From an optimization exercise on the open Yosys and OpenROAD flow, aimed at small area; shortcuts taken in it are not production practice. In this exercise RTL edits were held to simulation tests only and were not proved equivalent to the original. Not every run is shown, and edits may drop behaviour that the tests do not exercise. In runs 4 to 11 the design's own scripts or RTL, not TritonCTS, make the clock network. The flow treats the clock pin as an ideal source. Dropping or thinning the clock tree relies on that and would not hold on a real chip.

$ cat flow/design.v
 `timescale 1ns/10ps
module rx #(
    parameter CLK_FRQ=100000000,  
    parameter BAUD_RATE=115200,   
    parameter BYTE=8
) (
    input logic clk,
    input logic areset,
    input logic data_in,
    output logic rx_open,
    output logic rx_valid,
    output logic [BYTE-1:0] rx_saved
);
    logic prev_data_in;
    logic data_in_val;
    always_ff @(posedge clk) begin
        prev_data_in <= data_in;
        data_in_val <= (!data_in && prev_data_in);
    end
    localparam int BAUD_DIV = CLK_FRQ / BAUD_RATE;
    logic baud_high; 
    int clk_counter;
    int half_counter;
    logic restart_baud;
    always_ff @(posedge clk or posedge areset) begin
        if (areset) begin
            clk_counter <= '0;
            baud_high <= 0;
        end else if (restart_baud) begin
            clk_counter <= '0;
            baud_high <= 1'b0;
        end else if (32'(clk_counter) == BAUD_DIV - 1) begin
            baud_high <= 1'b1;
            clk_counter <= '0;
        end else begin
            clk_counter <= clk_counter + 1;
            baud_high <= 1'b0;
        end
    end
    logic [1:0] state;
    logic [3:0] counter;
    localparam IDLE=2'd0, RECIEVING=2'd1, WAIT_HALF=2'd2, DONE=2'd3;
    localparam START_BIT=1'b0, STOP_BIT=1'b1;
    logic [BYTE-1:0] buffer;
    assign restart_baud = (state == WAIT_HALF) && (32'(half_counter) >= (BAUD_DIV >> 1));
    always_ff @(posedge clk or posedge areset) begin
        if (areset) begin
            counter <= 0;
            state <= IDLE;
            buffer <= '0; 
            rx_saved <= '0;
            half_counter <= 0;
            rx_open <= 1;
            rx_valid <= 0;
        end else begin
            case (state)
            IDLE : begin
                rx_open <= 1;
                rx_valid <= 0;
                if (data_in_val) begin
                    state <= WAIT_HALF;
                    counter <= 0;
                    half_counter <= 0;
                    buffer <= '0;
                end
            end
            WAIT_HALF : begin
                half_counter <= half_counter + 1;
                rx_open <= 1;
                rx_valid <= 0;
                if (32'(half_counter) >= (BAUD_DIV >> 1)) begin
                    half_counter <= 0;
                    state <= RECIEVING;
                end
            end
            RECIEVING : begin
                if (baud_high) begin
                    rx_open <= 0;
                    rx_valid <= 0;
                    if (counter == 8 && (data_in == STOP_BIT)) begin
                        counter <= 0;
                        state <= DONE;
                    end else if (counter >= 8 && (data_in != STOP_BIT)) begin
                        counter <= '0;
                        state <= IDLE;
                    end else begin
                        buffer[counter[2:0]] <= data_in;  
                        counter <= counter + 1;
                    end
                end
            end
            DONE : begin
                rx_saved <= buffer;
                rx_valid <= 1;
                rx_open <= 1;
                state <= IDLE;
            end
            default : begin
                state <= IDLE;
                counter <= '0;
                rx_open <= 1;
                buffer <= '0;
                rx_valid <= 0;
            end
            endcase
        end
    end
endmodule
 `timescale 1ns/10ps
module tx #(
    parameter CLK_FRQ=100000000,  
    parameter BAUD_RATE=115200,  
    parameter REG_WIDTH=10
) (
    input logic clk,
    input logic areset,
    input logic data_loaded,
    input logic [7:0] data_in,
    output logic data_out,
    output logic tx_done,
    output logic tx_busy
);
    logic prev_data_loaded;
    logic data_loaded_pos_edge;
    always_ff @(posedge clk) begin
        prev_data_loaded <= data_loaded;
        data_loaded_pos_edge <= (data_loaded && !prev_data_loaded);
    end
    logic load_pending;
    localparam int BAUD_DIV = CLK_FRQ / BAUD_RATE;
    logic baud_high; 
    logic [31:0] clk_counter; 
    always_ff @(posedge clk or posedge areset) begin
        if (areset) begin
            clk_counter <= '0;
            baud_high <= 0;
        end else if (32'(clk_counter) == 32'(BAUD_DIV - 1)) begin
            baud_high <= 1'b1;
            clk_counter <= '0;
        end else begin
            clk_counter <= clk_counter + 1;
            baud_high <= 1'b0;
        end
    end
    logic state;
    localparam START=1'd0, TRANSMIT=1'd1;
    localparam START_BIT=1'b0, STOP_BIT=1'b1;
    logic [REG_WIDTH-1:0] shift_reg;
    logic [$clog2(REG_WIDTH + 1) - 1:0] counter; 
    always_ff @(posedge clk or posedge areset) begin
        if (areset)
            load_pending <= 1'b0;
        else if (baud_high && state == START)
            load_pending <= 1'b0;
        else if (data_loaded_pos_edge)
            load_pending <= 1'b1;
    end
    always_ff @(posedge clk or posedge areset) begin
        if (areset) begin
            state <= START;
            tx_done <= 0;
            tx_busy <= 0;
            counter <= 0;
            data_out <= 1;
            shift_reg <= {REG_WIDTH{1'b0}};
        end else if (baud_high) begin
            case (state)
            START : begin
                tx_busy <= 0;
                if (load_pending || data_loaded_pos_edge) begin
                    tx_done <= 0;
                    shift_reg <= {STOP_BIT, data_in, START_BIT};
                    state <= TRANSMIT;
                end
            end
            TRANSMIT : begin
                if (counter == REG_WIDTH) begin
                    counter <= 0;
                    tx_done <= 1;
                    tx_busy <= 0;
                    state <= START;
                    data_out <= 1;
                end else begin
                    tx_busy <= 1;
                    data_out <= shift_reg[0];
                    shift_reg <= shift_reg >> 1;
                    counter <= counter + 1;
                end
            end
            default : begin
                tx_done <= 0;
                data_out <= 1;
                state <= START;
                tx_busy <= 0;
            end
            endcase
        end
    end
endmodule
 `timescale 1ns/10ps
module uart #(
    parameter BYTE=8,
    parameter CLK_FRQ=100000000,  
    parameter BAUD_RATE=115200    
) (
    input logic clk,
    input logic areset,
    input logic data_in_rx,
    output logic tx_done,
    output logic tx_busy, 
    output logic rx_open,
    output logic rx_valid,
    output logic [BYTE-1:0] rx_saved,
    output logic data_out
);
    tx #(.CLK_FRQ(CLK_FRQ), .BAUD_RATE(BAUD_RATE)) uart_tx(
        .clk(clk),
        .areset(areset),
        .data_loaded(rx_valid),
        .data_in(rx_saved),
        .data_out(data_out),
        .tx_done(tx_done),
        .tx_busy(tx_busy)
    );
    rx #(.CLK_FRQ(CLK_FRQ), .BAUD_RATE(BAUD_RATE), .BYTE(BYTE)) uart_rx (
        .clk(clk),
        .areset(areset),
        .data_in(data_in_rx),
        .rx_open(rx_open),
        .rx_valid(rx_valid),
        .rx_saved(rx_saved)
    );
endmodule
$ cat flow/run.sh
#!/bin/bash
# synth_recipe.tcl (not shown) runs the flow's synth.tcl, then flattens the netlist and writes it again
# the make line also repeats each setting of config.mk as NAME=value (left out here)
make -C /OpenROAD-flow-scripts/flow DESIGN_CONFIG=/design/flow/config.mk WORK_HOME=/design/flow/orfs CLKGATE_MAP_FILE= SYNTH_SCRIPT=/design/flow/synth_recipe.tcl finish
$ cat flow/config.mk
export PLATFORM = sky130hd
export DESIGN_NAME = uart
export DESIGN_NICKNAME = uart
export VERILOG_FILES = /design/flow/design.v
export SDC_FILE = /design/flow/constraint.sdc
export NUM_CORES = 4
export LEC_CHECK = 0
export CAP_MARGIN = 20
export CORE_MARGIN = 2
export CORE_UTILIZATION = 40
export SLEW_MARGIN = 20
$ cat flow/constraint.sdc
create_clock -name core_clock -period 10.0 [get_ports {clk}]
set_input_delay 2.0000 -clock core_clock [delete_from_list [all_inputs] [get_ports {clk}]]
set_output_delay 2.0000 -clock core_clock [all_outputs]
set_load 0.01 [all_outputs]
Figure 1. Clock wires, drivers and flops (run 1).
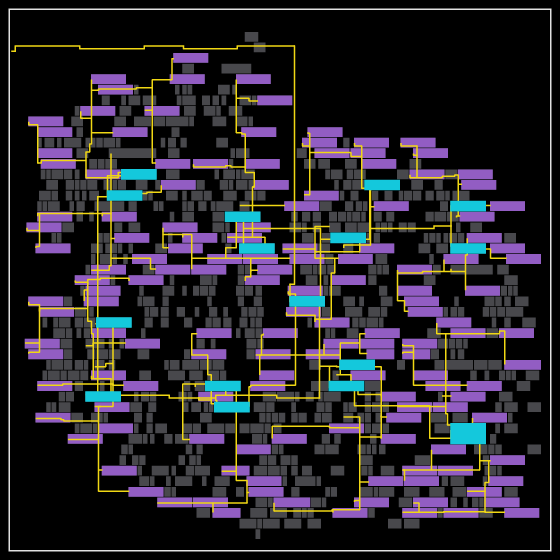
legend:
  cyan:
    item: cells driving clock nets
    count: 17
  yellow:
    item: clock wires
    length: 1890 µm
  purple:
    item: flip-flops
    count: 145
routed clock nets: 18
Post-Route Skew: 8.23 ps

Figure 2. Worst path highlighted (run 1).
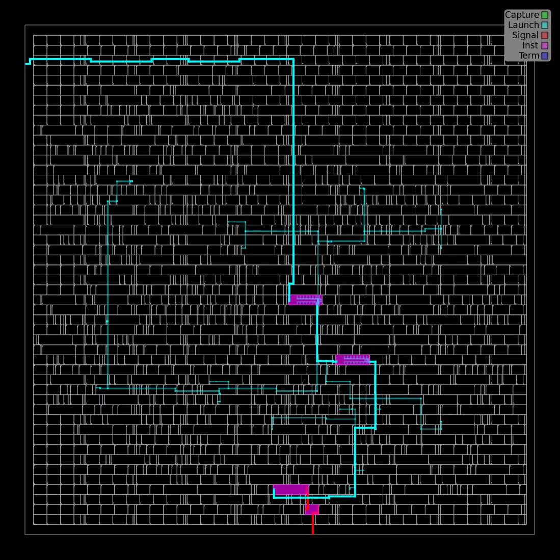
minimum clock period after layout: 3470 ps
fin cells: 977
post-layout util: 0.456
final setup TNS: 0 ps

Figure 3. Local utilization (run 1).
The bar under the picture is 50 µm long. 14 x 14 tiles, from dark purple (low) to yellow (high), 0 to 100% covered.
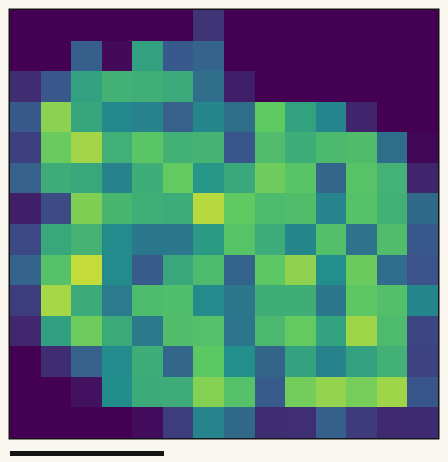
nearly empty tiles: 19%
densest ninth of the die: centre
tiles over 75% full: 11%
fullest tile: 91%
emptiest ninth of the die: upper right

==> run_results.csv, run 1 <==
group,metric,value,unit
finish,antenna_cells,0,
clocking,clock_sinks,145,
placement,io_buffers,15,
yosys,ys.flop_type,"dfrtp_1",
critical_path,required,8000,ps
floorplan,die_w,139,µm
global_routing,top_usage_layer,"met2",
finish,area_delta_synth_final,12.3,%
global_routing,grt_pass1_vias,5079,
critical_path,r2r_start,"uart_rx.state[0]$_DFFE_PP0P_",
timing,fin_ws,6530,ps
yosys,syn_area_per_cell,10.0,µm²
timing,timing.fmax,288,MHz
critical_path,end_kind,"output port",
timing,rsz0062_at_grt,"no",
critical_path,cp-endpoint,"rx_open",
finish,nets,751,
floorplan,dieHeight,139,µm
floorplan,dieArea,19300,µm²
timing,finalHoldViolations,0,
hold_path,min_path_type,"reg -> reg",
clocking,clock_tree.root_cell,"clkbuf_16",
yosys,syn-cell-area,7270,µm²
global_routing,use_met3,0.0363,
yosys,synth-edff-count,0,
timing,post-route-period-util,0.347,
floorplan,rows,49,
clocking,ctsResizeCount,0,
hold_path,hold_depth,1,
yosys,synth_warnings,2,
yosys,synth_fp_nets,741,
timing,finalSetupViolCount,0,
routing,drc,0,
routing,num_vias,5148,
critical_path,crit_cells,1,
placement,place_ws,6070,ps
timing,maxSlewViolCount,0,
critical_path,path_max_fanout,2,
finish,final_area,8160,µm²
placement,placed_cell_area,7580,µm²
yosys,yosysTopAreaCell,"dfrtp_1",
clocking,clock_latency,420,ps
placement,placed_cells,946,
yosys,synth_seq_cells,145,
run_status,outcome,"no timing/DRC/antenna violations",
critical_path,critPathLaunchType,"flop",
placement,place.gp.congestion,0.800,
routing,vias_per_cell,5.27,
critical_path,ff2ff_path_depth,6,
yosys,synth_area_leaders,"dfrtp_1 (48%), xnor2_1 (6.0%), nor2_1 (4.5%)",
finish,reg_top3,"uart_rx.clk_counter x32, uart_rx.half_counter x32, uart_tx.clk_counter x32",
global_routing,grt_usage,0.150,
routing,drt-total-wl,13900,µm
floorplan,ios,16,
clocking,cts_max_level,4,
yosys,yosysSeqAreaShare,0.497,
clocking,holdBufCountCts,0,
hold_path,hp-start,"uart_tx.prev_data_loaded$_DFF_P_",
routing,wire_per_inst,14.3,µm
routing,first_pass_iters,4,
critical_path,slowest_delay,530,ps
global_routing,grt_pass1_wl,23900,µm
clocking,clkTransAtPathRegs,60,ps
critical_path,rr_endpoint,"uart_rx.baud_high$_DFF_PP0_",
hold_path,holdPathEnd,"uart_tx.data_loaded_pos_edge$_DFF_P_",
floorplan,start_util,0.406,
critical_path,critPathTopFamily,"flip-flops",
finish,drive_gt1_frac,0.0949,
==> run 1: cells in the final DEF, fill, tap and decap left out, drive strengths merged, types with 5 or more instances in the layout <==
| cell type | instances |
|---|---|
| a21oi | 32 |
| and2 | 5 |
| and3 | 12 |
| and4 | 9 |
| clkbuf | 19 |
| clkdlybuf4s50 | 15 |
| clkinvlp | 5 |
| dfrtp | 139 |
| ha | 12 |
| inv | 23 |
| mux2 | 11 |
| mux2i | 16 |
| nand2 | 61 |
| nand3 | 36 |
| nand4 | 35 |
| nor2 | 89 |
| nor2b | 11 |
| nor3 | 20 |
| nor3b | 5 |
| nor4 | 23 |
| o21ai | 29 |
| o31ai | 6 |
| or3 | 7 |
| or4 | 5 |
| xnor2 | 50 |
| xor2 | 32 |
==> run 1: kinds of logic (layout without fill, tap and decap cells) <==
kind of cell,after synthesis,after routing,synth area share
AND/OR/NAND/NOR,329,329,0.246
XOR/XNOR,82,82,0.0988
flip-flops,145,145,0.497
multiplexers,27,27,0.0391
adder cells (fa/ha/maj),12,12,0.0207
buffers and inverters,48,70,0.0315
AO/OA/AOI/OAI,83,83,0.0675
==> run 1: synth_stat cells, types with 3 or more instances <==
library cell	n
dfrtp_1	139
nor2_1	87
nand2_1	61
xnor2_1	50
nand3_1	34
nand4_1	33
a21oi_1	32
xor2_1	32
o21ai_0	28
inv_1	21
nor4_1	20
mux2i_1	16
clkbuf_1	14
and3_1	12
ha_1	12
nor3_1	12
mux2_2	11
nor2b_1	11
and4_1	9
nor3_2	7
or3_1	7
buf_2	6
o31ai_1	6
and2_1	5
buf_6	5
or4_1	5
dfxtp_1	4
nand2b_1	4
nor3b_1	4
a21o_1	3
==> run 1: cell type report <==
cell class	count	area, µm²	share of cell area
Timing Repair Buffer	17	165	0.0202
Sequential cell	145	3610	0.442
Multi-Input combinational cell	533	3440	0.421
Tap cell	229	287	0.0351
Clock buffer	19	443	0.0543
Inverter	22	87.6	0.0107
Clock inverter	12	134	0.0164
==> run 1: per-layer routing <==
metal | wire, µm | share of wire
met1 | 6700 | 0.48
met2 | 6550 | 0.47
met3 | 439 | 0.032
met4 | 243 | 0.017
met5 | 0 | 0
==> run 1 -> run 2 <==
==> flow/design.v (replaced) <==
 `timescale 1ns/10ps
module rx #(
    parameter CLK_FRQ=100000000,  
    parameter BAUD_RATE=115200,   
    parameter BYTE=8
) (
    input logic clk,
    input logic areset,
    input logic data_in,
    output logic rx_open,
    output logic rx_valid,
    output logic [BYTE-1:0] rx_saved
);
    logic prev_data_in;
    logic data_in_val;
    always_ff @(posedge clk) begin
        prev_data_in <= data_in;
        data_in_val <= (!data_in && prev_data_in);
    end
    logic [9:0] q;
    logic [9:0] q_step;
    assign q_step = {q[8], ~q[9],
                     q[6:5], ~(q[7] ^ q[6]),
                     q[3:0], ~(q[4] ^ q[2])};
    logic q_zero;
    assign q_zero = (q == 10'h000);
    logic b, o, v;
    logic [8:0] buf_q;
    logic armed, tick, full;
    assign armed = buf_q[8] | ~o;
    assign tick  = b & armed & q_zero;
    assign full  = buf_q[0];
    always_ff @(posedge clk) begin
        q <= b ? q_step : 10'h190;
        if (!b)
            buf_q <= {1'b0, buf_q[8:1]};
        else if (!armed)
            buf_q <= {q_zero, buf_q[8:1]};
        else if (tick && !full)
            buf_q <= {data_in, buf_q[8:1]};
    end
    always_ff @(posedge clk or posedge areset) begin
        if (areset) begin
            b <= 1'b0;
            o <= 1'b1;
            v <= 1'b0;
            rx_saved <= '0;
        end else begin
            if (!b) begin
                b <= data_in_val;
                o <= 1'b1;
                v <= 1'b0;
            end else begin
                b <= !(v || (tick && full && !data_in));
                o <= v || (o && !tick);
                v <= v || (tick && full && data_in);
            end
            if (b && v)
                rx_saved <= buf_q[8:1];
        end
    end
    assign rx_open  = o;
    assign rx_valid = v & ~b;
endmodule
 `timescale 1ns/10ps
module tx #(
    parameter CLK_FRQ=100000000,  
    parameter BAUD_RATE=115200  
) (
    input logic clk,
    input logic areset,
    input logic data_loaded,
    input logic [7:0] data_in,
    output logic data_out,
    output logic tx_done,
    output logic tx_busy
);
    logic [9:0] q;
    logic tick;
    assign tick = (q == 10'h000);
    always_ff @(posedge clk or posedge areset) begin
        if (areset)
            q <= '0;
        else
            q <= {q[8], ~q[9],
                  q[6:5], ~(q[7] ^ q[6]),
                  q[3:0], ~(q[4] ^ q[2])};
    end
    logic req;
    logic [8:0] sr;
    logic empty;
    assign empty = (sr == 9'd0);
    logic idle;
    assign idle = ~tx_busy & empty;
    always_ff @(posedge clk or posedge areset) begin
        if (areset) begin
            req <= 1'b0;
            sr <= '0;
            tx_busy <= 1'b0;
            tx_done <= 1'b0;
            data_out <= 1'b1;
        end else begin
            req <= data_loaded || (req && !(tick && idle));
            if (tick) begin
                tx_busy <= !empty;
                data_out <= empty || (tx_busy && sr[0]);
                if (idle && req) begin
                    sr <= {1'b1, data_in};
                    tx_done <= 1'b0;
                end else if (tx_busy && !empty) begin
                    sr <= {1'b0, sr[8:1]};
                end else if (tx_busy && empty) begin
                    tx_done <= 1'b1;
                end
            end
        end
    end
endmodule
 `timescale 1ns/10ps
module uart #(
    parameter BYTE=8,
    parameter CLK_FRQ=100000000,  
    parameter BAUD_RATE=115200    
) (
    input logic clk,
    input logic areset,
    input logic data_in_rx,
    output logic tx_done,
    output logic tx_busy, 
    output logic rx_open,
    output logic rx_valid,
    output logic [BYTE-1:0] rx_saved,
    output logic data_out
);
    tx #(.CLK_FRQ(CLK_FRQ), .BAUD_RATE(BAUD_RATE)) uart_tx(
        .clk(clk),
        .areset(areset),
        .data_loaded(rx_valid),
        .data_in(rx_saved),
        .data_out(data_out),
        .tx_done(tx_done),
        .tx_busy(tx_busy)
    );
    rx #(.CLK_FRQ(CLK_FRQ), .BAUD_RATE(BAUD_RATE), .BYTE(BYTE)) uart_rx (
        .clk(clk),
        .areset(areset),
        .data_in(data_in_rx),
        .rx_open(rx_open),
        .rx_valid(rx_valid),
        .rx_saved(rx_saved)
    );
endmodule
==> run 2 against run 1 <==
Highest routed layer unchanged. Design area decreased by 71%. Via count is 77% lower. Non-clock buffer count decreased by 1. Cell count decreased by 74%. Worst setup slack got worse by 210 ps.
==> run_results.csv, run 2 <==
group,metric,value,unit
critical_path,end_kind,"output port",
yosys,synth_compound_area_frac,0.0683,
finish,drive_gt1_frac,0.115,
clocking,clock_latency,300,ps
yosys,synth_seq_cells,55,
yosys,synth_mux_area_frac,0.0830,
yosys,yosysTopAreaCell,"dfrtp_1",
critical_path,critPathTopFamily,"buffers and inverters",
floorplan,rows,26,
critical_path,path_max_fanout,17,
global_routing,top_usage_layer,"met2",
placement,place_ws,6620,ps
timing,fin_setup_tns,0,ps
timing,maxSlewViolCount,0,
clocking,clock_sinks,55,
floorplan,die_w,75.6,µm
routing,first_pass_iters,4,
hold_path,min_path_type,"reg -> reg",
yosys,syn-cell-area,2050,µm²
critical_path,critPathLaunchType,"flop",
finish,layout.cells.most_common,"dfrtp_1",
floorplan,ios,16,
timing,finalHoldViolations,0,
hold_path,holdPathEnd,"uart_tx.q[6]$_DFF_PP0_",
global_routing,grt_pass1_vias,1207,
timing,timing.fmax,272,MHz
timing,clock_skew,9.82,ps
yosys,synth_area_leaders,"dfrtp_1 (39%), dfxtp_1 (13%), edfxtp_1 (12%)",
critical_path,rr_endpoint,"uart_tx.sr[1]$_DFFE_PP0P_",
yosys,synth_fp_nets,167,
timing,fin_crit,3670,ps
yosys,synth_warnings,2,
critical_path,ff2ff_path_depth,4,
finish,final_cells,252,
yosys,ys.flop_type,"dfrtp_1",
timing,fin_ws,6330,ps
yosys,yosysSeqAreaShare,0.660,
clocking,clkTransAtPathRegs,90,ps
clocking,holdBufCountCts,0,
finish,nets,186,
run_status,outcome,"no timing/DRC/antenna violations",
critical_path,slowest_delay,570,ps
finish,antenna_cells,0,
yosys,synth-adder-area-share,0.0122,
placement,place.gp.congestion,0.814,
floorplan,dieHeight,75.6,µm
yosys,synthXorXnorAreaFrac,0.00854,
finish,final_cell_mix,"dfrtp_1 (32), inv_1 (19), clkdlybuf4s50_1 (15)",
yosys,synth-simple-area-share,0.118,
placement,placed_cells,244,
-- run 2: kinds of logic after synthesis --
| kind of cell | Yosys count |
|---|---|
| xor+xnor | 2 |
| compound gates | 24 |
| fa+ha+maj | 2 |
| flops | 55 |
| mux | 16 |
| simple gates | 40 |
| buf+inv | 23 |
-- run 2: cell type report --
| type | instances | area (µm²) | area share |
|---|---|---|---|
| Multi-Input combinational cell | 84 | 594 | 0.253 |
| Clock inverter | 3 | 20.0 | 0.00851 |
| Clock buffer | 5 | 68.8 | 0.0292 |
| Timing Repair Buffer | 16 | 158 | 0.0670 |
| Sequential cell | 55 | 1350 | 0.575 |
| Inverter | 19 | 71.3 | 0.0303 |
| Tap cell | 70 | 87.6 | 0.0372 |
-- run 2: stage by stage --
stage	hold slack (ps)	utilization	cell area (µm²)
final	391	0.467	2350
after global routing	404	0.467	2350
after floorplan	354	-	2050
after detailed placement	368	0.449	2260
after global placement	355	0.449	2260
after CTS	393	0.467	2350
-- run 2: per-layer routing --
layer  part of all wire  vias to the layer above  wire [µm]
met2               0.48                       17       1540
met4              0.017                        0         55
met3              0.031                        5         98
li1                   -                      581          -
met5                  0                        -          0
met1               0.47                      571       1510
-- run 2: worst max path at each step --
stage	end	slack, ps	cells after the start
final	rx_valid	6330	2
after global routing	rx_valid	6190	2
after CTS	rx_valid	6280	2
after detailed placement	rx_valid	6620	2
after global placement	rx_valid	6670	2
after floorplan	uart_rx.b$_DFF_PP0_	7260	1
-- run 2: worst reg2reg max path, stage by stage, from the launching register on --
cell	delay, ps
dfrtp_1	430
nor4_4	350
and4_1	430
o21a_1	450
mux2i_1	240
Figure 4. Local utilization (run 2).
The bar under the picture is 20 µm long. 8 x 8 tiles, from dark purple (low) to yellow (high), 0 to 100% covered.
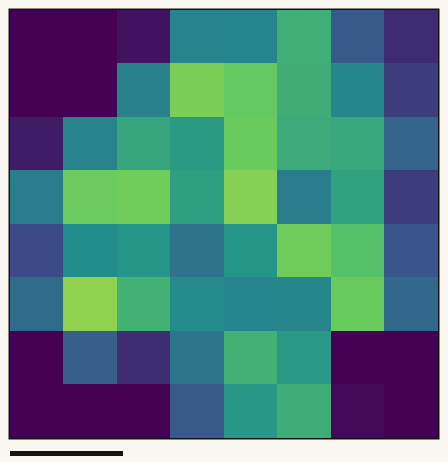
emptiest ninth of the die: upper left
nearly empty tiles: 17%
tiles over 75% full: 14%
fullest tile: 83%
post-layout util: 0.467
CORE AREA: 5040 µm²
starting density of the core: 0.407

Figure 5. Routed metal, one colour a layer (run 2).
Two of the layers only.
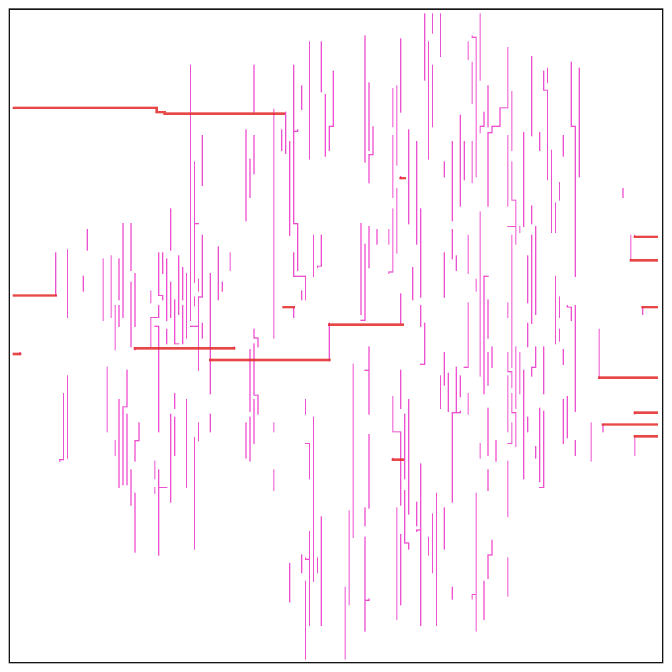
legend:
  magenta:
    layer: met2
    wire_length: 1540 µm
  red:
    layer: met3
    wire_length: 98.9 µm
Vias: 1174
WL final: 3210 µm
GRT Util Overall: 0.130

==> run 2 -> run 3 <==
==> flow/flow/run.sh (new file) <==
#!/bin/bash
# The standard layout, with two changes: the port buffers are buf_1 cells (the
# smallest buffer) instead of the default, and CTS adds no dummy loads.
set -euo pipefail
export BUFFER_PORTS_ARGS="-buffer_cell sky130_fd_sc_hd__buf_1"
export CTS_ARGS="-sink_clustering_enable -repair_clock_nets -dont_use_dummy_load"
bash standard.sh > standard.log 2>&1
==> flow/standard.sh (new file) <==
#!/bin/bash
# synth_recipe.tcl (not shown) runs the flow's synth.tcl, then flattens the netlist and writes it again
# the make line also repeats each setting of config.mk as NAME=value (left out here)
make -C /OpenROAD-flow-scripts/flow DESIGN_CONFIG=/design/flow/config.mk WORK_HOME=/design/flow/orfs CLKGATE_MAP_FILE= SYNTH_SCRIPT=/design/flow/synth_recipe.tcl "${@:-finish}"
removed: flow/run.sh
==> run 3 against run 2 <==
Clock-buffer cell count stayed put. Cell count is 1.2% lower. Sequential share of layout area is 2.9 points higher. Sequential cell count stayed put. Via count is 3.1% higher. Still clean on timing, DRC and antenna. Maximum frequency is 13% higher. Clock skew is 9.4 ps higher. Critical path type unchanged. Critical endpoint unchanged.
==> run_results.csv, run 3 <==
group,metric,value,unit
routing,drt-initial-drc-count,68,
yosys,synth-edff-count,8,
global_routing,grt_pass1_vias,1184,
critical_path,path_max_fanout,17,
yosys,syn_area_per_cell,12.7,µm²
yosys,synth-adder-area-share,0.0122,
critical_path,slowest_delay,550,ps
finish,reg_top3,"uart_rx.q x10, uart_tx.q x10",
yosys,yosysSeqAreaShare,0.660,
finish,layout.cells.most_common,"dfrtp_1",
yosys,synth_seq_cells,55,
critical_path,end_kind,"output port",
timing,finalSetupViolCount,0,
yosys,synth_compound_area_frac,0.0683,
routing,drt-total-wl,3420,µm
finish,antenna_cells,0,
global_routing,antenna_found_initial,0,
routing,drc,0,
global_routing,grt_usage,0.135,
floorplan,ios,16,
yosys,synthXorXnorAreaFrac,0.00854,
routing,vias_per_cell,4.86,
timing,finalHoldViolations,0,
finish,nets,186,
routing,num_vias,1210,
yosys,synthTopCellsByCount,"dfrtp_1 (32), inv_1 (19), dfxtp_1 (13)",
finish,final_cell_mix,"dfrtp_1 (32), inv_1 (19), buf_1 (15)",
timing,fin_setup_tns,0,ps
global_routing,grt_pass1_wl,5590,µm
clocking,clkTransAtPathRegs,90,ps
placement,place.gp.congestion,0.784,
yosys,synth_top_family_by_area,"simple AND/OR/NAND/NOR gates",
timing,worst_slew_pin_slew,745,ps
finish,area_delta_synth_final,9.21,%
yosys,synth-simple-area-share,0.118,
floorplan,rows,26,
critical_path,critPathLaunchType,"flop",
yosys,synth_warnings,2,
yosys,synth_most_common_cell,"dfrtp_1",
run_status,outcome,"no timing/DRC/antenna violations",
clocking,cts_max_level,2,
finish,multiInputGateArea,594,µm²
floorplan,dieHeight,75.6,µm
placement,io_buffers,15,
critical_path,path_buf_inv,1,
clocking,clock_tree.root_cell,"clkbuf_8",
clocking,clock_sinks,55,
floorplan,dieArea,5720,µm²
clocking,ctsResizeCount,0,
floorplan,die_w,75.6,µm
critical_path,required,8000,ps
critical_path,critPathTopFamily,"flip-flops",
timing,post-route-period-util,0.325,
timing,clock_skew,19.3,ps
floorplan,core,5040,µm²
finish,seq_area,1350,µm²
yosys,syn-cell-area,2050,µm²
clocking,holdBufCountCts,0,
routing,first_pass_iters,4,
placement,placed_cells,244,
yosys,yosysTopAreaCell,"dfrtp_1",
routing,wire_per_inst,13.7,µm
hold_path,min_path_type,"reg -> reg",
timing,maxSlewViolCount,0,
critical_path,path_class,"reg -> out",
-- run 3: changes by cell type in the layout (fill, tap and decap cells not counted) --
| cell | delta |
|---|---|
| clkdlybuf4s50_1 | -15 |
| buf_1 | +15 |
| clkinv_4 | -1 |
| clkinv_1 | -1 |
| clkinvlp_4 | -1 |
-- run 3: stage by stage --
step	hold WS (ps)	worst slack, ps	util	area (µm²)
after floorplan	354	7260	-	2050
after global placement	363	7090	0.431	2170
after detailed placement	366	7050	0.431	2170
after CTS	386	6710	0.444	2240
after global routing	405	6630	0.444	2240
final	384	6750	0.444	2240
-- run 3: final cells by class --
type,count,share of cell area
sequential,55,0.604
multi-input combinational,84,0.265
inverter,19,0.0318
tap,70,0.0391
clock buffer,5,0.0307
timing repair buffer,16,0.0285
-- run 3: per-layer routing --
layer | wire [µm] | GRT usage | vias up
met1 | 1610 | 0.175 | 597
met2 | 1630 | 0.208 | 28
met4 | 22 | 0.0468 | 0
li1 | - | - | 583
met5 | 0 | 0 | -
met3 | 154 | 0.0516 | 2
-- run 3: cells by family (layout without fill, tap and decap cells) --
kind of cell             count (synthesis)  in the layout
AND/OR/NAND/NOR                         40             40
AO/OA/AOI/OAI                           24             24
adder cells (fa/ha/maj)                  2              2
buffers and inverters                   23             40
XOR/XNOR                                 2              2
multiplexers                            16             16
flip-flops                              55             55
-- run 3: final timing paths --
kind	start	end	slack (ps)	cells after the start
worst max-delay path	uart_rx.b$_DFF_PP0_	rx_valid	6750	2
worst min-delay path	uart_tx.q[1]$_DFF_PP0_	uart_tx.q[2]$_DFF_PP0_	380	0
worst max register to register	uart_tx.sr[5]$_DFFE_PP0P_	uart_tx.sr[5]$_DFFE_PP0P_	7910	4
worst min register to register	uart_tx.q[1]$_DFF_PP0_	uart_tx.q[2]$_DFF_PP0_	380	0
max in group asynchronous	areset	uart_rx.o$_DFF_PP1_	7910	3
min in group asynchronous	areset	uart_tx.q[5]$_DFF_PP0_	1750	3
Figure 6. Clock wires, drivers and flops (run 3).
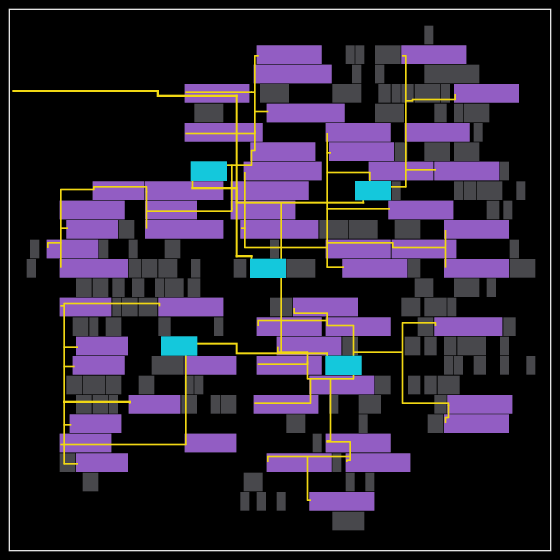
legend:
  cyan:
    item: cells driving clock nets
    count: 5
  purple:
    item: flip-flops
    count: 55
  yellow:
    item: clock wires
    length: 561 µm
routed clock nets: 6

Figure 7. Worst path highlighted (run 3).
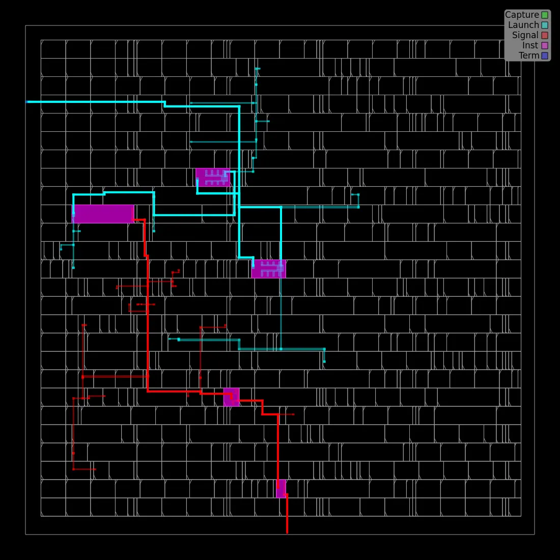
minimum clock period after layout: 3250 ps
fin cells: 249
PnR worst setup slack: 6750 ps
post-layout util: 0.444

==> run 3 -> run 4 <==
==> flow/flow/run.sh (replaced) <==
#!/bin/bash
# The standard layout (standard.sh), with these changes:
#  - synthesis: the standard synthesis script, with abc given an area-oriented
#    script (abc.script) in place of ORFS's speed script; registers untouched;
#  - the port buffers are buf_1 cells (the smallest buffer);
#  - clock tree: cts.tcl drives the registers from three clkbuf_8 cells, each
#    at the centre of a third of the registers (split along x).
# Each step's full log is under orfs/logs; make's output is in standard.log.
set -euo pipefail
F=$PWD/flow
printf 'proc abc {args} {\n  set i [lsearch $args -script]\n  if {$i >= 0} { set args [lreplace $args [expr {$i+1}] [expr {$i+1}] %s] }\n  yosys abc {*}$args\n}\nsource %s\n' \
  "$F/abc.script" "$PWD/synth_recipe.tcl" > my_synth.tcl
sed "s#SYNTH_SCRIPT=[^ ]*#SYNTH_SCRIPT=$PWD/my_synth.tcl#" standard.sh > my_standard.sh
grep -q "SYNTH_SCRIPT=$PWD/my_synth.tcl" my_standard.sh
export BUFFER_PORTS_ARGS="-buffer_cell sky130_fd_sc_hd__buf_1"
export PRE_CTS_TCL=$F/cts.tcl
export ONE_CLK_BUF=sky130_fd_sc_hd__clkbuf_8 ONE_CLK_N=3 ONE_CLK_AXIS=0
bash my_standard.sh > standard.log 2>&1
==> flow/flow/abc.script (new file) <==
strash
rewrite
refactor
balance
rewrite -z
refactor -z
rewrite -z
balance
dch -f
map -a
==> flow/flow/cts.tcl (new file) <==
# Replace TritonCTS: split the registers into ONE_CLK_N groups by position
# (along x, then y) and drive each group from one clock buffer at its centre.
proc clock_tree_synthesis {args} {
  set block [ord::get_db_block]
  set dbu [$block getDbUnitsPerMicron]
  set net [$block findNet clk]
  set sinks {}
  foreach it [$net getITerms] {
    set bb [[$it getInst] getBBox]
    set x [expr {([$bb xMin] + [$bb xMax]) / 2.0 / $dbu}]
    set y [expr {([$bb yMin] + [$bb yMax]) / 2.0 / $dbu}]
    lappend sinks [list $x $y "[[$it getInst] getName]/[[$it getMTerm] getName]"]
  }
  set n [llength $sinks]
  set k $::env(ONE_CLK_N)
  if {$k == 4} {
    # 2 x 2: split by x, then each half by y
    set sx [lsort -real -index 0 $sinks]
    set h [expr {$n / 2}]
    set groups {}
    foreach half [list [lrange $sx 0 [expr {$h-1}]] [lrange $sx $h end]] {
      set sy [lsort -real -index 1 $half]
      set m [expr {[llength $sy] / 2}]
      lappend groups [lrange $sy 0 [expr {$m-1}]] [lrange $sy $m end]
    }
  } else {
    set sx [lsort -real -index $::env(ONE_CLK_AXIS) $sinks]
    set groups {}
    for {set g 0} {$g < $k} {incr g} {
      lappend groups [lrange $sx [expr {$g * $n / $k}] [expr {($g + 1) * $n / $k - 1}]]
    }
  }
  foreach grp $groups {
    set sx 0.0; set sy 0.0; set pins {}
    foreach s $grp {
      set sx [expr {$sx + [lindex $s 0]}]
      set sy [expr {$sy + [lindex $s 1]}]
      lappend pins [get_pins [lindex $s 2]]
    }
    set m [llength $grp]
    set r [insert_buffer -buffer_cell $::env(ONE_CLK_BUF) -net clk -load_pins $pins \
             -location [list [expr {$sx / $m}] [expr {$sy / $m}]] -buffer_name clkbuf_leaf -net_name clknet_leaf]
    set bi [$block findInst [get_full_name $r]]
    [[$bi findITerm X] getNet] setSigType CLOCK
    puts "clock buffer [$bi getName] drives $m sinks"
  }
  set_propagated_clock [all_clocks]
}
==> run 4 against run 3 <==
Still clean on timing, DRC and antenna. Wire length is 13% lower. Maximum frequency grew 11%. Sequential share of layout area is 3.6 points higher. Critical path depth unchanged. Design area is 5.6% lower. Critical path type unchanged. Critical endpoint unchanged. Largest cell class unchanged.
==> run_results.csv, run 4 <==
group,metric,value,unit
routing,drt-initial-drc-count,59,
finish,seq_area,1350,µm²
yosys,synth_mux_area_frac,0.0407,
global_routing,grt_pass1_wl,5220,µm
routing,drc,0,
timing,fin_crit,2940,ps
clocking,clkTransAtPathRegs,110,ps
hold_path,min_path_type,"reg -> reg",
timing,finalSetupViolCount,0,
floorplan,die_w,73.6,µm
finish,multiInputGateArea,493,µm²
yosys,synth_fp_nets,178,
run_status,outcome,"no timing/DRC/antenna violations",
floorplan,core,4690,µm²
finish,layout.cells.most_common,"dfrtp_1",
yosys,syn_area_per_cell,11.2,µm²
floorplan,dieHeight,73.6,µm
global_routing,grt_pass1_vias,1084,
routing,num_vias,1202,
finish,area_delta_synth_final,9.11,%
yosys,synth-edff-count,8,
critical_path,path_class,"reg -> out",
floorplan,start_util,0.413,
placement,io_buffers,15,
critical_path,path_max_fanout,8,
yosys,yosysSeqAreaShare,0.699,
critical_path,rr_endpoint,"uart_tx.sr[0]$_DFFE_PP0P_",
floorplan,rows,25,
timing,timing.fmax,340,MHz
placement,place.gp.congestion,0.735,
routing,first_pass_iters,4,
finish,final_cell_mix,"dfrtp_1 (32), clkinv_1 (25), nor2_1 (24)",
critical_path,r2r_start,"uart_tx.sr[8]$_DFFE_PP0P_",
timing,post-route-period-util,0.294,
routing,vias_per_cell,4.89,
floorplan,dieArea,5410,µm²
timing,fin_setup_tns,0,ps
timing,worst_slew_pin_slew,884,ps
floorplan,ios,16,
finish,drive_gt1_frac,0.0781,
global_routing,antenna_found_initial,0,
timing,whs,385,ps
clocking,ctsResizeCount,0,
yosys,synth-adder-area-share,0.0129,
yosys,synth_most_common_cell,"dfrtp_1",
yosys,ys.flop_type,"dfrtp_1",
timing,maxSlewViolCount,0,
yosys,synth_area_leaders,"dfrtp_1 (41%), dfxtp_1 (13%), edfxtp_1 (12%)",
finish,nets,199,
-- run 4: cell types whose count changed after synthesis, moves of 4 or more --
cell and delta:
and2_1 -6, nor2b_1 -4, a21oi_1 +12, inv_1 -19, nand2_1 +11, nand2b_1 -5, nor2_1 +18, mux2i_1 -8
clkinv_1 +25
-- run 4: kinds of logic (layout without fill, tap and decap cells) --
logic type | after synthesis | after routing
AO/OA/AOI/OAI | 31 | 31
XOR/XNOR | 1 | 1
adder cells (fa/ha/maj) | 2 | 2
buffers and inverters | 25 | 44
flip-flops | 55 | 55
multiplexers | 7 | 7
AND/OR/NAND/NOR | 52 | 52
-- run 4: worst max-delay path, stage by stage (launching register included) --
cell and delay (ps):
dfrtp_1 470, nor2_1 150, buf_1 160
-- run 4: area by class of cell, without the clock buffers --
type | count | area share
sequential | 55 | 0.641
inverter | 25 | 0.0444
tap | 54 | 0.0320
timing repair buffer | 16 | 0.0302
multi-input combinational | 93 | 0.233
-- run 4: worst max-delay path by stage --
| stage | startpoint | end | slack [ps] | cells past startpoint |
|---|---|---|---|---|
| global route | uart_rx.b$_DFF_PP0_ | rx_valid | 6960 | 2 |
| global placement | uart_rx.b$_DFF_PP0_ | rx_valid | 7210 | 2 |
| finish | uart_rx.b$_DFF_PP0_ | rx_valid | 7060 | 2 |
| CTS | uart_rx.b$_DFF_PP0_ | rx_valid | 7020 | 2 |
| floorplan | uart_rx.b$_DFF_PP0_ | rx_valid | 7380 | 1 |
| detailed placement | uart_tx.sr[8]$_DFFE_PP0P_ | uart_tx.sr[7]$_DFFE_PP0P_ | 7100 | 7 |
-- run 4: stage by stage --
stage | instances | util | setup slack (ps) | cell area [µm²]
floorplan | 173 | - | 7380 | 1940
global placement | 243 | 0.441 | 7210 | 2070
detailed placement | 243 | 0.441 | 7100 | 2070
CTS | 246 | 0.450 | 7020 | 2110
global route | 246 | 0.450 | 6960 | 2110
finish | 246 | 0.450 | 7060 | 2110
-- run 4: metal layers --
metal | share of wire | vias to the layer above | global-route usage
met3 | 0.030 | 3 | 0.0110
met2 | 0.45 | 16 | 0.189
met5 | 0 | - | 0
met4 | 0.010 | 0 | 0.0121
li1 | - | 612 | -
met1 | 0.51 | 571 | 0.180
Figure 8. Clock wires, drivers and flops (run 4).
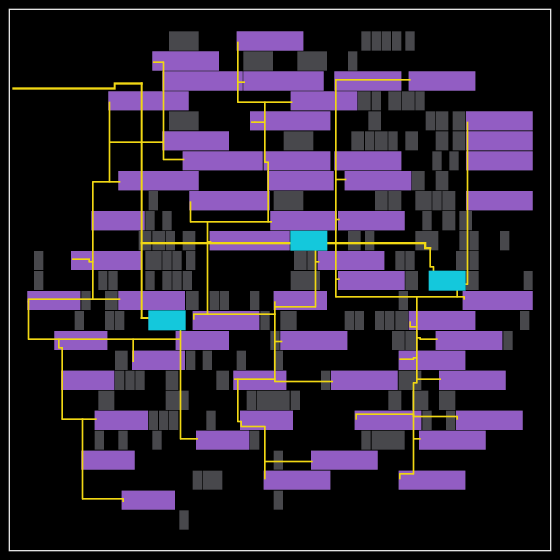
legend:
  cyan:
    item: cells driving clock nets
    count: 3
  purple:
    item: flip-flops
    count: 55
  yellow:
    item: clock wires
    length: 524 µm
flops lie: spread over the die
latest clock arrival within the worst-skew pair: 160 ps
Post-Route Skew: 6.09 ps

Figure 9. Local utilization (run 4).
The bar under the picture is 20 µm long. 7 x 7 tiles, from dark purple (low) to yellow (high), 0 to 100% covered.
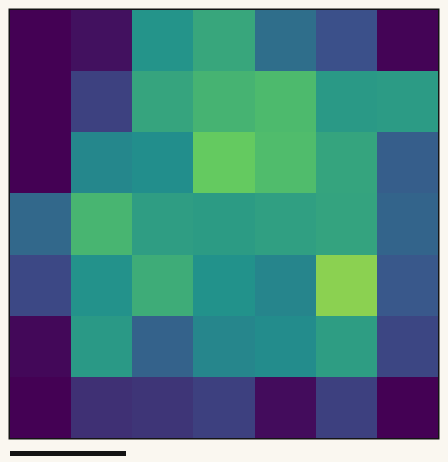
mean over tiles: 38%
tiles over 75% full: 4.1%
fullest tile: 82%

==> run 4 -> run 5 <==
--- a/flow/design.v
+++ b/flow/design.v
@@ -17,8 +17,11 @@
         prev_data_in <= data_in;
         data_in_val <= (!data_in && prev_data_in);
     end
+    localparam logic [9:0] QPOL = 10'h0b5;
+    logic [9:0] qs;
     logic [9:0] q;
     logic [9:0] q_step;
+    assign q = qs ^ QPOL;
     assign q_step = {q[8], ~q[9],
                      q[6:5], ~(q[7] ^ q[6]),
                      q[3:0], ~(q[4] ^ q[2])};
@@ -31,7 +34,7 @@
     assign tick  = b & armed & q_zero;
     assign full  = buf_q[0];
     always_ff @(posedge clk) begin
-        q <= b ? q_step : 10'h190;
+        qs <= (b ? q_step : 10'h190) ^ QPOL;
         if (!b)
             buf_q <= {1'b0, buf_q[8:1]};
         else if (!armed)
@@ -75,45 +78,55 @@
     output logic tx_done,
     output logic tx_busy
 );
+    localparam logic [9:0] QPOL = 10'h0b5;
+    logic [9:0] qs;
     logic [9:0] q;
+    assign q = qs ^ QPOL;
     logic tick;
     assign tick = (q == 10'h000);
-    always_ff @(posedge clk or posedge areset) begin
+    always_ff @(posedge clk) begin
         if (areset)
-            q <= '0;
+            qs <= QPOL;
         else
-            q <= {q[8], ~q[9],
-                  q[6:5], ~(q[7] ^ q[6]),
-                  q[3:0], ~(q[4] ^ q[2])};
+            qs <= {q[8], ~q[9],
+                   q[6:5], ~(q[7] ^ q[6]),
+                   q[3:0], ~(q[4] ^ q[2])} ^ QPOL;
     end
     logic req;
+    logic       mk;          
+    logic [7:0] sd;          
     logic [8:0] sr;
+    assign sr = {mk, sd};
     logic empty;
     assign empty = (sr == 9'd0);
     logic idle;
-    assign idle = ~tx_busy & empty;
+    assign idle = ~tx_busy & ~sr[8];
     always_ff @(posedge clk or posedge areset) begin
         if (areset) begin
             req <= 1'b0;
-            sr <= '0;
+            mk <= 1'b0;
             tx_busy <= 1'b0;
             tx_done <= 1'b0;
             data_out <= 1'b1;
         end else begin
             req <= data_loaded || (req && !(tick && idle));
             if (tick) begin
-                tx_busy <= !empty;
-                data_out <= empty || (tx_busy && sr[0]);
+                tx_busy <= tx_busy ? !empty : sr[8];
+                data_out <= tx_busy ? (empty || sr[0]) : !sr[8];
                 if (idle && req) begin
-                    sr <= {1'b1, data_in};
+                    mk <= 1'b1;
                     tx_done <= 1'b0;
                 end else if (tx_busy && !empty) begin
-                    sr <= {1'b0, sr[8:1]};
+                    mk <= 1'b0;
                 end else if (tx_busy && empty) begin
                     tx_done <= 1'b1;
                 end
             end
         end
+    end
+    always_ff @(posedge clk) begin
+        if (tick && !(!tx_busy && mk))
+            sd <= sr[8:1] | ({8{req && idle}} & data_in);
     end
 endmodule
  `timescale 1ns/10ps
==> run 5 against run 4 <==
Critical path depth up 1. Sequential cell count unchanged. Synthesized cell count is 1.7% higher. Sequential share of layout area is 0.75 points higher. Still clean. First-iteration DRC count rose by 22%. Cell count increased by 0.81%.
==> run_results.csv, run 5 <==
group,metric,value,unit
timing,rsz0062_at_grt,"no",
timing,post-route-period-util,0.299,
hold_path,hold_depth,1,
timing,fin_crit,2990,ps
finish,n_fill_cell,440,
critical_path,path_max_fanout,20,
finish,antenna_cells,0,
timing,finalHoldViolations,0,
clocking,clock_latency,160,ps
routing,first_pass_iters,4,
timing,fin_setup_tns,0,ps
clocking,clkTransAtPathRegs,110,ps
floorplan,rows,25,
floorplan,core,4660,µm²
floorplan,start_util,0.409,
global_routing,antenna_found_initial,0,
routing,drc,0,
flow_run,drv_cap,0,
routing,drt-initial-drc-count,72,
finish,reg_top3,"uart_rx.qs x10, uart_tx.qs x10, uart_rx.buf_q x9",
yosys,synthTopCellsByCount,"nor2_1 (28), clkinv_1 (25), dfxtp_1 (23)",
floorplan,die_w,73.1,µm
critical_path,cp.arrival,3080,ps
critical_path,critPathLaunchType,"primary input",
yosys,ys.flop_type,"dfxtp_1",
yosys,synth_cell_types,20,
yosys,synth_seq_cells,55,
placement,io_buffers,15,
finish,nets,201,
finish,final_cells,248,
finish,layout.cells.most_common,"nor2_1",
yosys,post_synth_inst_count,176,
routing,vias_per_cell,4.85,
yosys,synth_top_area_frac,0.252,
timing,maxSlewViolCount,0,
routing,wire_per_inst,12.1,µm
timing,worst_slew_pin_slew,957,ps
routing,drt-total-wl,3010,µm
yosys,synth_warnings,2,
critical_path,ff2ff_path_depth,6,
hold_path,min_path_type,"reg -> reg",
timing,max_slew_margin,0.362,
global_routing,grt_start_max_net_pins,21,
finish,final_cell_mix,"nor2_1 (28), clkinv_1 (25), dfxtp_1 (23)",
clocking,ctsResizeCount,0,
timing,whs,393,ps
critical_path,path_class,"in -> reg",
finish,drive_gt1_frac,0.0464,
floorplan,dieHeight,73.1,µm
finish,area_delta_synth_final,8.66,%
placement,placed_cells,245,
floorplan,dieArea,5340,µm²
global_routing,grt_pass1_vias,1115,
yosys,synthArstFlopShare,0.291,
critical_path,end_kind,"flop",
global_routing,grt_usage,0.124,
yosys,synth_area_leaders,"edfxtp_1 (25%), dfxtp_1 (24%), dfrtp_1 (18%)",
clocking,holdBufCountCts,0,
critical_path,required,10090,ps
timing,finalSetupViolCount,0,
yosys,syn-cell-area,1910,µm²
finish,final_util,0.445,
yosys,yosysTopAreaCell,"edfxtp_1",
yosys,syn_area_per_cell,10.8,µm²
yosys,yosysSeqAreaShare,0.704,
yosys,synth_fp_nets,181,
yosys,synth-edff-count,16,
global_routing,grt_remaining_overflow,0,
routing,num_vias,1202,
placement,place.gp.congestion,0.705,
yosys,synth_most_common_cell,"nor2_1",
global_routing,grt_pass1_wl,5380,µm
run_status,outcome,"no timing/DRC/antenna violations",
routing,antenna_left,0,
timing,timing.fmax,335,MHz
floorplan,ios,16,
placement,hpwl,2190,µm
clocking,cts_setup_buffers,0,
-- run 5: cell types whose count changed after synthesis, sizes merged, moves of 2 or more --
| cell | before | now |
|---|---|---|
| dfrtp | 32 | 14 |
| a21oi | 22 | 12 |
| dfxtp | 13 | 23 |
| edfxtp | 8 | 16 |
| mux2 | 7 | 0 |
| o21bai | 0 | 6 |
| nand2 | 16 | 20 |
| nand3 | 3 | 7 |
| nor2 | 24 | 28 |
| o21ai | 7 | 11 |
| nor3 | 4 | 2 |
-- run 5: worst paths after layout --
path                                           from                           to  slack [ps]
min                        uart_tx.qs[3]$_SDFF_PP0_     uart_tx.qs[4]$_SDFF_PP1_         390
min in group asynchronous                    areset  uart_tx.tx_busy$_DFFE_PP0P_        1930
max                                          areset     uart_tx.qs[0]$_SDFF_PP1_        7010
max reg2reg                uart_tx.qs[6]$_SDFF_PP0_      uart_tx.sd[5]$_DFFE_PP_        8000
min reg2reg                uart_tx.qs[3]$_SDFF_PP0_     uart_tx.qs[4]$_SDFF_PP1_         390
max in group asynchronous                    areset          uart_rx.o$_DFF_PP1_        7710
-- run 5: logic make-up after synthesis --
logic type / synth area share
DFF: 0.704
buffers and inverters: 0.0492
AOI/OAI and AO/OA: 0.102
and+or+nand+nor: 0.132
adders and majority gates: 0.0131
-- run 5: final cells by class, without the clock buffers --
cell class	instances	area [µm²]	share of cell area
sequential	55	1340	0.648
tap	54	67.6	0.0326
timing repair buffer	15	56.3	0.0272
multi-input combinational	96	470	0.227
inverter	25	93.8	0.0453
-- run 5: metrics by stage --
step / cell area [µm²] / worst slack (ps)
floorplan: 1910 / 7340
global placement: 2030 / 6820
detailed placement: 2030 / 6750
CTS: 2070 / 6930
global route: 2070 / 6780
finish: 2070 / 7010
-- run 5: critical path, cell delays in order --
cell and delay (ps):
buf_1 220, clkinv_1 620, o21ai_0 230
-- run 5: layer usage --
layer,vias up,GRT usage,wire (µm),part of all wire
met2,21,0.204,1360,0.45
met5,-,0,0,0
li1,620,-,-,-
met3,3,0.0124,143,0.047
met1,558,0.184,1480,0.49
met4,0,0.0103,31,0.010
Figure 10. Where the registers sit (run 5).
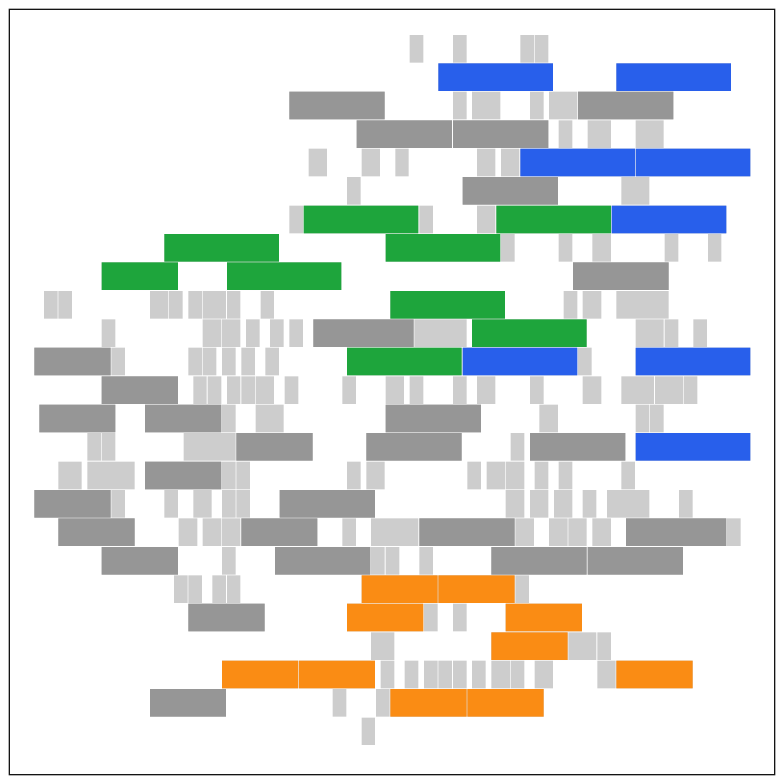
legend:
  orange:
    name_in_the_netlist: `uart_tx.qs`
    flops: 10
    where: bottom centre
  green:
    name_in_the_netlist: `uart_rx.buf_q`
    flops: 9
  blue:
    name_in_the_netlist: `uart_tx.sd`
    flops: 8
not coloured: 28

Figure 11. Clock wires, drivers and flops (run 5).
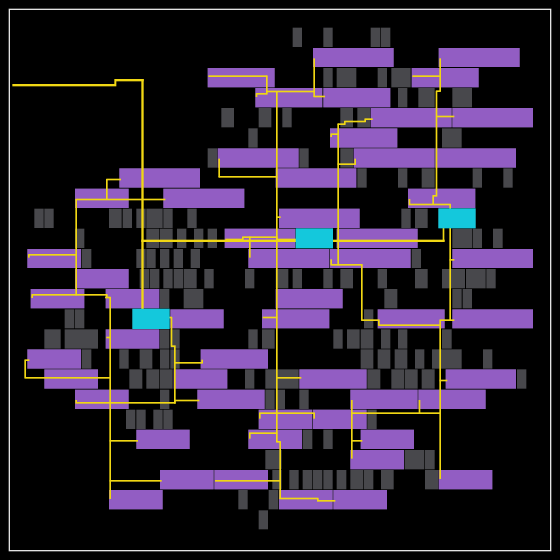
legend:
  yellow:
    item: clock wires
    length: 524 µm
  cyan:
    item: cells driving clock nets
    count: 3
  purple:
    item: flip-flops
    count: 55
routed clock nets: 4
flops lie: spread over the die
Post-Route Skew: 10.7 ps

==> run 5 -> run 6 <==
--- a/flow/design.v
+++ b/flow/design.v
@@ -42,19 +42,24 @@
         else if (tick && !full)
             buf_q <= {data_in, buf_q[8:1]};
     end
+    always_ff @(posedge clk) begin
+        if (areset)
+            b <= 1'b0;
+        else if (!b)
+            b <= data_in_val;
+        else
+            b <= !(v || (tick && full && !data_in));
+    end
     always_ff @(posedge clk or posedge areset) begin
         if (areset) begin
-            b <= 1'b0;
             o <= 1'b1;
             v <= 1'b0;
             rx_saved <= '0;
         end else begin
             if (!b) begin
-                b <= data_in_val;
                 o <= 1'b1;
                 v <= 1'b0;
             end else begin
-                b <= !(v || (tick && full && !data_in));
                 o <= v || (o && !tick);
                 v <= v || (tick && full && data_in);
             end
@@ -101,23 +106,31 @@
     assign empty = (sr == 9'd0);
     logic idle;
     assign idle = ~tx_busy & ~sr[8];
-    always_ff @(posedge clk or posedge areset) begin
+    always_ff @(posedge clk) begin
         if (areset) begin
             req <= 1'b0;
             mk <= 1'b0;
+        end else begin
+            req <= data_loaded || (req && !(tick && idle));
+            if (tick) begin
+                if (idle && req)
+                    mk <= 1'b1;
+                else if (tx_busy && !empty)
+                    mk <= 1'b0;
+            end
+        end
+    end
+    always_ff @(posedge clk or posedge areset) begin
+        if (areset) begin
             tx_busy <= 1'b0;
             tx_done <= 1'b0;
             data_out <= 1'b1;
         end else begin
-            req <= data_loaded || (req && !(tick && idle));
             if (tick) begin
                 tx_busy <= tx_busy ? !empty : sr[8];
                 data_out <= tx_busy ? (empty || sr[0]) : !sr[8];
                 if (idle && req) begin
-                    mk <= 1'b1;
                     tx_done <= 1'b0;
-                end else if (tx_busy && !empty) begin
-                    mk <= 1'b0;
                 end else if (tx_busy && empty) begin
                     tx_done <= 1'b1;
                 end
==> flow/flow/run.sh (replaced) <==
#!/bin/bash
# The standard layout (standard.sh), with these changes:
#  - synthesis: the standard synthesis script, but abc maps the logic with
#    each of the area-oriented scripts abc_*.script and keeps the smallest
#    result (synth_wrap.tcl); registers are untouched;
#  - the port buffers are buf_1 cells (the smallest buffer);
#  - clock tree: cts.tcl drives the registers from three clkbuf_8 cells, each
#    at the centre of a third of the registers (split along x).
# Each step's full log is under orfs/logs; make's output is in standard.log.
set -euo pipefail
F=$PWD/flow
mkdir -p abc_stats
export ABC_STAT_DIR=$PWD/abc_stats
export ABC_SCRIPTS="$(ls $F/abc_*.script | tr '\n' ' ')"
printf 'source %s\nsource %s\n' "$F/synth_wrap.tcl" "$PWD/synth_recipe.tcl" > my_synth.tcl
sed "s#SYNTH_SCRIPT=[^ ]*#SYNTH_SCRIPT=$PWD/my_synth.tcl#" standard.sh > my_standard.sh
grep -q "SYNTH_SCRIPT=$PWD/my_synth.tcl" my_standard.sh
export BUFFER_PORTS_ARGS="-buffer_cell sky130_fd_sc_hd__buf_1"
export PRE_CTS_TCL=$F/cts.tcl
export ONE_CLK_BUF=sky130_fd_sc_hd__clkbuf_8 ONE_CLK_N=3 ONE_CLK_AXIS=0
bash my_standard.sh > standard.log 2>&1
==> flow/flow/abc_a1.script (new file) <==
strash
dch -f
map -a
==> flow/flow/abc_a8.script (new file) <==
strash
rewrite
refactor
balance
rewrite -z
refactor -z
rewrite -z
balance
dch -f
map -a
==> flow/flow/abc_b1.script (new file) <==
strash
dch -f
map -a
strash
dch -f
map -a
strash
dch -f
map -a
strash
dch -f
map -a
==> flow/flow/abc_b2.script (new file) <==
strash
&get -n
&deepsyn -T 20
&put
dch -f
map -a
==> flow/flow/abc_c2.script (new file) <==
strash
&get -n
&st
&dch -f
&nf -R 1000
&put
==> flow/flow/abc_c3.script (new file) <==
strash
&get -n
&deepsyn -T 30
&put
strash
rewrite
refactor
balance
rewrite -z
refactor -z
rewrite -z
balance
dch -f
map -a
==> flow/flow/synth_wrap.tcl (new file) <==
# Sourced by my_synth.tcl (written by run.sh) before the standard
# synthesis script. It replaces abc's script: abc maps the combinational logic
# once per script in ABC_SCRIPTS and keeps the smallest result (standard-cell
# area by yosys stat). Registers are mapped before abc and are not touched.
proc abc {args} {
  set i [lsearch $args -script]
  set j [lsearch $args -liberty]
  set lib [lindex $args [expr {$j + 1}]]
  yosys design -save pre_abc
  set best -1
  set k 0
  foreach s $::env(ABC_SCRIPTS) {
    yosys design -load pre_abc
    set a [lreplace $args [expr {$i + 1}] [expr {$i + 1}] $s]
    yosys abc {*}$a
    set f $::env(ABC_STAT_DIR)/abc_area_$k.txt
    yosys tee -q -o $f stat -liberty $lib
    set area -1
    set fh [open $f]
    foreach line [split [read $fh] "\n"] {
      if {[regexp {Chip area[^:]*:\s*([0-9.eE+-]+)} $line -> x]} { set area $x }
    }
    close $fh
    puts "abc script $s: area $area"
    if {$area >= 0 && ($best < 0 || $area < $best)} {
      set best $area
      yosys design -save best_abc
      puts "abc: best so far"
    }
    incr k
  }
  yosys design -load best_abc
}
removed: flow/flow/abc.script
==> run 6 against run 5 <==
Sequential cell count did not move. Design area shrank 0.66%. Register-to-register slack worse by 260 ps. Clock skew down 5.3 ps. First-iteration DRC count shrank 65%. Worst hold slack better by 3.7 ps. Core utilization barely moved. Wire length is 4.7% lower. Critical path type is now reg -> out. Highest routed layer unchanged.
==> run_results.csv, run 6 <==
group,metric,value,unit
routing,drc,0,
clocking,cts_setup_buffers,0,
yosys,ys.flop_type,"dfxtp_1",
yosys,synthArstFlopShare,0.236,
timing,worst_slew_pin_slew,1010,ps
clocking,ctsResizeCount,0,
yosys,synth_warnings,2,
floorplan,dieHeight,72.8,µm
timing,max_slew_margin,0.322,
floorplan,start_util,0.409,
global_routing,grt_start_max_net_pins,20,
global_routing,grt_pass1_wl,4810,µm
yosys,synth_area_leaders,"dfxtp_1 (27%), edfxtp_1 (25%), dfrtp_1 (15%)",
floorplan,dieArea,5300,µm²
clocking,clkTransAtPathRegs,100,ps
yosys,synth_seq_cells,55,
timing,clock_skew,5.45,ps
yosys,yosysSeqAreaShare,0.701,
yosys,synth_cell_types,18,
finish,nets,204,
yosys,synth-edff-count,16,
yosys,syn-cell-area,1890,µm²
hold_path,min_path_type,"reg -> reg",
critical_path,path_class,"reg -> out",
timing,finalSetupViolCount,0,
timing,finalHoldViolations,0,
finish,antenna_cells,0,
finish,drive_gt1_frac,0.0406,
critical_path,cp-endpoint,"rx_valid",
yosys,synthTopCellsByCount,"nor2_1 (28), dfxtp_1 (26), nand2_1 (26)",
yosys,synth_top_area_frac,0.275,
clocking,clock_latency,160,ps
finish,area_delta_synth_final,8.72,%
timing,maxSlewViolCount,0,
timing,timing.fmax,305,MHz
finish,reg_top3,"uart_rx.qs x10, uart_tx.qs x10, uart_rx.buf_q x9",
routing,drt-total-wl,2870,µm
critical_path,critPathLaunchType,"flop",
critical_path,r2r_start,"uart_rx.b$_SDFF_PP0_",
yosys,yosysTopAreaCell,"dfxtp_1",
yosys,synth_fp_nets,184,
placement,place.gp.congestion,0.803,
routing,drt-initial-drc-count,25,
timing,fin_setup_tns,0,ps
floorplan,ios,16,
routing,vias_per_cell,4.71,
timing,rsz0062_at_grt,"no",
clocking,holdBufCountCts,0,
global_routing,met2_usage,0.172,
critical_path,r2r_slack,7740,ps
routing,wire_per_inst,11.4,µm
run_status,outcome,"no timing/DRC/antenna violations",
timing,post-route-period-util,0.328,
==> run 6: cell types whose count changed after synthesis, sizes merged, moves of 2 or more <==
cell,change
dfxtp,+3
clkinv,-2
nand3,-2
dfrtp,-3
nand2,+6
==> run 6: metal layers <==
metal | wire, µm | vias up | share of wire
met2 | 1200 | 12 | 0.42
met1 | 1530 | 543 | 0.53
met5 | 0 | - | 0
li1 | - | 625 | -
met3 | 97 | 3 | 0.034
met4 | 37 | 0 | 0.013
==> run 6: cell families (layout without fill, tap and decap cells) <==
family	Yosys count	count (layout)	synth area share
buf+inv	23	41	0.0456
fa+ha+maj	2	2	0.0132
flops	55	55	0.701
compound gates	31	31	0.0911
simple gates	68	68	0.149
==> run 6: critical path, stage by stage, from the launching register on <==
cell      delay, ps
dfxtp_1         430
clkinv_1        320
nand2_1         180
clkinv_1         70
buf_1           120
==> run 6: worst min-delay path by stage <==
| stage | startpoint | end | depth (start not counted) |
|---|---|---|---|
| final | uart_tx.qs[6]$_SDFF_PP0_ | uart_tx.qs[7]$_SDFF_PP1_ | 1 |
| after floorplan | uart_rx.qs[1]$_SDFF_PN0_ | uart_rx.qs[2]$_DFF_P_ | 1 |
| after detailed placement | uart_tx.qs[3]$_SDFF_PP0_ | uart_tx.qs[4]$_SDFF_PP1_ | 1 |
| after global placement | uart_tx.qs[1]$_SDFF_PP0_ | uart_tx.qs[2]$_SDFF_PP1_ | 1 |
| after global routing | uart_rx.qs[1]$_SDFF_PN0_ | uart_rx.qs[2]$_DFF_P_ | 1 |
| after CTS | uart_tx.qs[3]$_SDFF_PP0_ | uart_tx.qs[4]$_SDFF_PP1_ | 1 |
==> run 6: metrics by stage <==
step	std cells	instance area [µm²]	setup slack [ps]	utilization
2_1_floorplan	179	1890	7170	-
3_3_place_gp	248	2020	6780	0.436
3_5_place_dp	248	2020	6690	0.436
4_1_cts	251	2060	6700	0.445
5_1_grt	251	2060	6580	0.445
6_report	251	2060	6720	0.445
==> run 6: layout make-up, without the clock buffers <==
class                      instances  area [µm²]
multi-input combinational        101         479
timing repair buffer              15        56.3
sequential                        55        1330
inverter                          23        86.3
fill                             442        2570
tap                               54        67.6
Figure 12. Where the registers sit (run 6).
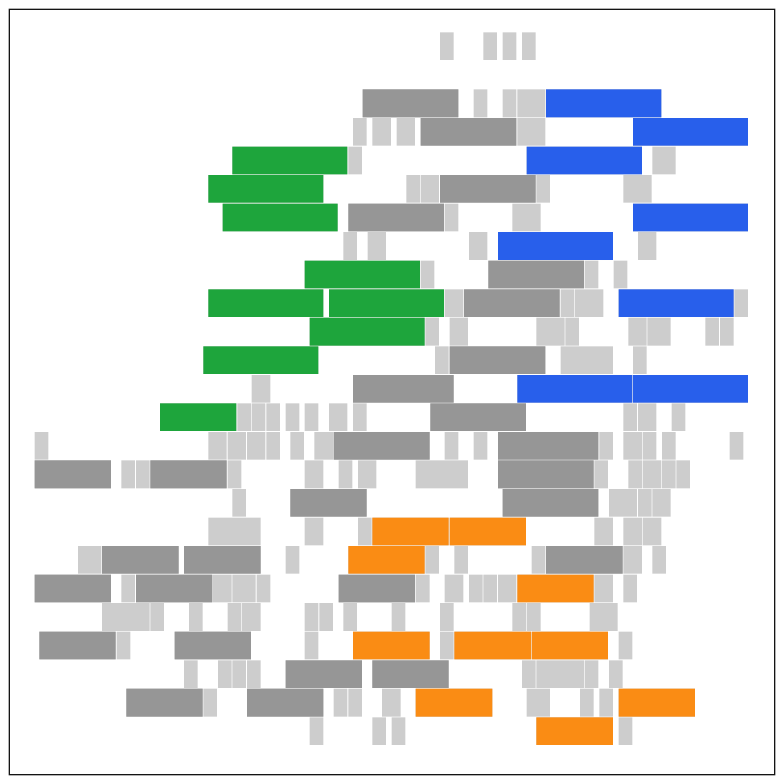
legend:
  orange:
    name_in_the_netlist: `uart_tx.qs`
    flops: 10
  green:
    name_in_the_netlist: `uart_rx.buf_q`
    flops: 9
  blue:
    name_in_the_netlist: `uart_tx.sd`
    flops: 8
not coloured: 28
post-layout util: 0.445
Storage cell area: 1330 µm²
sequential cell area share: 0.645

Figure 13. Worst path highlighted (run 6).
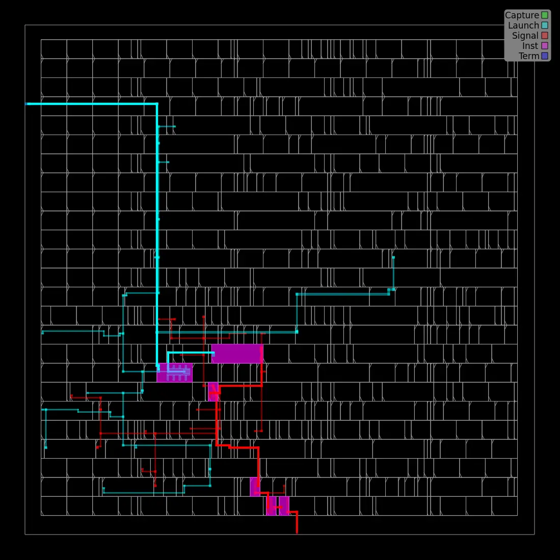
minimum clock period after layout: 3280 ps
fin cells: 251
PnR worst setup slack: 6720 ps

==> run 6 -> run 7 <==
--- a/flow/design.v
+++ b/flow/design.v
@@ -17,7 +17,7 @@
         prev_data_in <= data_in;
         data_in_val <= (!data_in && prev_data_in);
     end
-    localparam logic [9:0] QPOL = 10'h0b5;
+    localparam logic [9:0] QPOL = 10'h04a;
     logic [9:0] qs;
     logic [9:0] q;
     logic [9:0] q_step;
==> run 7 against run 6 <==
Clock skew grew 0.69 ps. Core utilization grew 1.6 points. Worst setup slack gained 160 ps. Critical path type is now in -> reg. Largest cell class unchanged.
==> run_results.csv, run 7 <==
group,metric,value,unit
yosys,synth_seq_cells,55,
timing,fin_crit,3120,ps
critical_path,required,10050,ps
critical_path,cp.arrival,3170,ps
routing,vias_per_cell,4.89,
timing,rsz0062_at_grt,"no",
floorplan,core,4440,µm²
yosys,yosysSeqAreaShare,0.704,
clocking,holdBufCountCts,0,
finish,final_util,0.461,
yosys,synth_fp_nets,177,
yosys,syn_area_per_cell,11.0,µm²
clocking,clkTransAtPathRegs,100,ps
yosys,synth_cell_types,23,
yosys,ys.flop_type,"dfxtp_1",
critical_path,end_kind,"flop",
global_routing,grt_usage,0.129,
yosys,synthArstFlopShare,0.236,
routing,antenna_left,0,
routing,num_vias,1184,
yosys,post_synth_inst_count,172,
critical_path,path_class,"in -> reg",
floorplan,die_w,72.7,µm
finish,drive_gt1_frac,0.0684,
yosys,yosysTopAreaCell,"dfxtp_1",
floorplan,dieHeight,72.7,µm
finish,nets,197,
timing,max_slew_margin,0.604,
global_routing,grt_pass1_vias,1222,
placement,place.gp.congestion,0.769,
placement,hpwl,2370,µm
clocking,clock_latency,160,ps
finish,area_delta_synth_final,8.62,%
timing,post-route-period-util,0.312,
finish,final_cell_mix,"nand2_1 (32), dfxtp_1 (26), clkinv_1 (23), nor2_1 (23), edfxtp_1 (16)",
yosys,synth_most_common_cell,"nand2_1",
floorplan,dieArea,5280,µm²
finish,final_cells,242,
floorplan,rows,24,
timing,fin_setup_tns,0,ps
finish,antenna_cells,0,
finish,final_area,2050,µm²
placement,placed_cell_area,2010,µm²
critical_path,ff2ff_path_depth,10,
flow_run,drv_cap,0,
yosys,synth_warnings,2,
finish,layout.cells.most_common,"nand2_1",
hold_path,min_path_type,"reg -> reg",
placement,io_buffers,15,
run_status,outcome,"no timing/DRC/antenna violations",
finish,reg_top3,"uart_rx.qs x10, uart_tx.qs x10, uart_rx.buf_q x9",
clocking,cts_setup_buffers,0,
global_routing,antenna_found_initial,0,
global_routing,grt_remaining_overflow,0,
yosys,synthTopCellsByCount,"nand2_1 (32), dfxtp_1 (26), clkinv_1 (23), nor2_1 (23), edfxtp_1 (16)",
floorplan,start_util,0.425,
routing,first_pass_iters,4,
critical_path,path_max_fanout,18,
timing,finalHoldViolations,0,
clocking,ctsResizeCount,0,
critical_path,critPathLaunchType,"primary input",
timing,worst_slew_pin_slew,591,ps
placement,placed_cells,239,
yosys,synth-edff-count,16,
global_routing,grt_start_max_net_pins,20,
timing,finalSetupViolCount,0,
yosys,synth_top_area_frac,0.276,
routing,drc,0,
timing,maxSlewViolCount,0,
## run 7: path summary, 6_finish.rpt
path	startpoint	end	slack (ps)
max	areset	uart_rx.b$_SDFF_PP0_	6880
min	uart_tx.qs[6]$_SDFF_PP0_	uart_tx.qs[7]$_SDFF_PP1_	400
max reg2reg	uart_tx.qs[6]$_SDFF_PP0_	uart_tx.sd[4]$_DFFE_PP_	8210
min reg2reg	uart_tx.qs[6]$_SDFF_PP0_	uart_tx.qs[7]$_SDFF_PP1_	400
max in group asynchronous	areset	uart_rx.o$_DFF_PP1_	7720
min in group asynchronous	areset	uart_tx.tx_done$_DFFE_PP0P_	1940
## run 7: area by class of cell, without the clock buffers
| cell class | count | area (µm²) |
|---|---|---|
| Multi-Input combinational cell | 94 | 472 |
| Tap cell | 52 | 65.1 |
| Timing Repair Buffer | 15 | 56.3 |
| Sequential cell | 55 | 1330 |
| Inverter | 23 | 86.3 |
| Fill cell | 422 | 2390 |
## run 7: critical path, cell delays in order
cell      delay (ps)
buf_1            270
clkinv_1         580
o211ai_1         250
a21oi_1           60
## run 7: cell families after synthesis
family / share of synthesized area
buffers and inverters: 0.0458
adders and majority gates: 0.0133
muxes: 0.0239
AOI/OAI and AO/OA: 0.0637
and+or+nand+nor: 0.149
DFF: 0.704
## run 7: stage by stage
stage	setup slack [ps]	hold WS (ps)
floorplan	7280	366
global placement	6720	369
detailed placement	6660	376
CTS	6840	401
global route	6700	412
finish	6880	396
## run 7: routing by layer
| layer | vias to the layer above | global-route usage | part of all wire |
|---|---|---|---|
| li1 | 596 | - | - |
| met1 | 564 | 0.182 | 0.48 |
| met2 | 20 | 0.226 | 0.47 |
| met3 | 4 | 0.00967 | 0.032 |
| met4 | 0 | 0.0165 | 0.013 |
| met5 | - | 0 | 0 |
Figure 14. Where the registers sit (run 7).
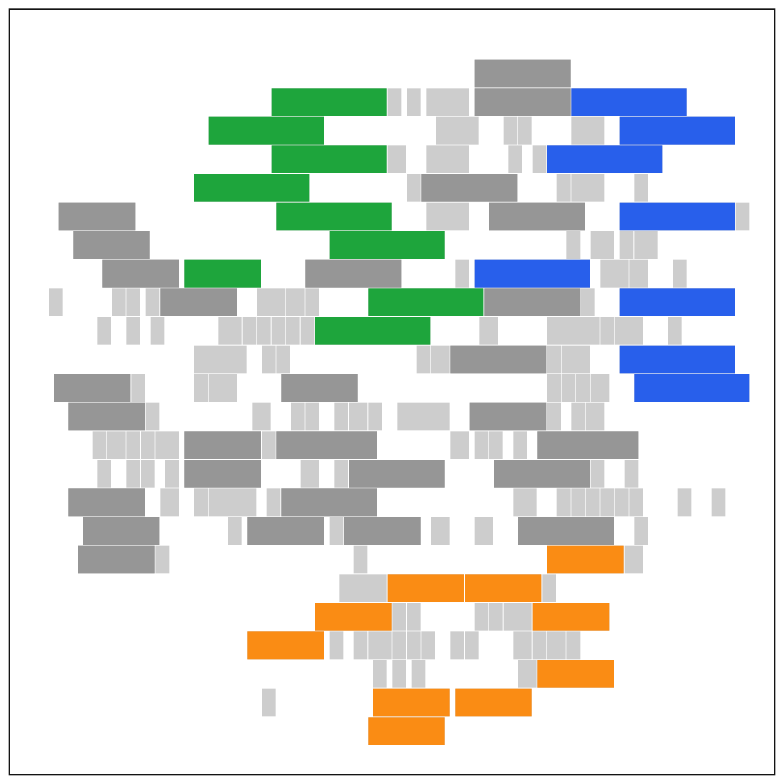
legend:
  orange:
    name_in_the_netlist: `uart_tx.qs`
    flops: 10
  blue:
    name_in_the_netlist: `uart_tx.sd`
    flops: 8
  green:
    name_in_the_netlist: `uart_rx.buf_q`
    flops: 9
    where: top centre
not coloured: 28

Figure 15. Routed metal, one colour a layer (run 7).
Two of the layers only.
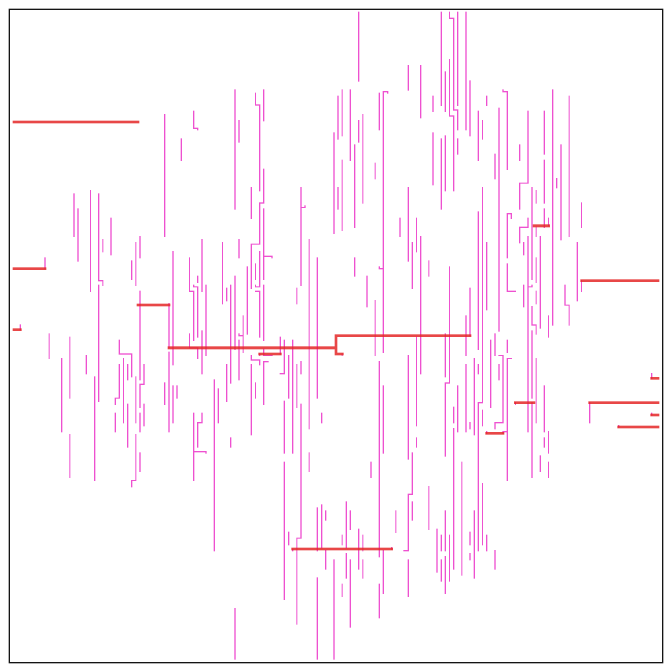
legend:
  magenta:
    layer: met2
    wire_length: 1450 µm
  red:
    layer: met3
    wire_length: 98.4 µm

==> run 7 -> run 8 <==
--- a/flow/flow/run.sh
+++ b/flow/flow/run.sh
@@ -4,8 +4,9 @@
 #    each of the area-oriented scripts abc_*.script and keeps the smallest
 #    result (synth_wrap.tcl); registers are untouched;
 #  - the port buffers are buf_1 cells (the smallest buffer);
-#  - clock tree: cts.tcl drives the registers from three clkbuf_8 cells, each
-#    at the centre of a third of the registers (split along x).
+#  - clock tree: cts.tcl drives the registers from three inv_6 cells, each at
+#    the centre of a third of the registers (split along x), fed by one inv_2
+#    root inverter on clk, so each register sees clk through two inverters.
 # Each step's full log is under orfs/logs; make's output is in standard.log.
 set -euo pipefail
 F=$PWD/flow
@@ -17,5 +18,5 @@
 grep -q "SYNTH_SCRIPT=$PWD/my_synth.tcl" my_standard.sh
 export BUFFER_PORTS_ARGS="-buffer_cell sky130_fd_sc_hd__buf_1"
 export PRE_CTS_TCL=$F/cts.tcl
-export ONE_CLK_BUF=sky130_fd_sc_hd__clkbuf_8 ONE_CLK_N=3 ONE_CLK_AXIS=0
+export ROOT_INV=sky130_fd_sc_hd__inv_2 LEAF_INV=sky130_fd_sc_hd__inv_6 ONE_CLK_N=3
 bash my_standard.sh > standard.log 2>&1
==> flow/flow/cts.tcl (replaced) <==
# Replace TritonCTS: clk -> one root inverter -> ONE_CLK_N leaf inverters,
# each driving the registers of one group (split along x), so every register
# sees clk through two inversions.
proc mk_inst {block master name x y} {
  set m [[ord::get_db] findMaster $master]
  set inst [odb::dbInst_create $block $m $name]
  set dbu [$block getDbUnitsPerMicron]
  $inst setLocation [expr {int($x * $dbu)}] [expr {int($y * $dbu)}]
  $inst setPlacementStatus PLACED
  return $inst
}
proc clock_tree_synthesis {args} {
  set block [ord::get_db_block]
  set dbu [$block getDbUnitsPerMicron]
  set net [$block findNet clk]
  set sinks {}
  set ax 0.0; set ay 0.0
  foreach it [$net getITerms] {
    set bb [[$it getInst] getBBox]
    set x [expr {([$bb xMin] + [$bb xMax]) / 2.0 / $dbu}]
    set y [expr {([$bb yMin] + [$bb yMax]) / 2.0 / $dbu}]
    set ax [expr {$ax + $x}]; set ay [expr {$ay + $y}]
    lappend sinks [list $x $y $it]
  }
  set n [llength $sinks]
  set k $::env(ONE_CLK_N)
  set root [mk_inst $block $::env(ROOT_INV) clkinv_root [expr {$ax / $n}] [expr {$ay / $n}]]
  set rnet [odb::dbNet_create $block clknet_root]
  $rnet setSigType CLOCK
  [$root findITerm A] connect $net
  [$root findITerm Y] connect $rnet
  set sx [lsort -real -index 0 $sinks]
  for {set g 0} {$g < $k} {incr g} {
    set grp [lrange $sx [expr {$g * $n / $k}] [expr {($g + 1) * $n / $k - 1}]]
    set gx 0.0; set gy 0.0
    foreach s $grp { set gx [expr {$gx + [lindex $s 0]}]; set gy [expr {$gy + [lindex $s 1]}] }
    set m [llength $grp]
    set leaf [mk_inst $block $::env(LEAF_INV) clkinv_leaf_$g [expr {$gx / $m}] [expr {$gy / $m}]]
    set lnet [odb::dbNet_create $block clknet_leaf_$g]
    $lnet setSigType CLOCK
    [$leaf findITerm A] connect $rnet
    [$leaf findITerm Y] connect $lnet
    foreach s $grp {
      set it [lindex $s 2]
      $it disconnect
      $it connect $lnet
    }
    puts "clock inverter clkinv_leaf_$g drives $m sinks"
  }
  set_propagated_clock [all_clocks]
}
==> run 8 against run 7 <==
Still clean on timing, DRC and antenna. First-iteration DRC count is 1.2% lower. Design area shrank 0.55%. Worst hold slack is essentially flat. Register-to-register slack about the same. Sequential share of layout area increased by 0.36 points. Synthesized cell count did not move. Critical path depth stayed put. Die area unchanged. Maximum frequency rose by 1.8%. Synthesized area did not move. Critical path type unchanged. Critical endpoint unchanged. Largest cell class unchanged.
==> run_results.csv, run 8 <==
group,metric,value,unit
run_status,outcome,"no timing/DRC/antenna violations",
yosys,synth_top_area_frac,0.276,
critical_path,cp-endpoint,"uart_rx.b$_SDFF_PP0_",
global_routing,grt_use_met1,0.182,
critical_path,r2r_start,"uart_tx.qs[6]$_SDFF_PP0_",
critical_path,crit_cells,4,
critical_path,r2r_slack,8210,ps
critical_path,critPathTopFamily,"buffers and inverters",
timing,max_slew_margin,0.604,
yosys,synth_most_common_cell,"nand2_1",
timing,worst_slew_pin_slew,591,ps
global_routing,met2_usage,0.228,
yosys,synthTopCellsByCount,"nand2_1 (32), dfxtp_1 (26), clkinv_1 (23), nor2_1 (23), edfxtp_1 (16)",
global_routing,grt_pass1_wl,5730,µm
clocking,ctsResizeCount,0,
floorplan,die_w,72.7,µm
routing,wl_met2,1460,µm
floorplan,start_util,0.425,
floorplan,dieArea,5280,µm²
finish,reg_top3,"uart_rx.qs x10, uart_tx.qs x10, uart_rx.buf_q x9",
finish,final_util,0.459,
hold_path,hold_depth,1,
critical_path,ff2ff_path_depth,10,
finish,final_cell_mix,"nand2_1 (32), dfxtp_1 (26), clkinv_1 (23), nor2_1 (23), edfxtp_1 (16)",
clocking,clock_latency,220,ps
routing,wire_per_inst,12.7,µm
finish,layout.cells.most_common,"nand2_1",
yosys,synth_fp_nets,177,
timing,timing.fmax,327,MHz
routing,antenna_left,0,
yosys,post_synth_inst_count,172,
finish,antenna_cells,0,
timing,fin_crit,3060,ps
yosys,synth_warnings,2,
clocking,clkTransAtPathRegs,110,ps
floorplan,dieHeight,72.7,µm
critical_path,worst_path_max_delay_cell,"clkinv_1",
timing,rsz0062_at_grt,"no",
timing,post-route-period-util,0.306,
routing,first_pass_iters,6,
yosys,synth-edff-count,16,
yosys,syn_area_per_cell,11.0,µm²
floorplan,core,4440,µm²
finish,nets,198,
timing,finalSetupViolCount,0,
critical_path,slowest_delay,580,ps
placement,placed_cell_area,2010,µm²
global_routing,antenna_found_initial,0,
global_routing,grt_usage,0.131,
hold_path,min_path_type,"reg -> reg",
placement,hpwl,2370,µm
yosys,synthArstFlopShare,0.236,
global_routing,use_met3,0.0138,
finish,n_fill_cell,425,
[run 8: stage by stage]
step                hold slack, ps  std cells  setup WS (ps)
floorplan                      366        172           7280
global placement               369        239           6720
detailed placement             376        239           6660
CTS                            403        243           6900
global route                   414        243           6770
finish                         396        243           6940
[run 8: worst register-to-register path, stage by stage, from the launching register on]
cell      delay [ps]
dfxtp_1          350
clkinv_1          70
ha_1             190
nand2_1           60
nor2_1            40
nand3_1          140
clkinv_1         110
nand2_1          110
nand2_1           80
nand2_1           90
clkinv_1         250
[run 8: worst min path at each step]
stage | from | end | slack (ps)
3_3_place_gp | uart_tx.qs[3]$_SDFF_PP0_ | uart_tx.qs[4]$_SDFF_PP1_ | 370
2_1_floorplan | uart_rx.qs[9]$_SDFF_PN0_ | uart_rx.qs[8]$_SDFF_PN1_ | 370
5_1_grt | uart_rx.qs[9]$_SDFF_PN0_ | uart_rx.qs[8]$_SDFF_PN1_ | 410
6_report | uart_tx.qs[6]$_SDFF_PP0_ | uart_tx.qs[7]$_SDFF_PP1_ | 400
4_1_cts | uart_tx.qs[6]$_SDFF_PP0_ | uart_tx.qs[7]$_SDFF_PP1_ | 400
3_5_place_dp | uart_rx.qs[5]$_SDFF_PN0_ | uart_rx.qs[6]$_DFF_P_ | 380
[run 8: kinds of logic (layout without fill, tap and decap cells)]
| group | count (synthesis) | after routing | share of synthesized area |
|---|---|---|---|
| adder cells (fa/ha/maj) | 2 | 2 | 0.0133 |
| AND/OR/NAND/NOR | 68 | 68 | 0.149 |
| flip-flops | 55 | 55 | 0.704 |
| buffers and inverters | 23 | 42 | 0.0458 |
| multiplexers | 4 | 4 | 0.0239 |
| AO/OA/AOI/OAI | 20 | 20 | 0.0637 |
[run 8: layout make-up]
cell class                 instances  area, µm²  area share
inverter                          27        116      0.0571
multi-input combinational         94        472       0.231
sequential                        55       1330       0.652
tap                               52       65.1      0.0319
timing repair buffer              15       56.3      0.0276
Figure 16. Local utilization (run 8).
The bar under the picture is 20 µm long. 7 x 7 tiles, from dark purple (low) to yellow (high), 0 to 100% covered.
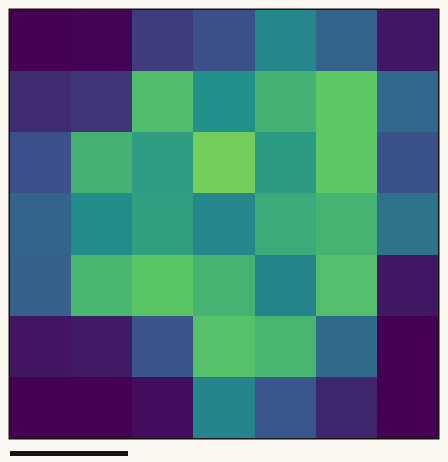
tiles over 75% full: 2.0%
emptiest ninth of the die: lower left
fullest tile: 78%
densest ninth of the die: centre
nearly empty tiles: 12%
mean over tiles: 37%

Figure 17. Routed metal, one colour a layer (run 8).
Two of the layers only.
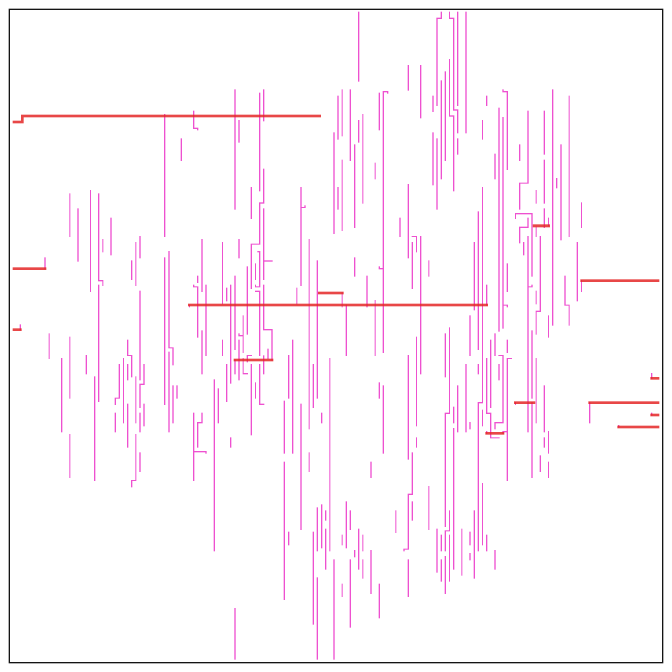
legend:
  red:
    layer: met3
    wire_length: 106 µm
  magenta:
    layer: met2
    wire_length: 1460 µm

==> run 8 -> run 9 <==
--- a/flow/design.v
+++ b/flow/design.v
@@ -29,18 +29,14 @@
     assign q_zero = (q == 10'h000);
     logic b, o, v;
     logic [8:0] buf_q;
-    logic armed, tick, full;
-    assign armed = buf_q[8] | ~o;
-    assign tick  = b & armed & q_zero;
-    assign full  = buf_q[0];
+    logic a, tick, full;
+    assign a    = b & (buf_q[8] | ~o);
+    assign tick = a & q_zero;
+    assign full = buf_q[0];
     always_ff @(posedge clk) begin
         qs <= (b ? q_step : 10'h190) ^ QPOL;
-        if (!b)
-            buf_q <= {1'b0, buf_q[8:1]};
-        else if (!armed)
-            buf_q <= {q_zero, buf_q[8:1]};
-        else if (tick && !full)
-            buf_q <= {data_in, buf_q[8:1]};
+        if (!a || (q_zero && !full))
+            buf_q <= {a ? data_in : q_zero, buf_q[8:1]};
     end
     always_ff @(posedge clk) begin
         if (areset)
==> run 9 against run 8 <==
Critical path type unchanged. Critical endpoint unchanged. Core utilization is 0.057 points higher. Worst hold slack better by 1.2 ps. Wire length is 1.9% lower. Critical path depth stayed put. Via count is 1.7% higher. Worst setup slack worse by 35 ps. Still clean on timing, DRC and antenna. Sequential cell count stayed put. Clock skew is 2.1 ps lower.
==> run_results.csv, run 9 <==
group,metric,value,unit
run_status,outcome,"no timing/DRC/antenna violations",
critical_path,worst_path_max_delay_cell,"clkinv_1",
critical_path,slowest_delay,590,ps
critical_path,critPathLaunchType,"primary input",
critical_path,required,10120,ps
critical_path,end_kind,"flop",
routing,antenna_left,0,
yosys,synth-simple-area-share,0.137,
global_routing,antenna_found_initial,0,
timing,finalSetupViolCount,0,
hold_path,min_path_type,"reg -> reg",
yosys,yosysSeqAreaShare,0.717,
finish,final_util,0.459,
placement,placed_cell_area,2000,µm²
timing,post-route-period-util,0.310,
routing,first_pass_iters,4,
yosys,synth_fp_nets,173,
timing,clock_skew,7.37,ps
timing,timing.fmax,323,MHz
finish,final_cell_mix,"nor2_1 (28), dfxtp_1 (25), clkinv_1 (20), nand2_1 (20), edfxtp_1 (17)",
yosys,ys.flop_type,"dfxtp_1",
finish,nets,195,
clocking,holdBufCountCts,0,
finish,drive_gt1_frac,0.0532,
critical_path,cp.arrival,3210,ps
routing,drt-initial-drc-count,35,
floorplan,dieHeight,72.3,µm
yosys,syn-cell-area,1870,µm²
routing,vias_per_cell,5.00,
critical_path,crit_chain,"buf_1 -> clkinv_1 -> o211ai_1 -> nor2_1",
global_routing,grt_usage,0.118,
critical_path,path_buf_inv,2,
yosys,synth_warnings,2,
yosys,synth_top_family_by_area,"simple AND/OR/NAND/NOR gates",
timing,max_slew_margin,0.463,
placement,place.gp.congestion,0.811,
critical_path,critPathTopFamily,"buffers and inverters",
timing,rsz0062_at_grt,"no",
finish,layout.cells.most_common,"nor2_1",
finish,final_area,2030,µm²
yosys,synth-edff-count,17,
floorplan,ios,16,
yosys,synth_mux_area_frac,0,
critical_path,path_max_fanout,18,
clocking,clock_latency,220,ps
global_routing,grt_start_max_net_pins,20,
timing,maxSlewViolCount,0,
timing,finalHoldViolations,0,
routing,wire_per_inst,12.6,µm
yosys,synth_top_area_frac,0.273,
yosys,synthXorXnorAreaFrac,0,
yosys,synth_area_leaders,"edfxtp_1 (27%), dfxtp_1 (27%), dfrtp_1 (15%)",
yosys,yosysTopAreaCell,"edfxtp_1",
yosys,synth-adder-area-share,0.0134,
yosys,post_synth_inst_count,168,
yosys,synth_compound_area_frac,0.0931,
flow_run,drv_cap,0,
global_routing,grt_pass1_vias,1199,
floorplan,core,4410,µm²
timing,whs,397,ps
placement,hpwl,2230,µm
routing,drt-total-wl,3020,µm
yosys,synth_seq_cells,55,
yosys,synth_most_common_cell,"nor2_1",
routing,num_vias,1199,
clocking,cts_setup_buffers,0,
finish,final_cells,240,
placement,placed_cells,236,
yosys,synthArstFlopShare,0.236,
finish,reg_top3,"uart_rx.qs x10, uart_tx.qs x10, uart_rx.buf_q x9",
global_routing,grt_remaining_overflow,0,
floorplan,rows,24,
floorplan,start_util,0.423,
routing,drc,0,
floorplan,dieArea,5230,µm²
yosys,synthTopCellsByCount,"nor2_1 (28), dfxtp_1 (25), clkinv_1 (20), nand2_1 (20), edfxtp_1 (17)",
timing,fin_setup_tns,0,ps
timing,worst_slew_pin_slew,805,ps
finish,antenna_cells,0,
clocking,ctsResizeCount,0,
finish,area_delta_synth_final,8.51,%
floorplan,die_w,72.3,µm
clocking,clkTransAtPathRegs,120,ps
global_routing,grt_pass1_wl,5160,µm
yosys,synth_cell_types,19,
placement,io_buffers,15,
timing,fin_crit,3100,ps
yosys,syn_area_per_cell,11.1,µm²
critical_path,path_class,"in -> reg",
run 9: cell count changes after synthesis, moves of 2 or more:
cell | before | now
nor2_1 | 23 | 28
nand2_1 | 32 | 20
a21o_2 | 2 | 0
a21oi_1 | 8 | 15
o21ai_0 | 4 | 6
clkinv_1 | 23 | 20
o21bai_1 | 3 | 7
mux2_2 | 4 | 0
nor4_1 | 1 | 3
run 9: cell type report:
| class | count | area (µm²) |
|---|---|---|
| fillers | 410 | 2390 |
| inverters | 24 | 105 |
| multi-input cells | 93 | 454 |
| flip-flops and latches | 55 | 1340 |
| well taps | 52 | 65.1 |
| repair buffers | 16 | 63.8 |
run 9: worst register-to-register path: stages, from the launching register on:
cell and delay (ps):
dfxtp_1 330, clkinv_1 50, ha_1 130, nand2_1 50, nor2_1 140, nand3_1 210
a21oi_1 690
run 9: path summary, 6_finish.rpt:
kind,start,to,slack (ps),depth (start not counted)
max,areset,uart_rx.b$_SDFF_PP0_,6900,4
max reg2reg,uart_tx.qs[6]$_SDFF_PP0_,uart_tx.sd[7]$_DFFE_PP_,8050,6
min in group asynchronous,areset,uart_tx.tx_done$_DFFE_PP0P_,1890,2
min,uart_tx.qs[3]$_SDFF_PP0_,uart_tx.qs[4]$_SDFF_PP1_,400,1
max in group asynchronous,areset,uart_rx.o$_DFF_PP1_,7770,2
min reg2reg,uart_tx.qs[3]$_SDFF_PP0_,uart_tx.qs[4]$_SDFF_PP1_,400,1
run 9: routing by layer:
| layer | global-route usage | share of wire | vias to the layer above |
|---|---|---|---|
| met5 | 0 | 0 | - |
| met4 | 0.00839 | 0.0040 | 0 |
| met3 | 0.0139 | 0.041 | 2 |
| met2 | 0.215 | 0.48 | 21 |
| met1 | 0.157 | 0.48 | 577 |
| li1 | - | - | 599 |
run 9: per-stage QoR:
step           setup WS, ps
2_1_floorplan          7270
3_3_place_gp           6690
3_5_place_dp           6580
4_1_cts                6850
5_1_grt                6720
6_report               6900
Figure 18. Local utilization (run 9).
The bar under the picture is 20 µm long. 7 x 7 tiles, from dark purple (low) to yellow (high), 0 to 100% covered.
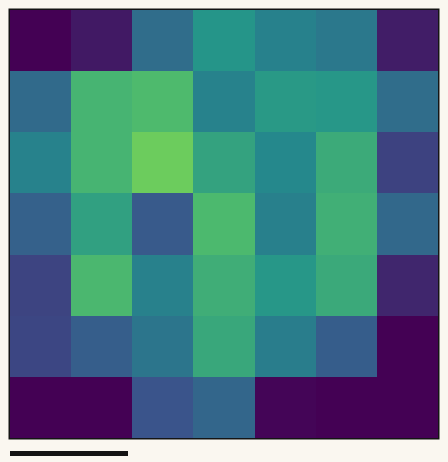
fullest tile: 77%
nearly empty tiles: 14%
mean over tiles: 38%

Figure 19. Routed metal, one colour a layer (run 9).
Two of the layers only.
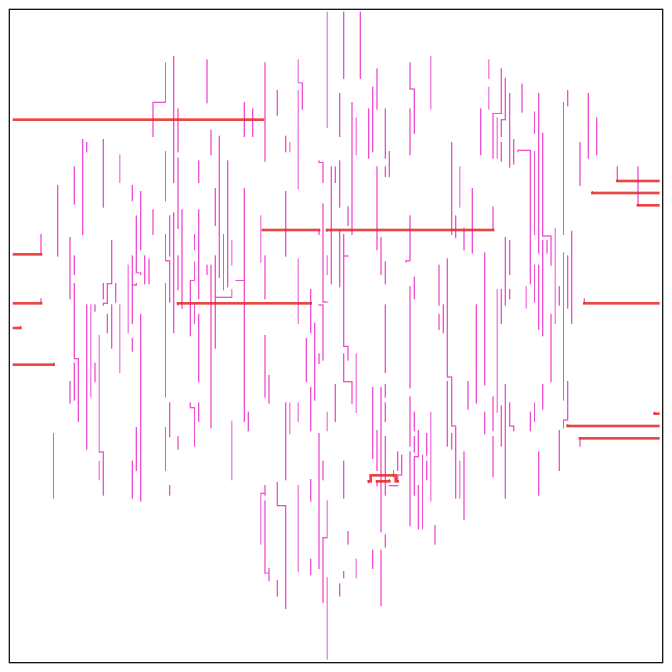
legend:
  magenta:
    layer: met2
    wire_length: 1450 µm
  red:
    layer: met3
    wire_length: 125 µm

==> run 9 -> run 10 <==
--- a/flow/design.v
+++ b/flow/design.v
@@ -108,12 +108,8 @@
             mk <= 1'b0;
         end else begin
             req <= data_loaded || (req && !(tick && idle));
-            if (tick) begin
-                if (idle && req)
-                    mk <= 1'b1;
-                else if (tx_busy && !empty)
-                    mk <= 1'b0;
-            end
+            if (tick)
+                mk <= !tx_busy && (mk || req);
         end
     end
     always_ff @(posedge clk or posedge areset) begin
@@ -121,21 +117,18 @@
             tx_busy <= 1'b0;
             tx_done <= 1'b0;
             data_out <= 1'b1;
-        end else begin
-            if (tick) begin
-                tx_busy <= tx_busy ? !empty : sr[8];
-                data_out <= tx_busy ? (empty || sr[0]) : !sr[8];
-                if (idle && req) begin
-                    tx_done <= 1'b0;
-                end else if (tx_busy && empty) begin
-                    tx_done <= 1'b1;
-                end
-            end
+        end else if (tick) begin
+            tx_busy <= tx_busy ? !empty : mk;
+            data_out <= tx_busy ? (empty || sd[0]) : !mk;
+            if (tx_busy && empty)
+                tx_done <= 1'b1;
+            else if (idle && req)
+                tx_done <= 1'b0;
         end
     end
     always_ff @(posedge clk) begin
-        if (tick && !(!tx_busy && mk))
-            sd <= sr[8:1] | ({8{req && idle}} & data_in);
+        if (tick && (tx_busy || !mk))
+            sd <= sr[8:1] | ({8{req && !tx_busy}} & data_in);
     end
 endmodule
  `timescale 1ns/10ps
==> run 10 against run 9 <==
Wire length down 4.5%. Still clean on timing, DRC and antenna. Die area up 0.18%. Critical endpoint unchanged. Sequential share of layout area up 0.12 points. Core utilization down 0.39 points. Cell count up 0.83%. Design area down 0.19%. Via count down 3.8%. Register-to-register slack worse by 160 ps. Critical path depth unchanged.
==> run_results.csv, run 10 <==
group,metric,value,unit
run_status,outcome,"no timing/DRC/antenna violations",
global_routing,grt_start_max_net_pins,20,
finish,final_cell_mix,"nor2_1 (28), dfxtp_1 (25), clkinv_1 (24)",
critical_path,slowest_delay,560,ps
global_routing,grt_pass1_wl,4760,µm
yosys,syn_area_per_cell,10.9,µm²
yosys,synth_top_area_frac,0.273,
yosys,synth_area_leaders,"edfxtp_1 (27%), dfxtp_1 (27%), dfrtp_1 (15%)",
timing,max_slew_margin,0.500,
placement,io_buffers,15,
finish,nets,197,
routing,wire_per_inst,11.9,µm
placement,place.gp.congestion,0.789,
yosys,ys.flop_type,"dfxtp_1",
routing,drt-initial-drc-count,92,
critical_path,path_class,"in -> reg",
timing,fin_ws,6970,ps
clocking,clkTransAtPathRegs,110,ps
finish,antenna_cells,0,
flow_run,drv_cap,0,
critical_path,cp.arrival,3140,ps
hold_path,hold_depth,1,
routing,num_vias,1153,
critical_path,path_max_fanout,18,
clocking,clock_latency,220,ps
timing,clock_skew,6.43,ps
critical_path,r2r_slack,7890,ps
yosys,synth_fp_nets,176,
floorplan,dieHeight,72.4,µm
timing,rsz0062_at_grt,"no",
critical_path,critPathLaunchType,"primary input",
timing,timing.fmax,330,MHz
yosys,yosysSeqAreaShare,0.715,
routing,antenna_left,0,
critical_path,critPathTopFamily,"buffers and inverters",
routing,drc,0,
timing,finalSetupViolCount,0,
yosys,synth-edff-count,17,
clocking,cts_setup_buffers,0,
routing,drt-total-wl,2880,µm
floorplan,dieArea,5240,µm²
timing,maxSlewViolCount,0,
floorplan,die_w,72.4,µm
finish,drive_gt1_frac,0.0474,
floorplan,core,4440,µm²
finish,reg_top3,"uart_rx.qs x10, uart_tx.qs x10, uart_rx.buf_q x9",
hold_path,min_path_type,"reg -> reg",
yosys,synth_warnings,2,
yosys,synth_most_common_cell,"nor2_1",
critical_path,r2r_start,"uart_tx.qs[6]$_SDFF_PP0_",
floorplan,ios,16,
yosys,post_synth_inst_count,171,
placement,hpwl,2170,µm
finish,n_fill_cell,411,
global_routing,grt_remaining_overflow,0,
finish,area_delta_synth_final,8.09,%
critical_path,worst_path_max_delay_cell,"clkinv_1",
routing,vias_per_cell,4.76,
[run 10: cell types whose count changed in the layout (fill, tap and decap cells not counted), sizes merged]
cell	previous run	this run
buf	16	15
clkinv	20	24
o21bai	7	6
nand3	3	4
nor3	3	2
nor4	3	2
nand2	20	22
a21o	0	1
a21oi	15	14
a31o	1	0
[run 10: cell type report]
| type | instances | area [µm²] | share of cell area |
|---|---|---|---|
| well taps | 52 | 65.1 | 0.0322 |
| inverters | 28 | 120 | 0.0594 |
| multi-input cells | 92 | 443 | 0.219 |
| repair buffers | 15 | 56.3 | 0.0278 |
| flip-flops and latches | 55 | 1340 | 0.662 |
[run 10: per-layer routing]
metal | GRT usage | vias up | share of wire
met5 | 0 | - | 0
met4 | 0.0144 | 0 | 0.0073
met3 | 0.0153 | 4 | 0.040
met2 | 0.189 | 16 | 0.46
met1 | 0.156 | 534 | 0.49
li1 | - | 599 | -
[run 10: stage by stage]
step	hold slack (ps)	cell area, µm²	utilization	instances
floorplan	358	1870	-	171
CTS	402	2020	0.455	242
global route	406	2020	0.455	242
finish	399	2020	0.455	242
detailed placement	374	1990	0.448	238
global placement	366	1990	0.448	238
[run 10: worst max-delay path by stage]
stage	start	endpoint	slack [ps]	cells past startpoint
2_1_floorplan	areset	uart_rx.b$_SDFF_PP0_	7270	3
3_3_place_gp	areset	uart_rx.b$_SDFF_PP0_	6710	4
3_5_place_dp	areset	uart_rx.b$_SDFF_PP0_	6640	4
4_1_cts	areset	uart_rx.b$_SDFF_PP0_	6910	4
5_1_grt	areset	uart_rx.b$_SDFF_PP0_	6740	4
6_report	areset	uart_rx.b$_SDFF_PP0_	6970	4
[run 10: kinds of logic after synthesis]
logic type,Yosys count,synth area share
AO/OA/AOI/OAI,28,0.0862
buffers and inverters,24,0.0481
flip-flops,55,0.715
adder cells (fa/ha/maj),2,0.0134
AND/OR/NAND/NOR,62,0.137
Figure 20. Clock wires, drivers and flops (run 10).
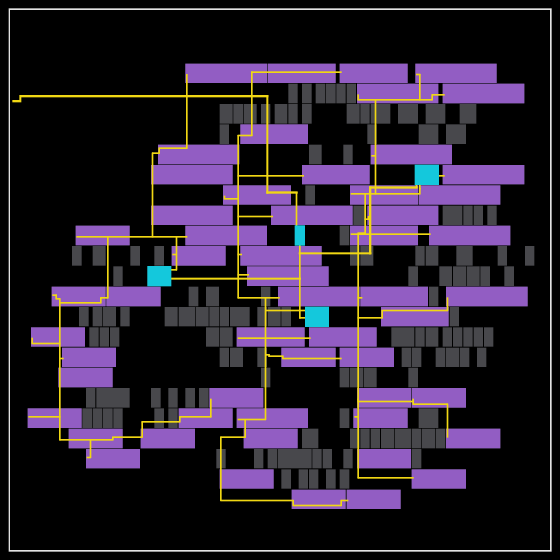
legend:
  yellow:
    item: clock wires
    length: 512 µm
  purple:
    item: flip-flops
    count: 55
  cyan:
    item: cells driving clock nets
    count: 4
flops lie: spread over the die

Figure 21. Routed metal, one colour a layer (run 10).
Two of the layers only.
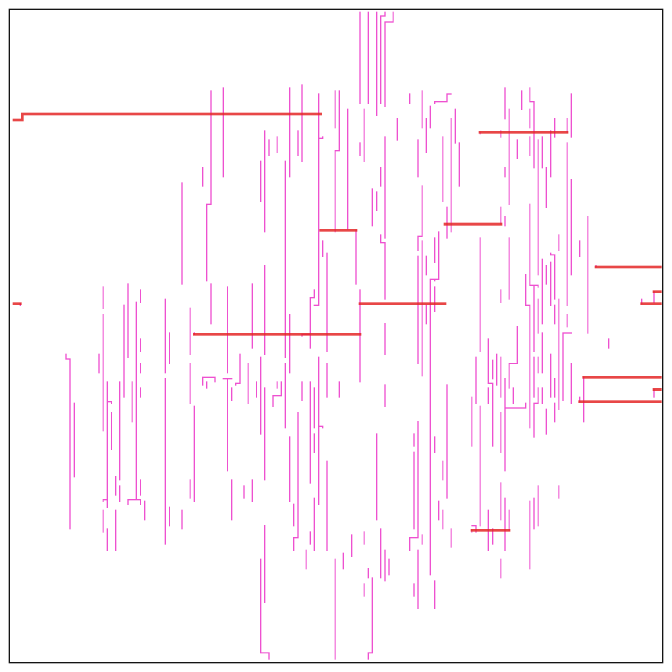
legend:
  magenta:
    layer: met2
    wire_length: 1320 µm
  red:
    layer: met3
    wire_length: 115 µm

==> run 10 -> run 11 <==
--- a/flow/design.v
+++ b/flow/design.v
@@ -96,6 +96,9 @@
     logic req;
     logic       mk;          
     logic [7:0] sd;          
+    localparam logic [7:0] DPOL = 8'haa;
+    logic [7:0] sds;
+    assign sd = sds ^ DPOL;
     logic [8:0] sr;
     assign sr = {mk, sd};
     logic empty;
@@ -128,7 +131,7 @@
     end
     always_ff @(posedge clk) begin
         if (tick && (tx_busy || !mk))
-            sd <= sr[8:1] | ({8{req && !tx_busy}} & data_in);
+            sds <= (sr[8:1] | ({8{req && !tx_busy}} & data_in)) ^ DPOL;
     end
 endmodule
  `timescale 1ns/10ps
==> run 11 against run 10 <==
First-iteration DRC count down 54%. Sequential cell count unchanged. Sequential share of layout area up 0.66 points. Synthesized area down 1.1%. Synthesized cell count down 4.1%. Via count down 1.2%. Highest routed layer unchanged. Core utilization down 0.14 points. Critical path type unchanged.
==> run_results.csv, run 11 <==
group,metric,value,unit
yosys,synth_fp_nets,169,
critical_path,worst_path_max_delay_cell,"clkinv_1",
critical_path,required,10110,ps
finish,area_delta_synth_final,8.18,%
finish,nets,190,
critical_path,r2r_start,"uart_tx.qs[6]$_SDFF_PP0_",
floorplan,ios,16,
yosys,ys.flop_type,"dfxtp_1",
yosys,synth_warnings,2,
finish,n_fill_cell,425,
global_routing,grt_pass1_vias,1113,
critical_path,critPathLaunchType,"primary input",
clocking,clkTransAtPathRegs,100,ps
critical_path,cp.arrival,3170,ps
yosys,synth_mux_area_frac,0.0182,
clocking,holdBufCountCts,0,
yosys,post_synth_inst_count,164,
clocking,ctsResizeCount,0,
run_status,outcome,"no timing/DRC/antenna violations",
critical_path,path_class,"in -> reg",
critical_path,rr_endpoint,"uart_tx.req$_SDFF_PP0_",
finish,final_cell_mix,"nor2_1 (25), dfxtp_1 (25), clkinv_1 (21), nand2_1 (21), edfxtp_1 (17)",
yosys,yosysTopAreaCell,"edfxtp_1",
yosys,syn-cell-area,1850,µm²
timing,rsz0062_at_grt,"no",
hold_path,min_path_type,"reg -> reg",
global_routing,top_usage_layer,"met2",
clocking,clock_latency,220,ps
global_routing,antenna_found_initial,0,
timing,post-route-period-util,0.305,
clocking,cts_setup_buffers,0,
placement,placed_cells,231,
global_routing,grt_start_max_net_pins,20,
yosys,synth_cell_types,20,
routing,drt-initial-drc-count,42,
global_routing,grt_pass1_wl,5240,µm
critical_path,crit_chain,"buf_1 -> clkinv_1 -> o211ai_1 -> nor2_1",
finish,reg_top3,"uart_rx.qs x10, uart_tx.qs x10, uart_rx.buf_q x9",
yosys,synth-edff-count,17,
yosys,synthTopCellsByCount,"dfxtp_1 (25), nor2_1 (25), clkinv_1 (21), nand2_1 (21), edfxtp_1 (17)",
global_routing,use_met3,0.0167,
global_routing,grt_use_met1,0.175,
placement,io_buffers,15,
flow_run,drv_cap,0,
yosys,yosysSeqAreaShare,0.723,
finish,drive_gt1_frac,0.0656,
routing,antenna_left,0,
timing,max_slew_margin,0.512,
timing,finalHoldViolations,0,
global_routing,grt_remaining_overflow,0,
timing,fin_crit,3050,ps
hold_path,hp-start,"uart_rx.qs[3]$_DFF_P_",
routing,drc,0,
hold_path,holdPathEnd,"uart_rx.qs[4]$_SDFF_PN1_",
yosys,synth_seq_cells,55,
yosys,synth_area_leaders,"edfxtp_1 (28%), dfxtp_1 (27%), dfrtp_1 (15%)",
finish,antenna_cells,0,
yosys,synth-simple-area-share,0.129,
timing,timing.fmax,327,MHz
timing,maxSlewViolCount,0,
finish,final_cells,235,
floorplan,dieArea,5190,µm²
routing,first_pass_iters,4,
critical_path,end_kind,"flop",
yosys,synth-adder-area-share,0.0135,
floorplan,dieHeight,72.0,µm
timing,finalSetupViolCount,0,
floorplan,core,4410,µm²
yosys,synth_top_family_by_area,"simple AND/OR/NAND/NOR gates",
yosys,synth_compound_area_frac,0.0736,
routing,vias_per_cell,4.85,
yosys,synthArstFlopShare,0.236,
floorplan,die_w,72.0,µm
critical_path,path_max_fanout,18,
timing,worst_slew_pin_slew,727,ps
hold_path,hold_depth,1,
floorplan,rows,24,
placement,place.gp.congestion,0.782,
yosys,synth_top_area_frac,0.276,
global_routing,met2_usage,0.205,
floorplan,start_util,0.420,
yosys,synthXorXnorAreaFrac,0,
critical_path,slowest_delay,570,ps
timing,fin_setup_tns,0,ps
critical_path,r2r_slack,7880,ps
placement,hpwl,2320,µm
yosys,syn_area_per_cell,11.3,µm²
critical_path,ff2ff_path_depth,13,
[run 11: worst max-delay path by stage]
stage          startpoint              endpoint  slack, ps
2_1_floorplan      areset  uart_rx.b$_SDFF_PP0_       7270
3_5_place_dp       areset  uart_rx.b$_SDFF_PP0_       6670
3_3_place_gp       areset  uart_rx.b$_SDFF_PP0_       6730
6_report           areset  uart_rx.b$_SDFF_PP0_       6950
4_1_cts            areset  uart_rx.b$_SDFF_PP0_       6920
5_1_grt            areset  uart_rx.b$_SDFF_PP0_       6760
[run 11: cells by family after synthesis]
logic type	Yosys count
flip-flops	55
multiplexers	3
buffers and inverters	21
AO/OA/AOI/OAI	26
AND/OR/NAND/NOR	57
adder cells (fa/ha/maj)	2
[run 11: worst max-delay path, delay by kind of cell]
family / cells / cell delay (ps)
buffers and inverters: 2 / 830
AOI/OAI and AO/OA: 1 / 260
and+or+nand+nor: 1 / 70
[run 11: metrics by stage]
stage | hold slack (ps) | utilization | worst slack (ps) | area [µm²]
global route | 417 | 0.454 | 6760 | 2000
finish | 395 | 0.454 | 6950 | 2000
floorplan | 358 | - | 7270 | 1850
CTS | 402 | 0.454 | 6920 | 2000
global placement | 368 | 0.447 | 6730 | 1970
detailed placement | 375 | 0.447 | 6670 | 1970
[run 11: cell type report]
class / instances / area (µm²) / area share
Timing Repair Buffer: 15 / 56.3 / 0.0281
Multi-Input combinational cell: 88 / 434 / 0.217
Inverter: 25 / 109 / 0.0543
Sequential cell: 55 / 1340 / 0.668
Tap cell: 52 / 65.1 / 0.0325
[run 11: layer usage]
metal / vias up / wire (µm)
met2: 18 / 1440
met5: - / 0
met1: 537 / 1460
met4: 0 / 28
li1: 580 / -
met3: 4 / 126
Figure 22. Routed metal, one colour a layer (run 11).
Two of the layers only.
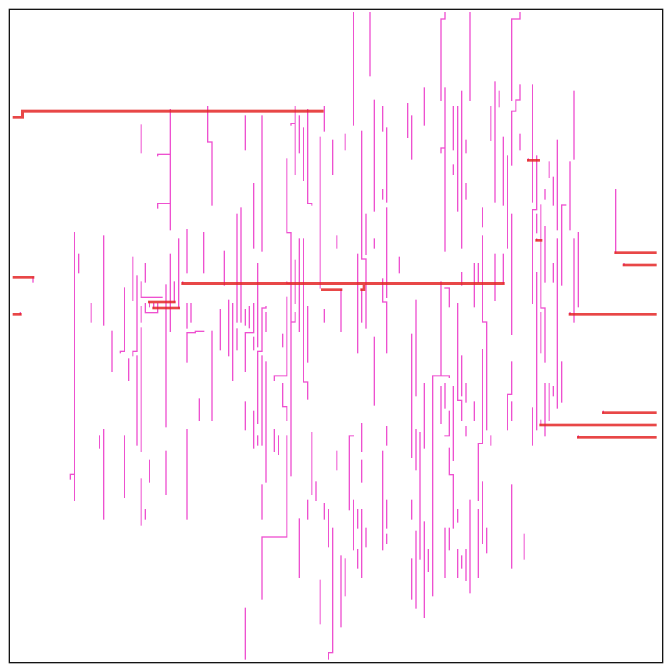
legend:
  red:
    layer: met3
    wire_length: 127 µm
  magenta:
    layer: met2
    wire_length: 1440 µm
per-cell routed wire length: 13.0 µm
WL final: 3050 µm
Vias: 1139
GRT Util Overall: 0.121

Figure 23. Clock wires, drivers and flops (run 11).
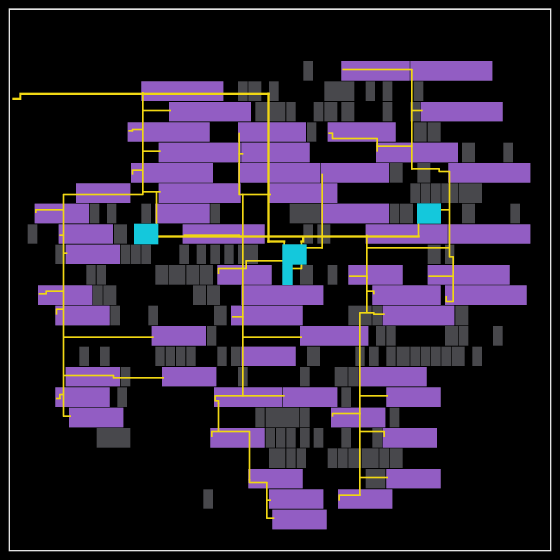
legend:
  yellow:
    item: clock wires
    length: 470 µm
  cyan:
    item: cells driving clock nets
    count: 4
  purple:
    item: flip-flops
    count: 55
routed clock nets: 5
Post-Route Skew: 13.2 ps


==> notes/layouts.md <==
Pictures saved along the way, in no particular order.

Local utilization.
The bar under the picture is 20 µm long. 7 x 7 tiles, from dark purple (low) to yellow (high), 0 to 100% covered.
image #1
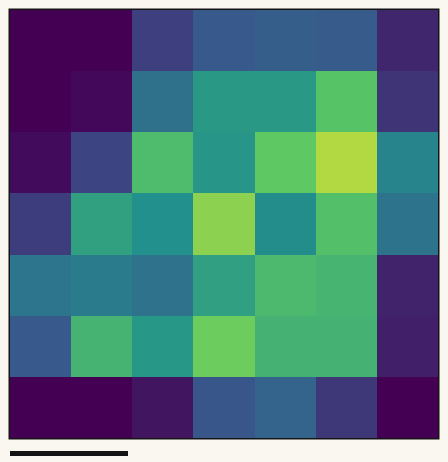
image #2
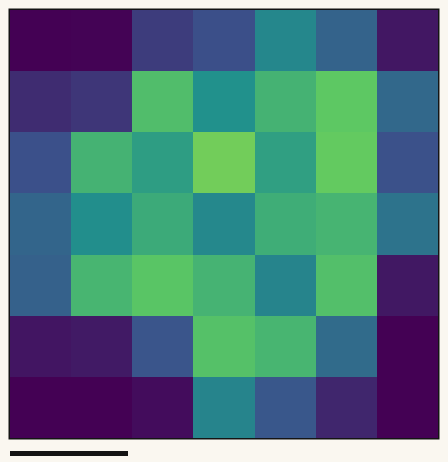
| from | picture |
|---|---|
| run 10 | image #1 |
| run 7 | image #2 |

Key to image #1:
tiles over 75% full: 6.1%
densest ninth of the die: centre
emptiest ninth of the die: upper left
nearly empty tiles: 12%


==> gallery <==
Where the registers sit.
picture 1
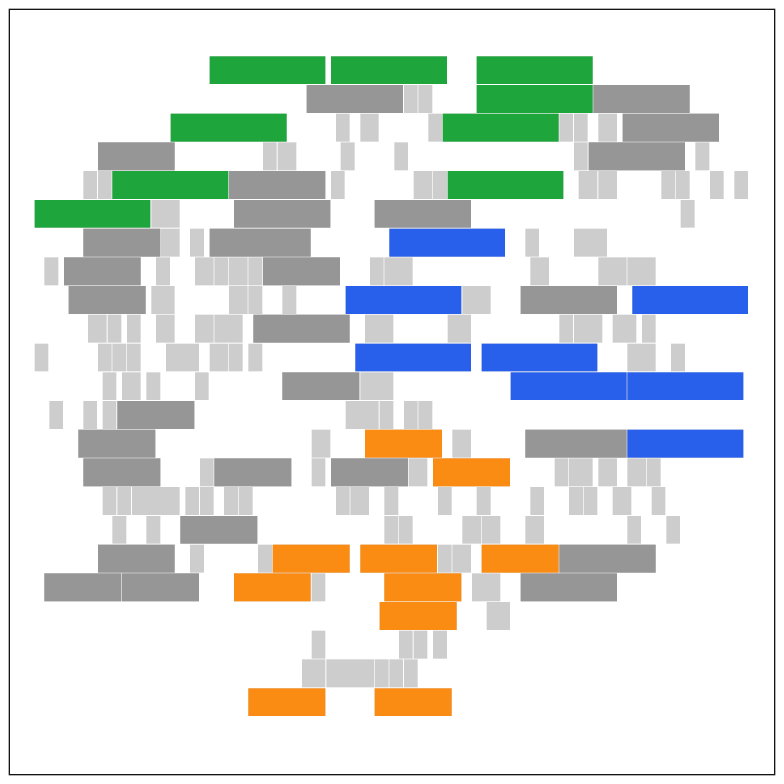
picture 2
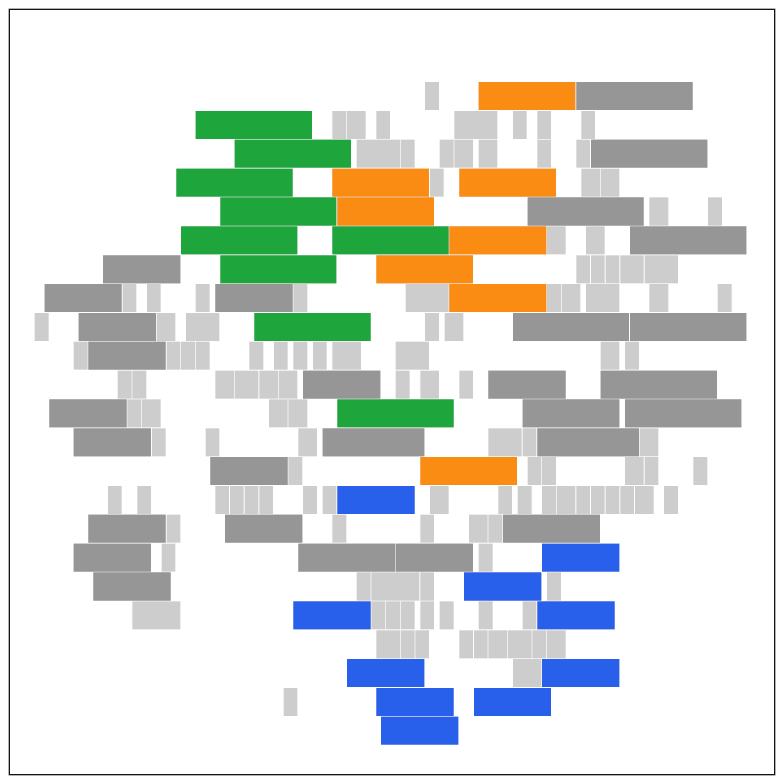
picture 3
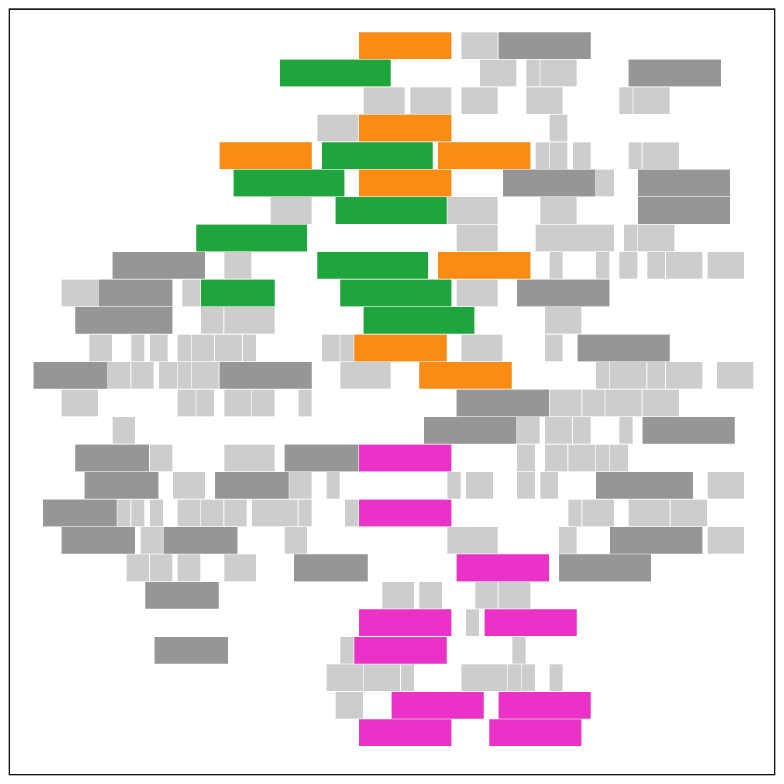
picture 4
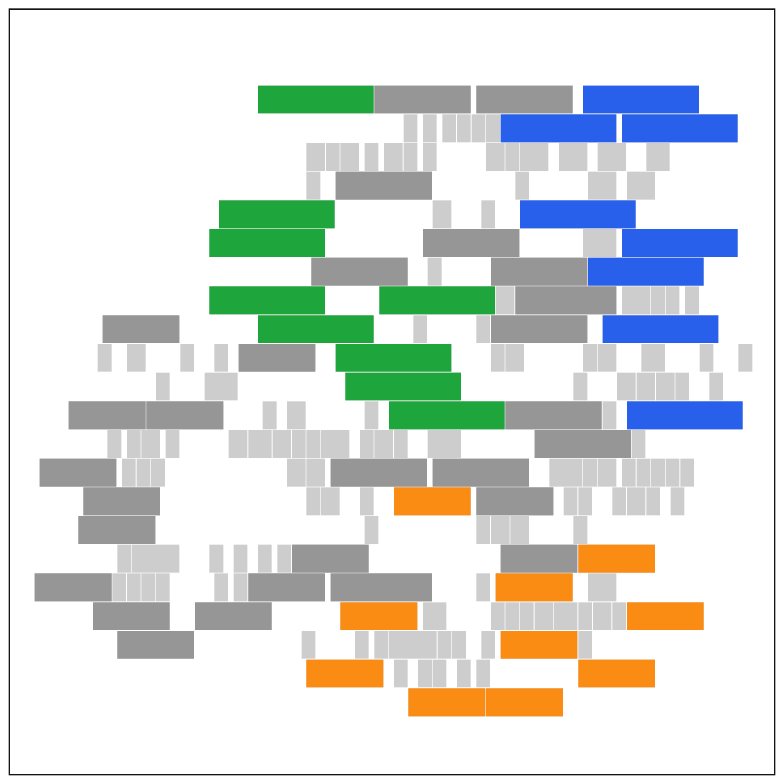
picture 5
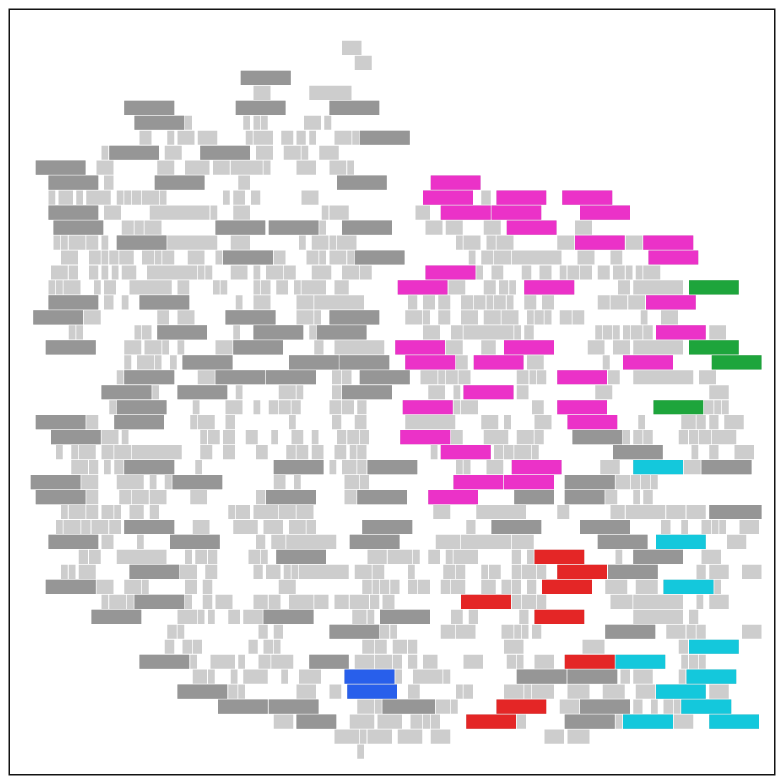
picture 6
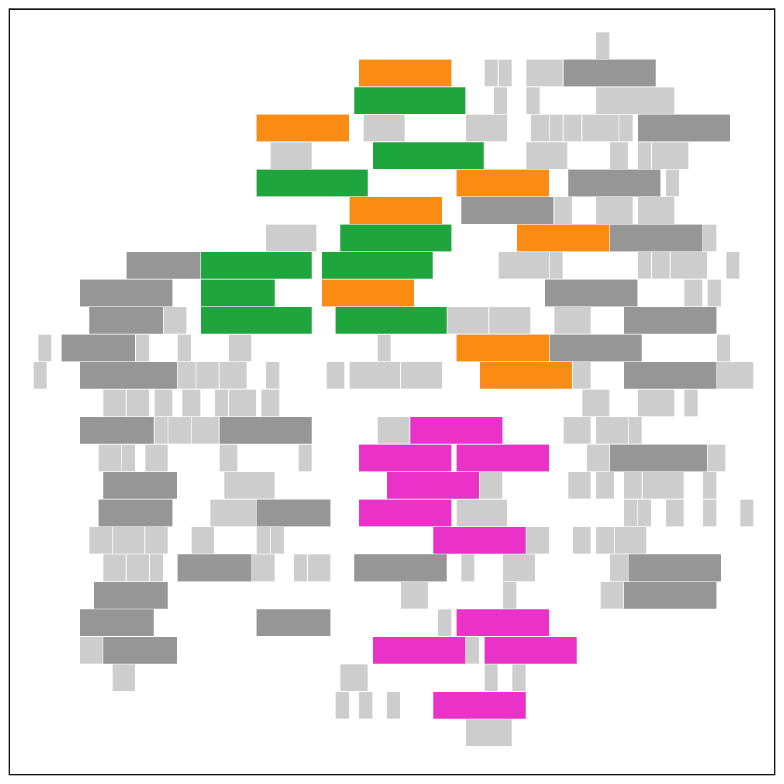
picture 2 -> run 11
picture 3 -> run 2
picture 1 -> run 9
picture 5 -> run 1
picture 6 -> run 3
picture 4 -> run 10
Of these, most sequential cells: picture 5
Of these, most cells: picture 5

Key to picture 6:
legend:
  green:
    name_in_the_netlist: `uart_rx.buf_q`
    flops: 9
  magenta:
    name_in_the_netlist: `uart_tx.q`
    flops: 10
  orange:
    name_in_the_netlist: `uart_rx.rx_saved`
    flops: 8
not coloured: 28

## what the ideal ports hide
The results above use ideal ports. As a check the final layouts listed here were re-extracted and re-timed, cells and wires unchanged.
Step 1 assumes that a clkbuf_16 drives the clock port and a buf_2 every other input.
Step 2 adds t to the input delays and takes it off the output delays; t is the mean of the earliest and latest rising clock arrival at the registers after step 1. Input paths then give back, and output paths get back, about the clock's delay inside the block.
Three values: ideal ports, drivers, drivers and shift; two values: the first two.
run | shift t [ns] | slack for setup (ns) | clock arrival spread, ns | worst register clock-pin slew, ns
run 1 | 0.456 | 6.532 / 6.489 / 6.206 | 0.011 / 0.010 | 0.06 / 0.06
run 2 | 0.326 | 6.327 / 6.301 / 6.627 | 0.010 / 0.010 | 0.10 / 0.10
run 3 | 0.314 | 6.750 / 6.724 / 7.038 | 0.020 / 0.021 | 0.09 / 0.09
run 4 | 0.203 | 7.059 / 7.014 / 7.216 | 0.007 / 0.007 | 0.11 / 0.11
run 5 | 0.205 | 7.013 / 7.007 / 6.832 | 0.011 / 0.011 | 0.11 / 0.11
run 6 | 0.204 | 6.723 / 6.678 / 6.753 | 0.006 / 0.005 | 0.10 / 0.10
run 7 | 0.200 | 6.883 / 6.900 / 6.700 | 0.006 / 0.006 | 0.10 / 0.10
run 8 | 0.238 | 6.938 / 6.934 / 6.702 | 0.009 / 0.010 | 0.12 / 0.12
run 9 | 0.242 | 6.903 / 6.903 / 6.661 | 0.007 / 0.008 | 0.12 / 0.12
run 10 | 0.239 | 6.969 / 6.964 / 6.732 | 0.007 / 0.008 | 0.11 / 0.11
run 11 | 0.240 | 6.946 / 6.939 / 6.705 | 0.015 / 0.014 | 0.12 / 0.12
After both steps setup and hold are still met in every run listed. The setup slack of run 1, which loses most, moves by -0.043 ns with the drivers and by -0.326 ns with both steps. The worst setup slack also covers recovery checks on asynchronous resets.
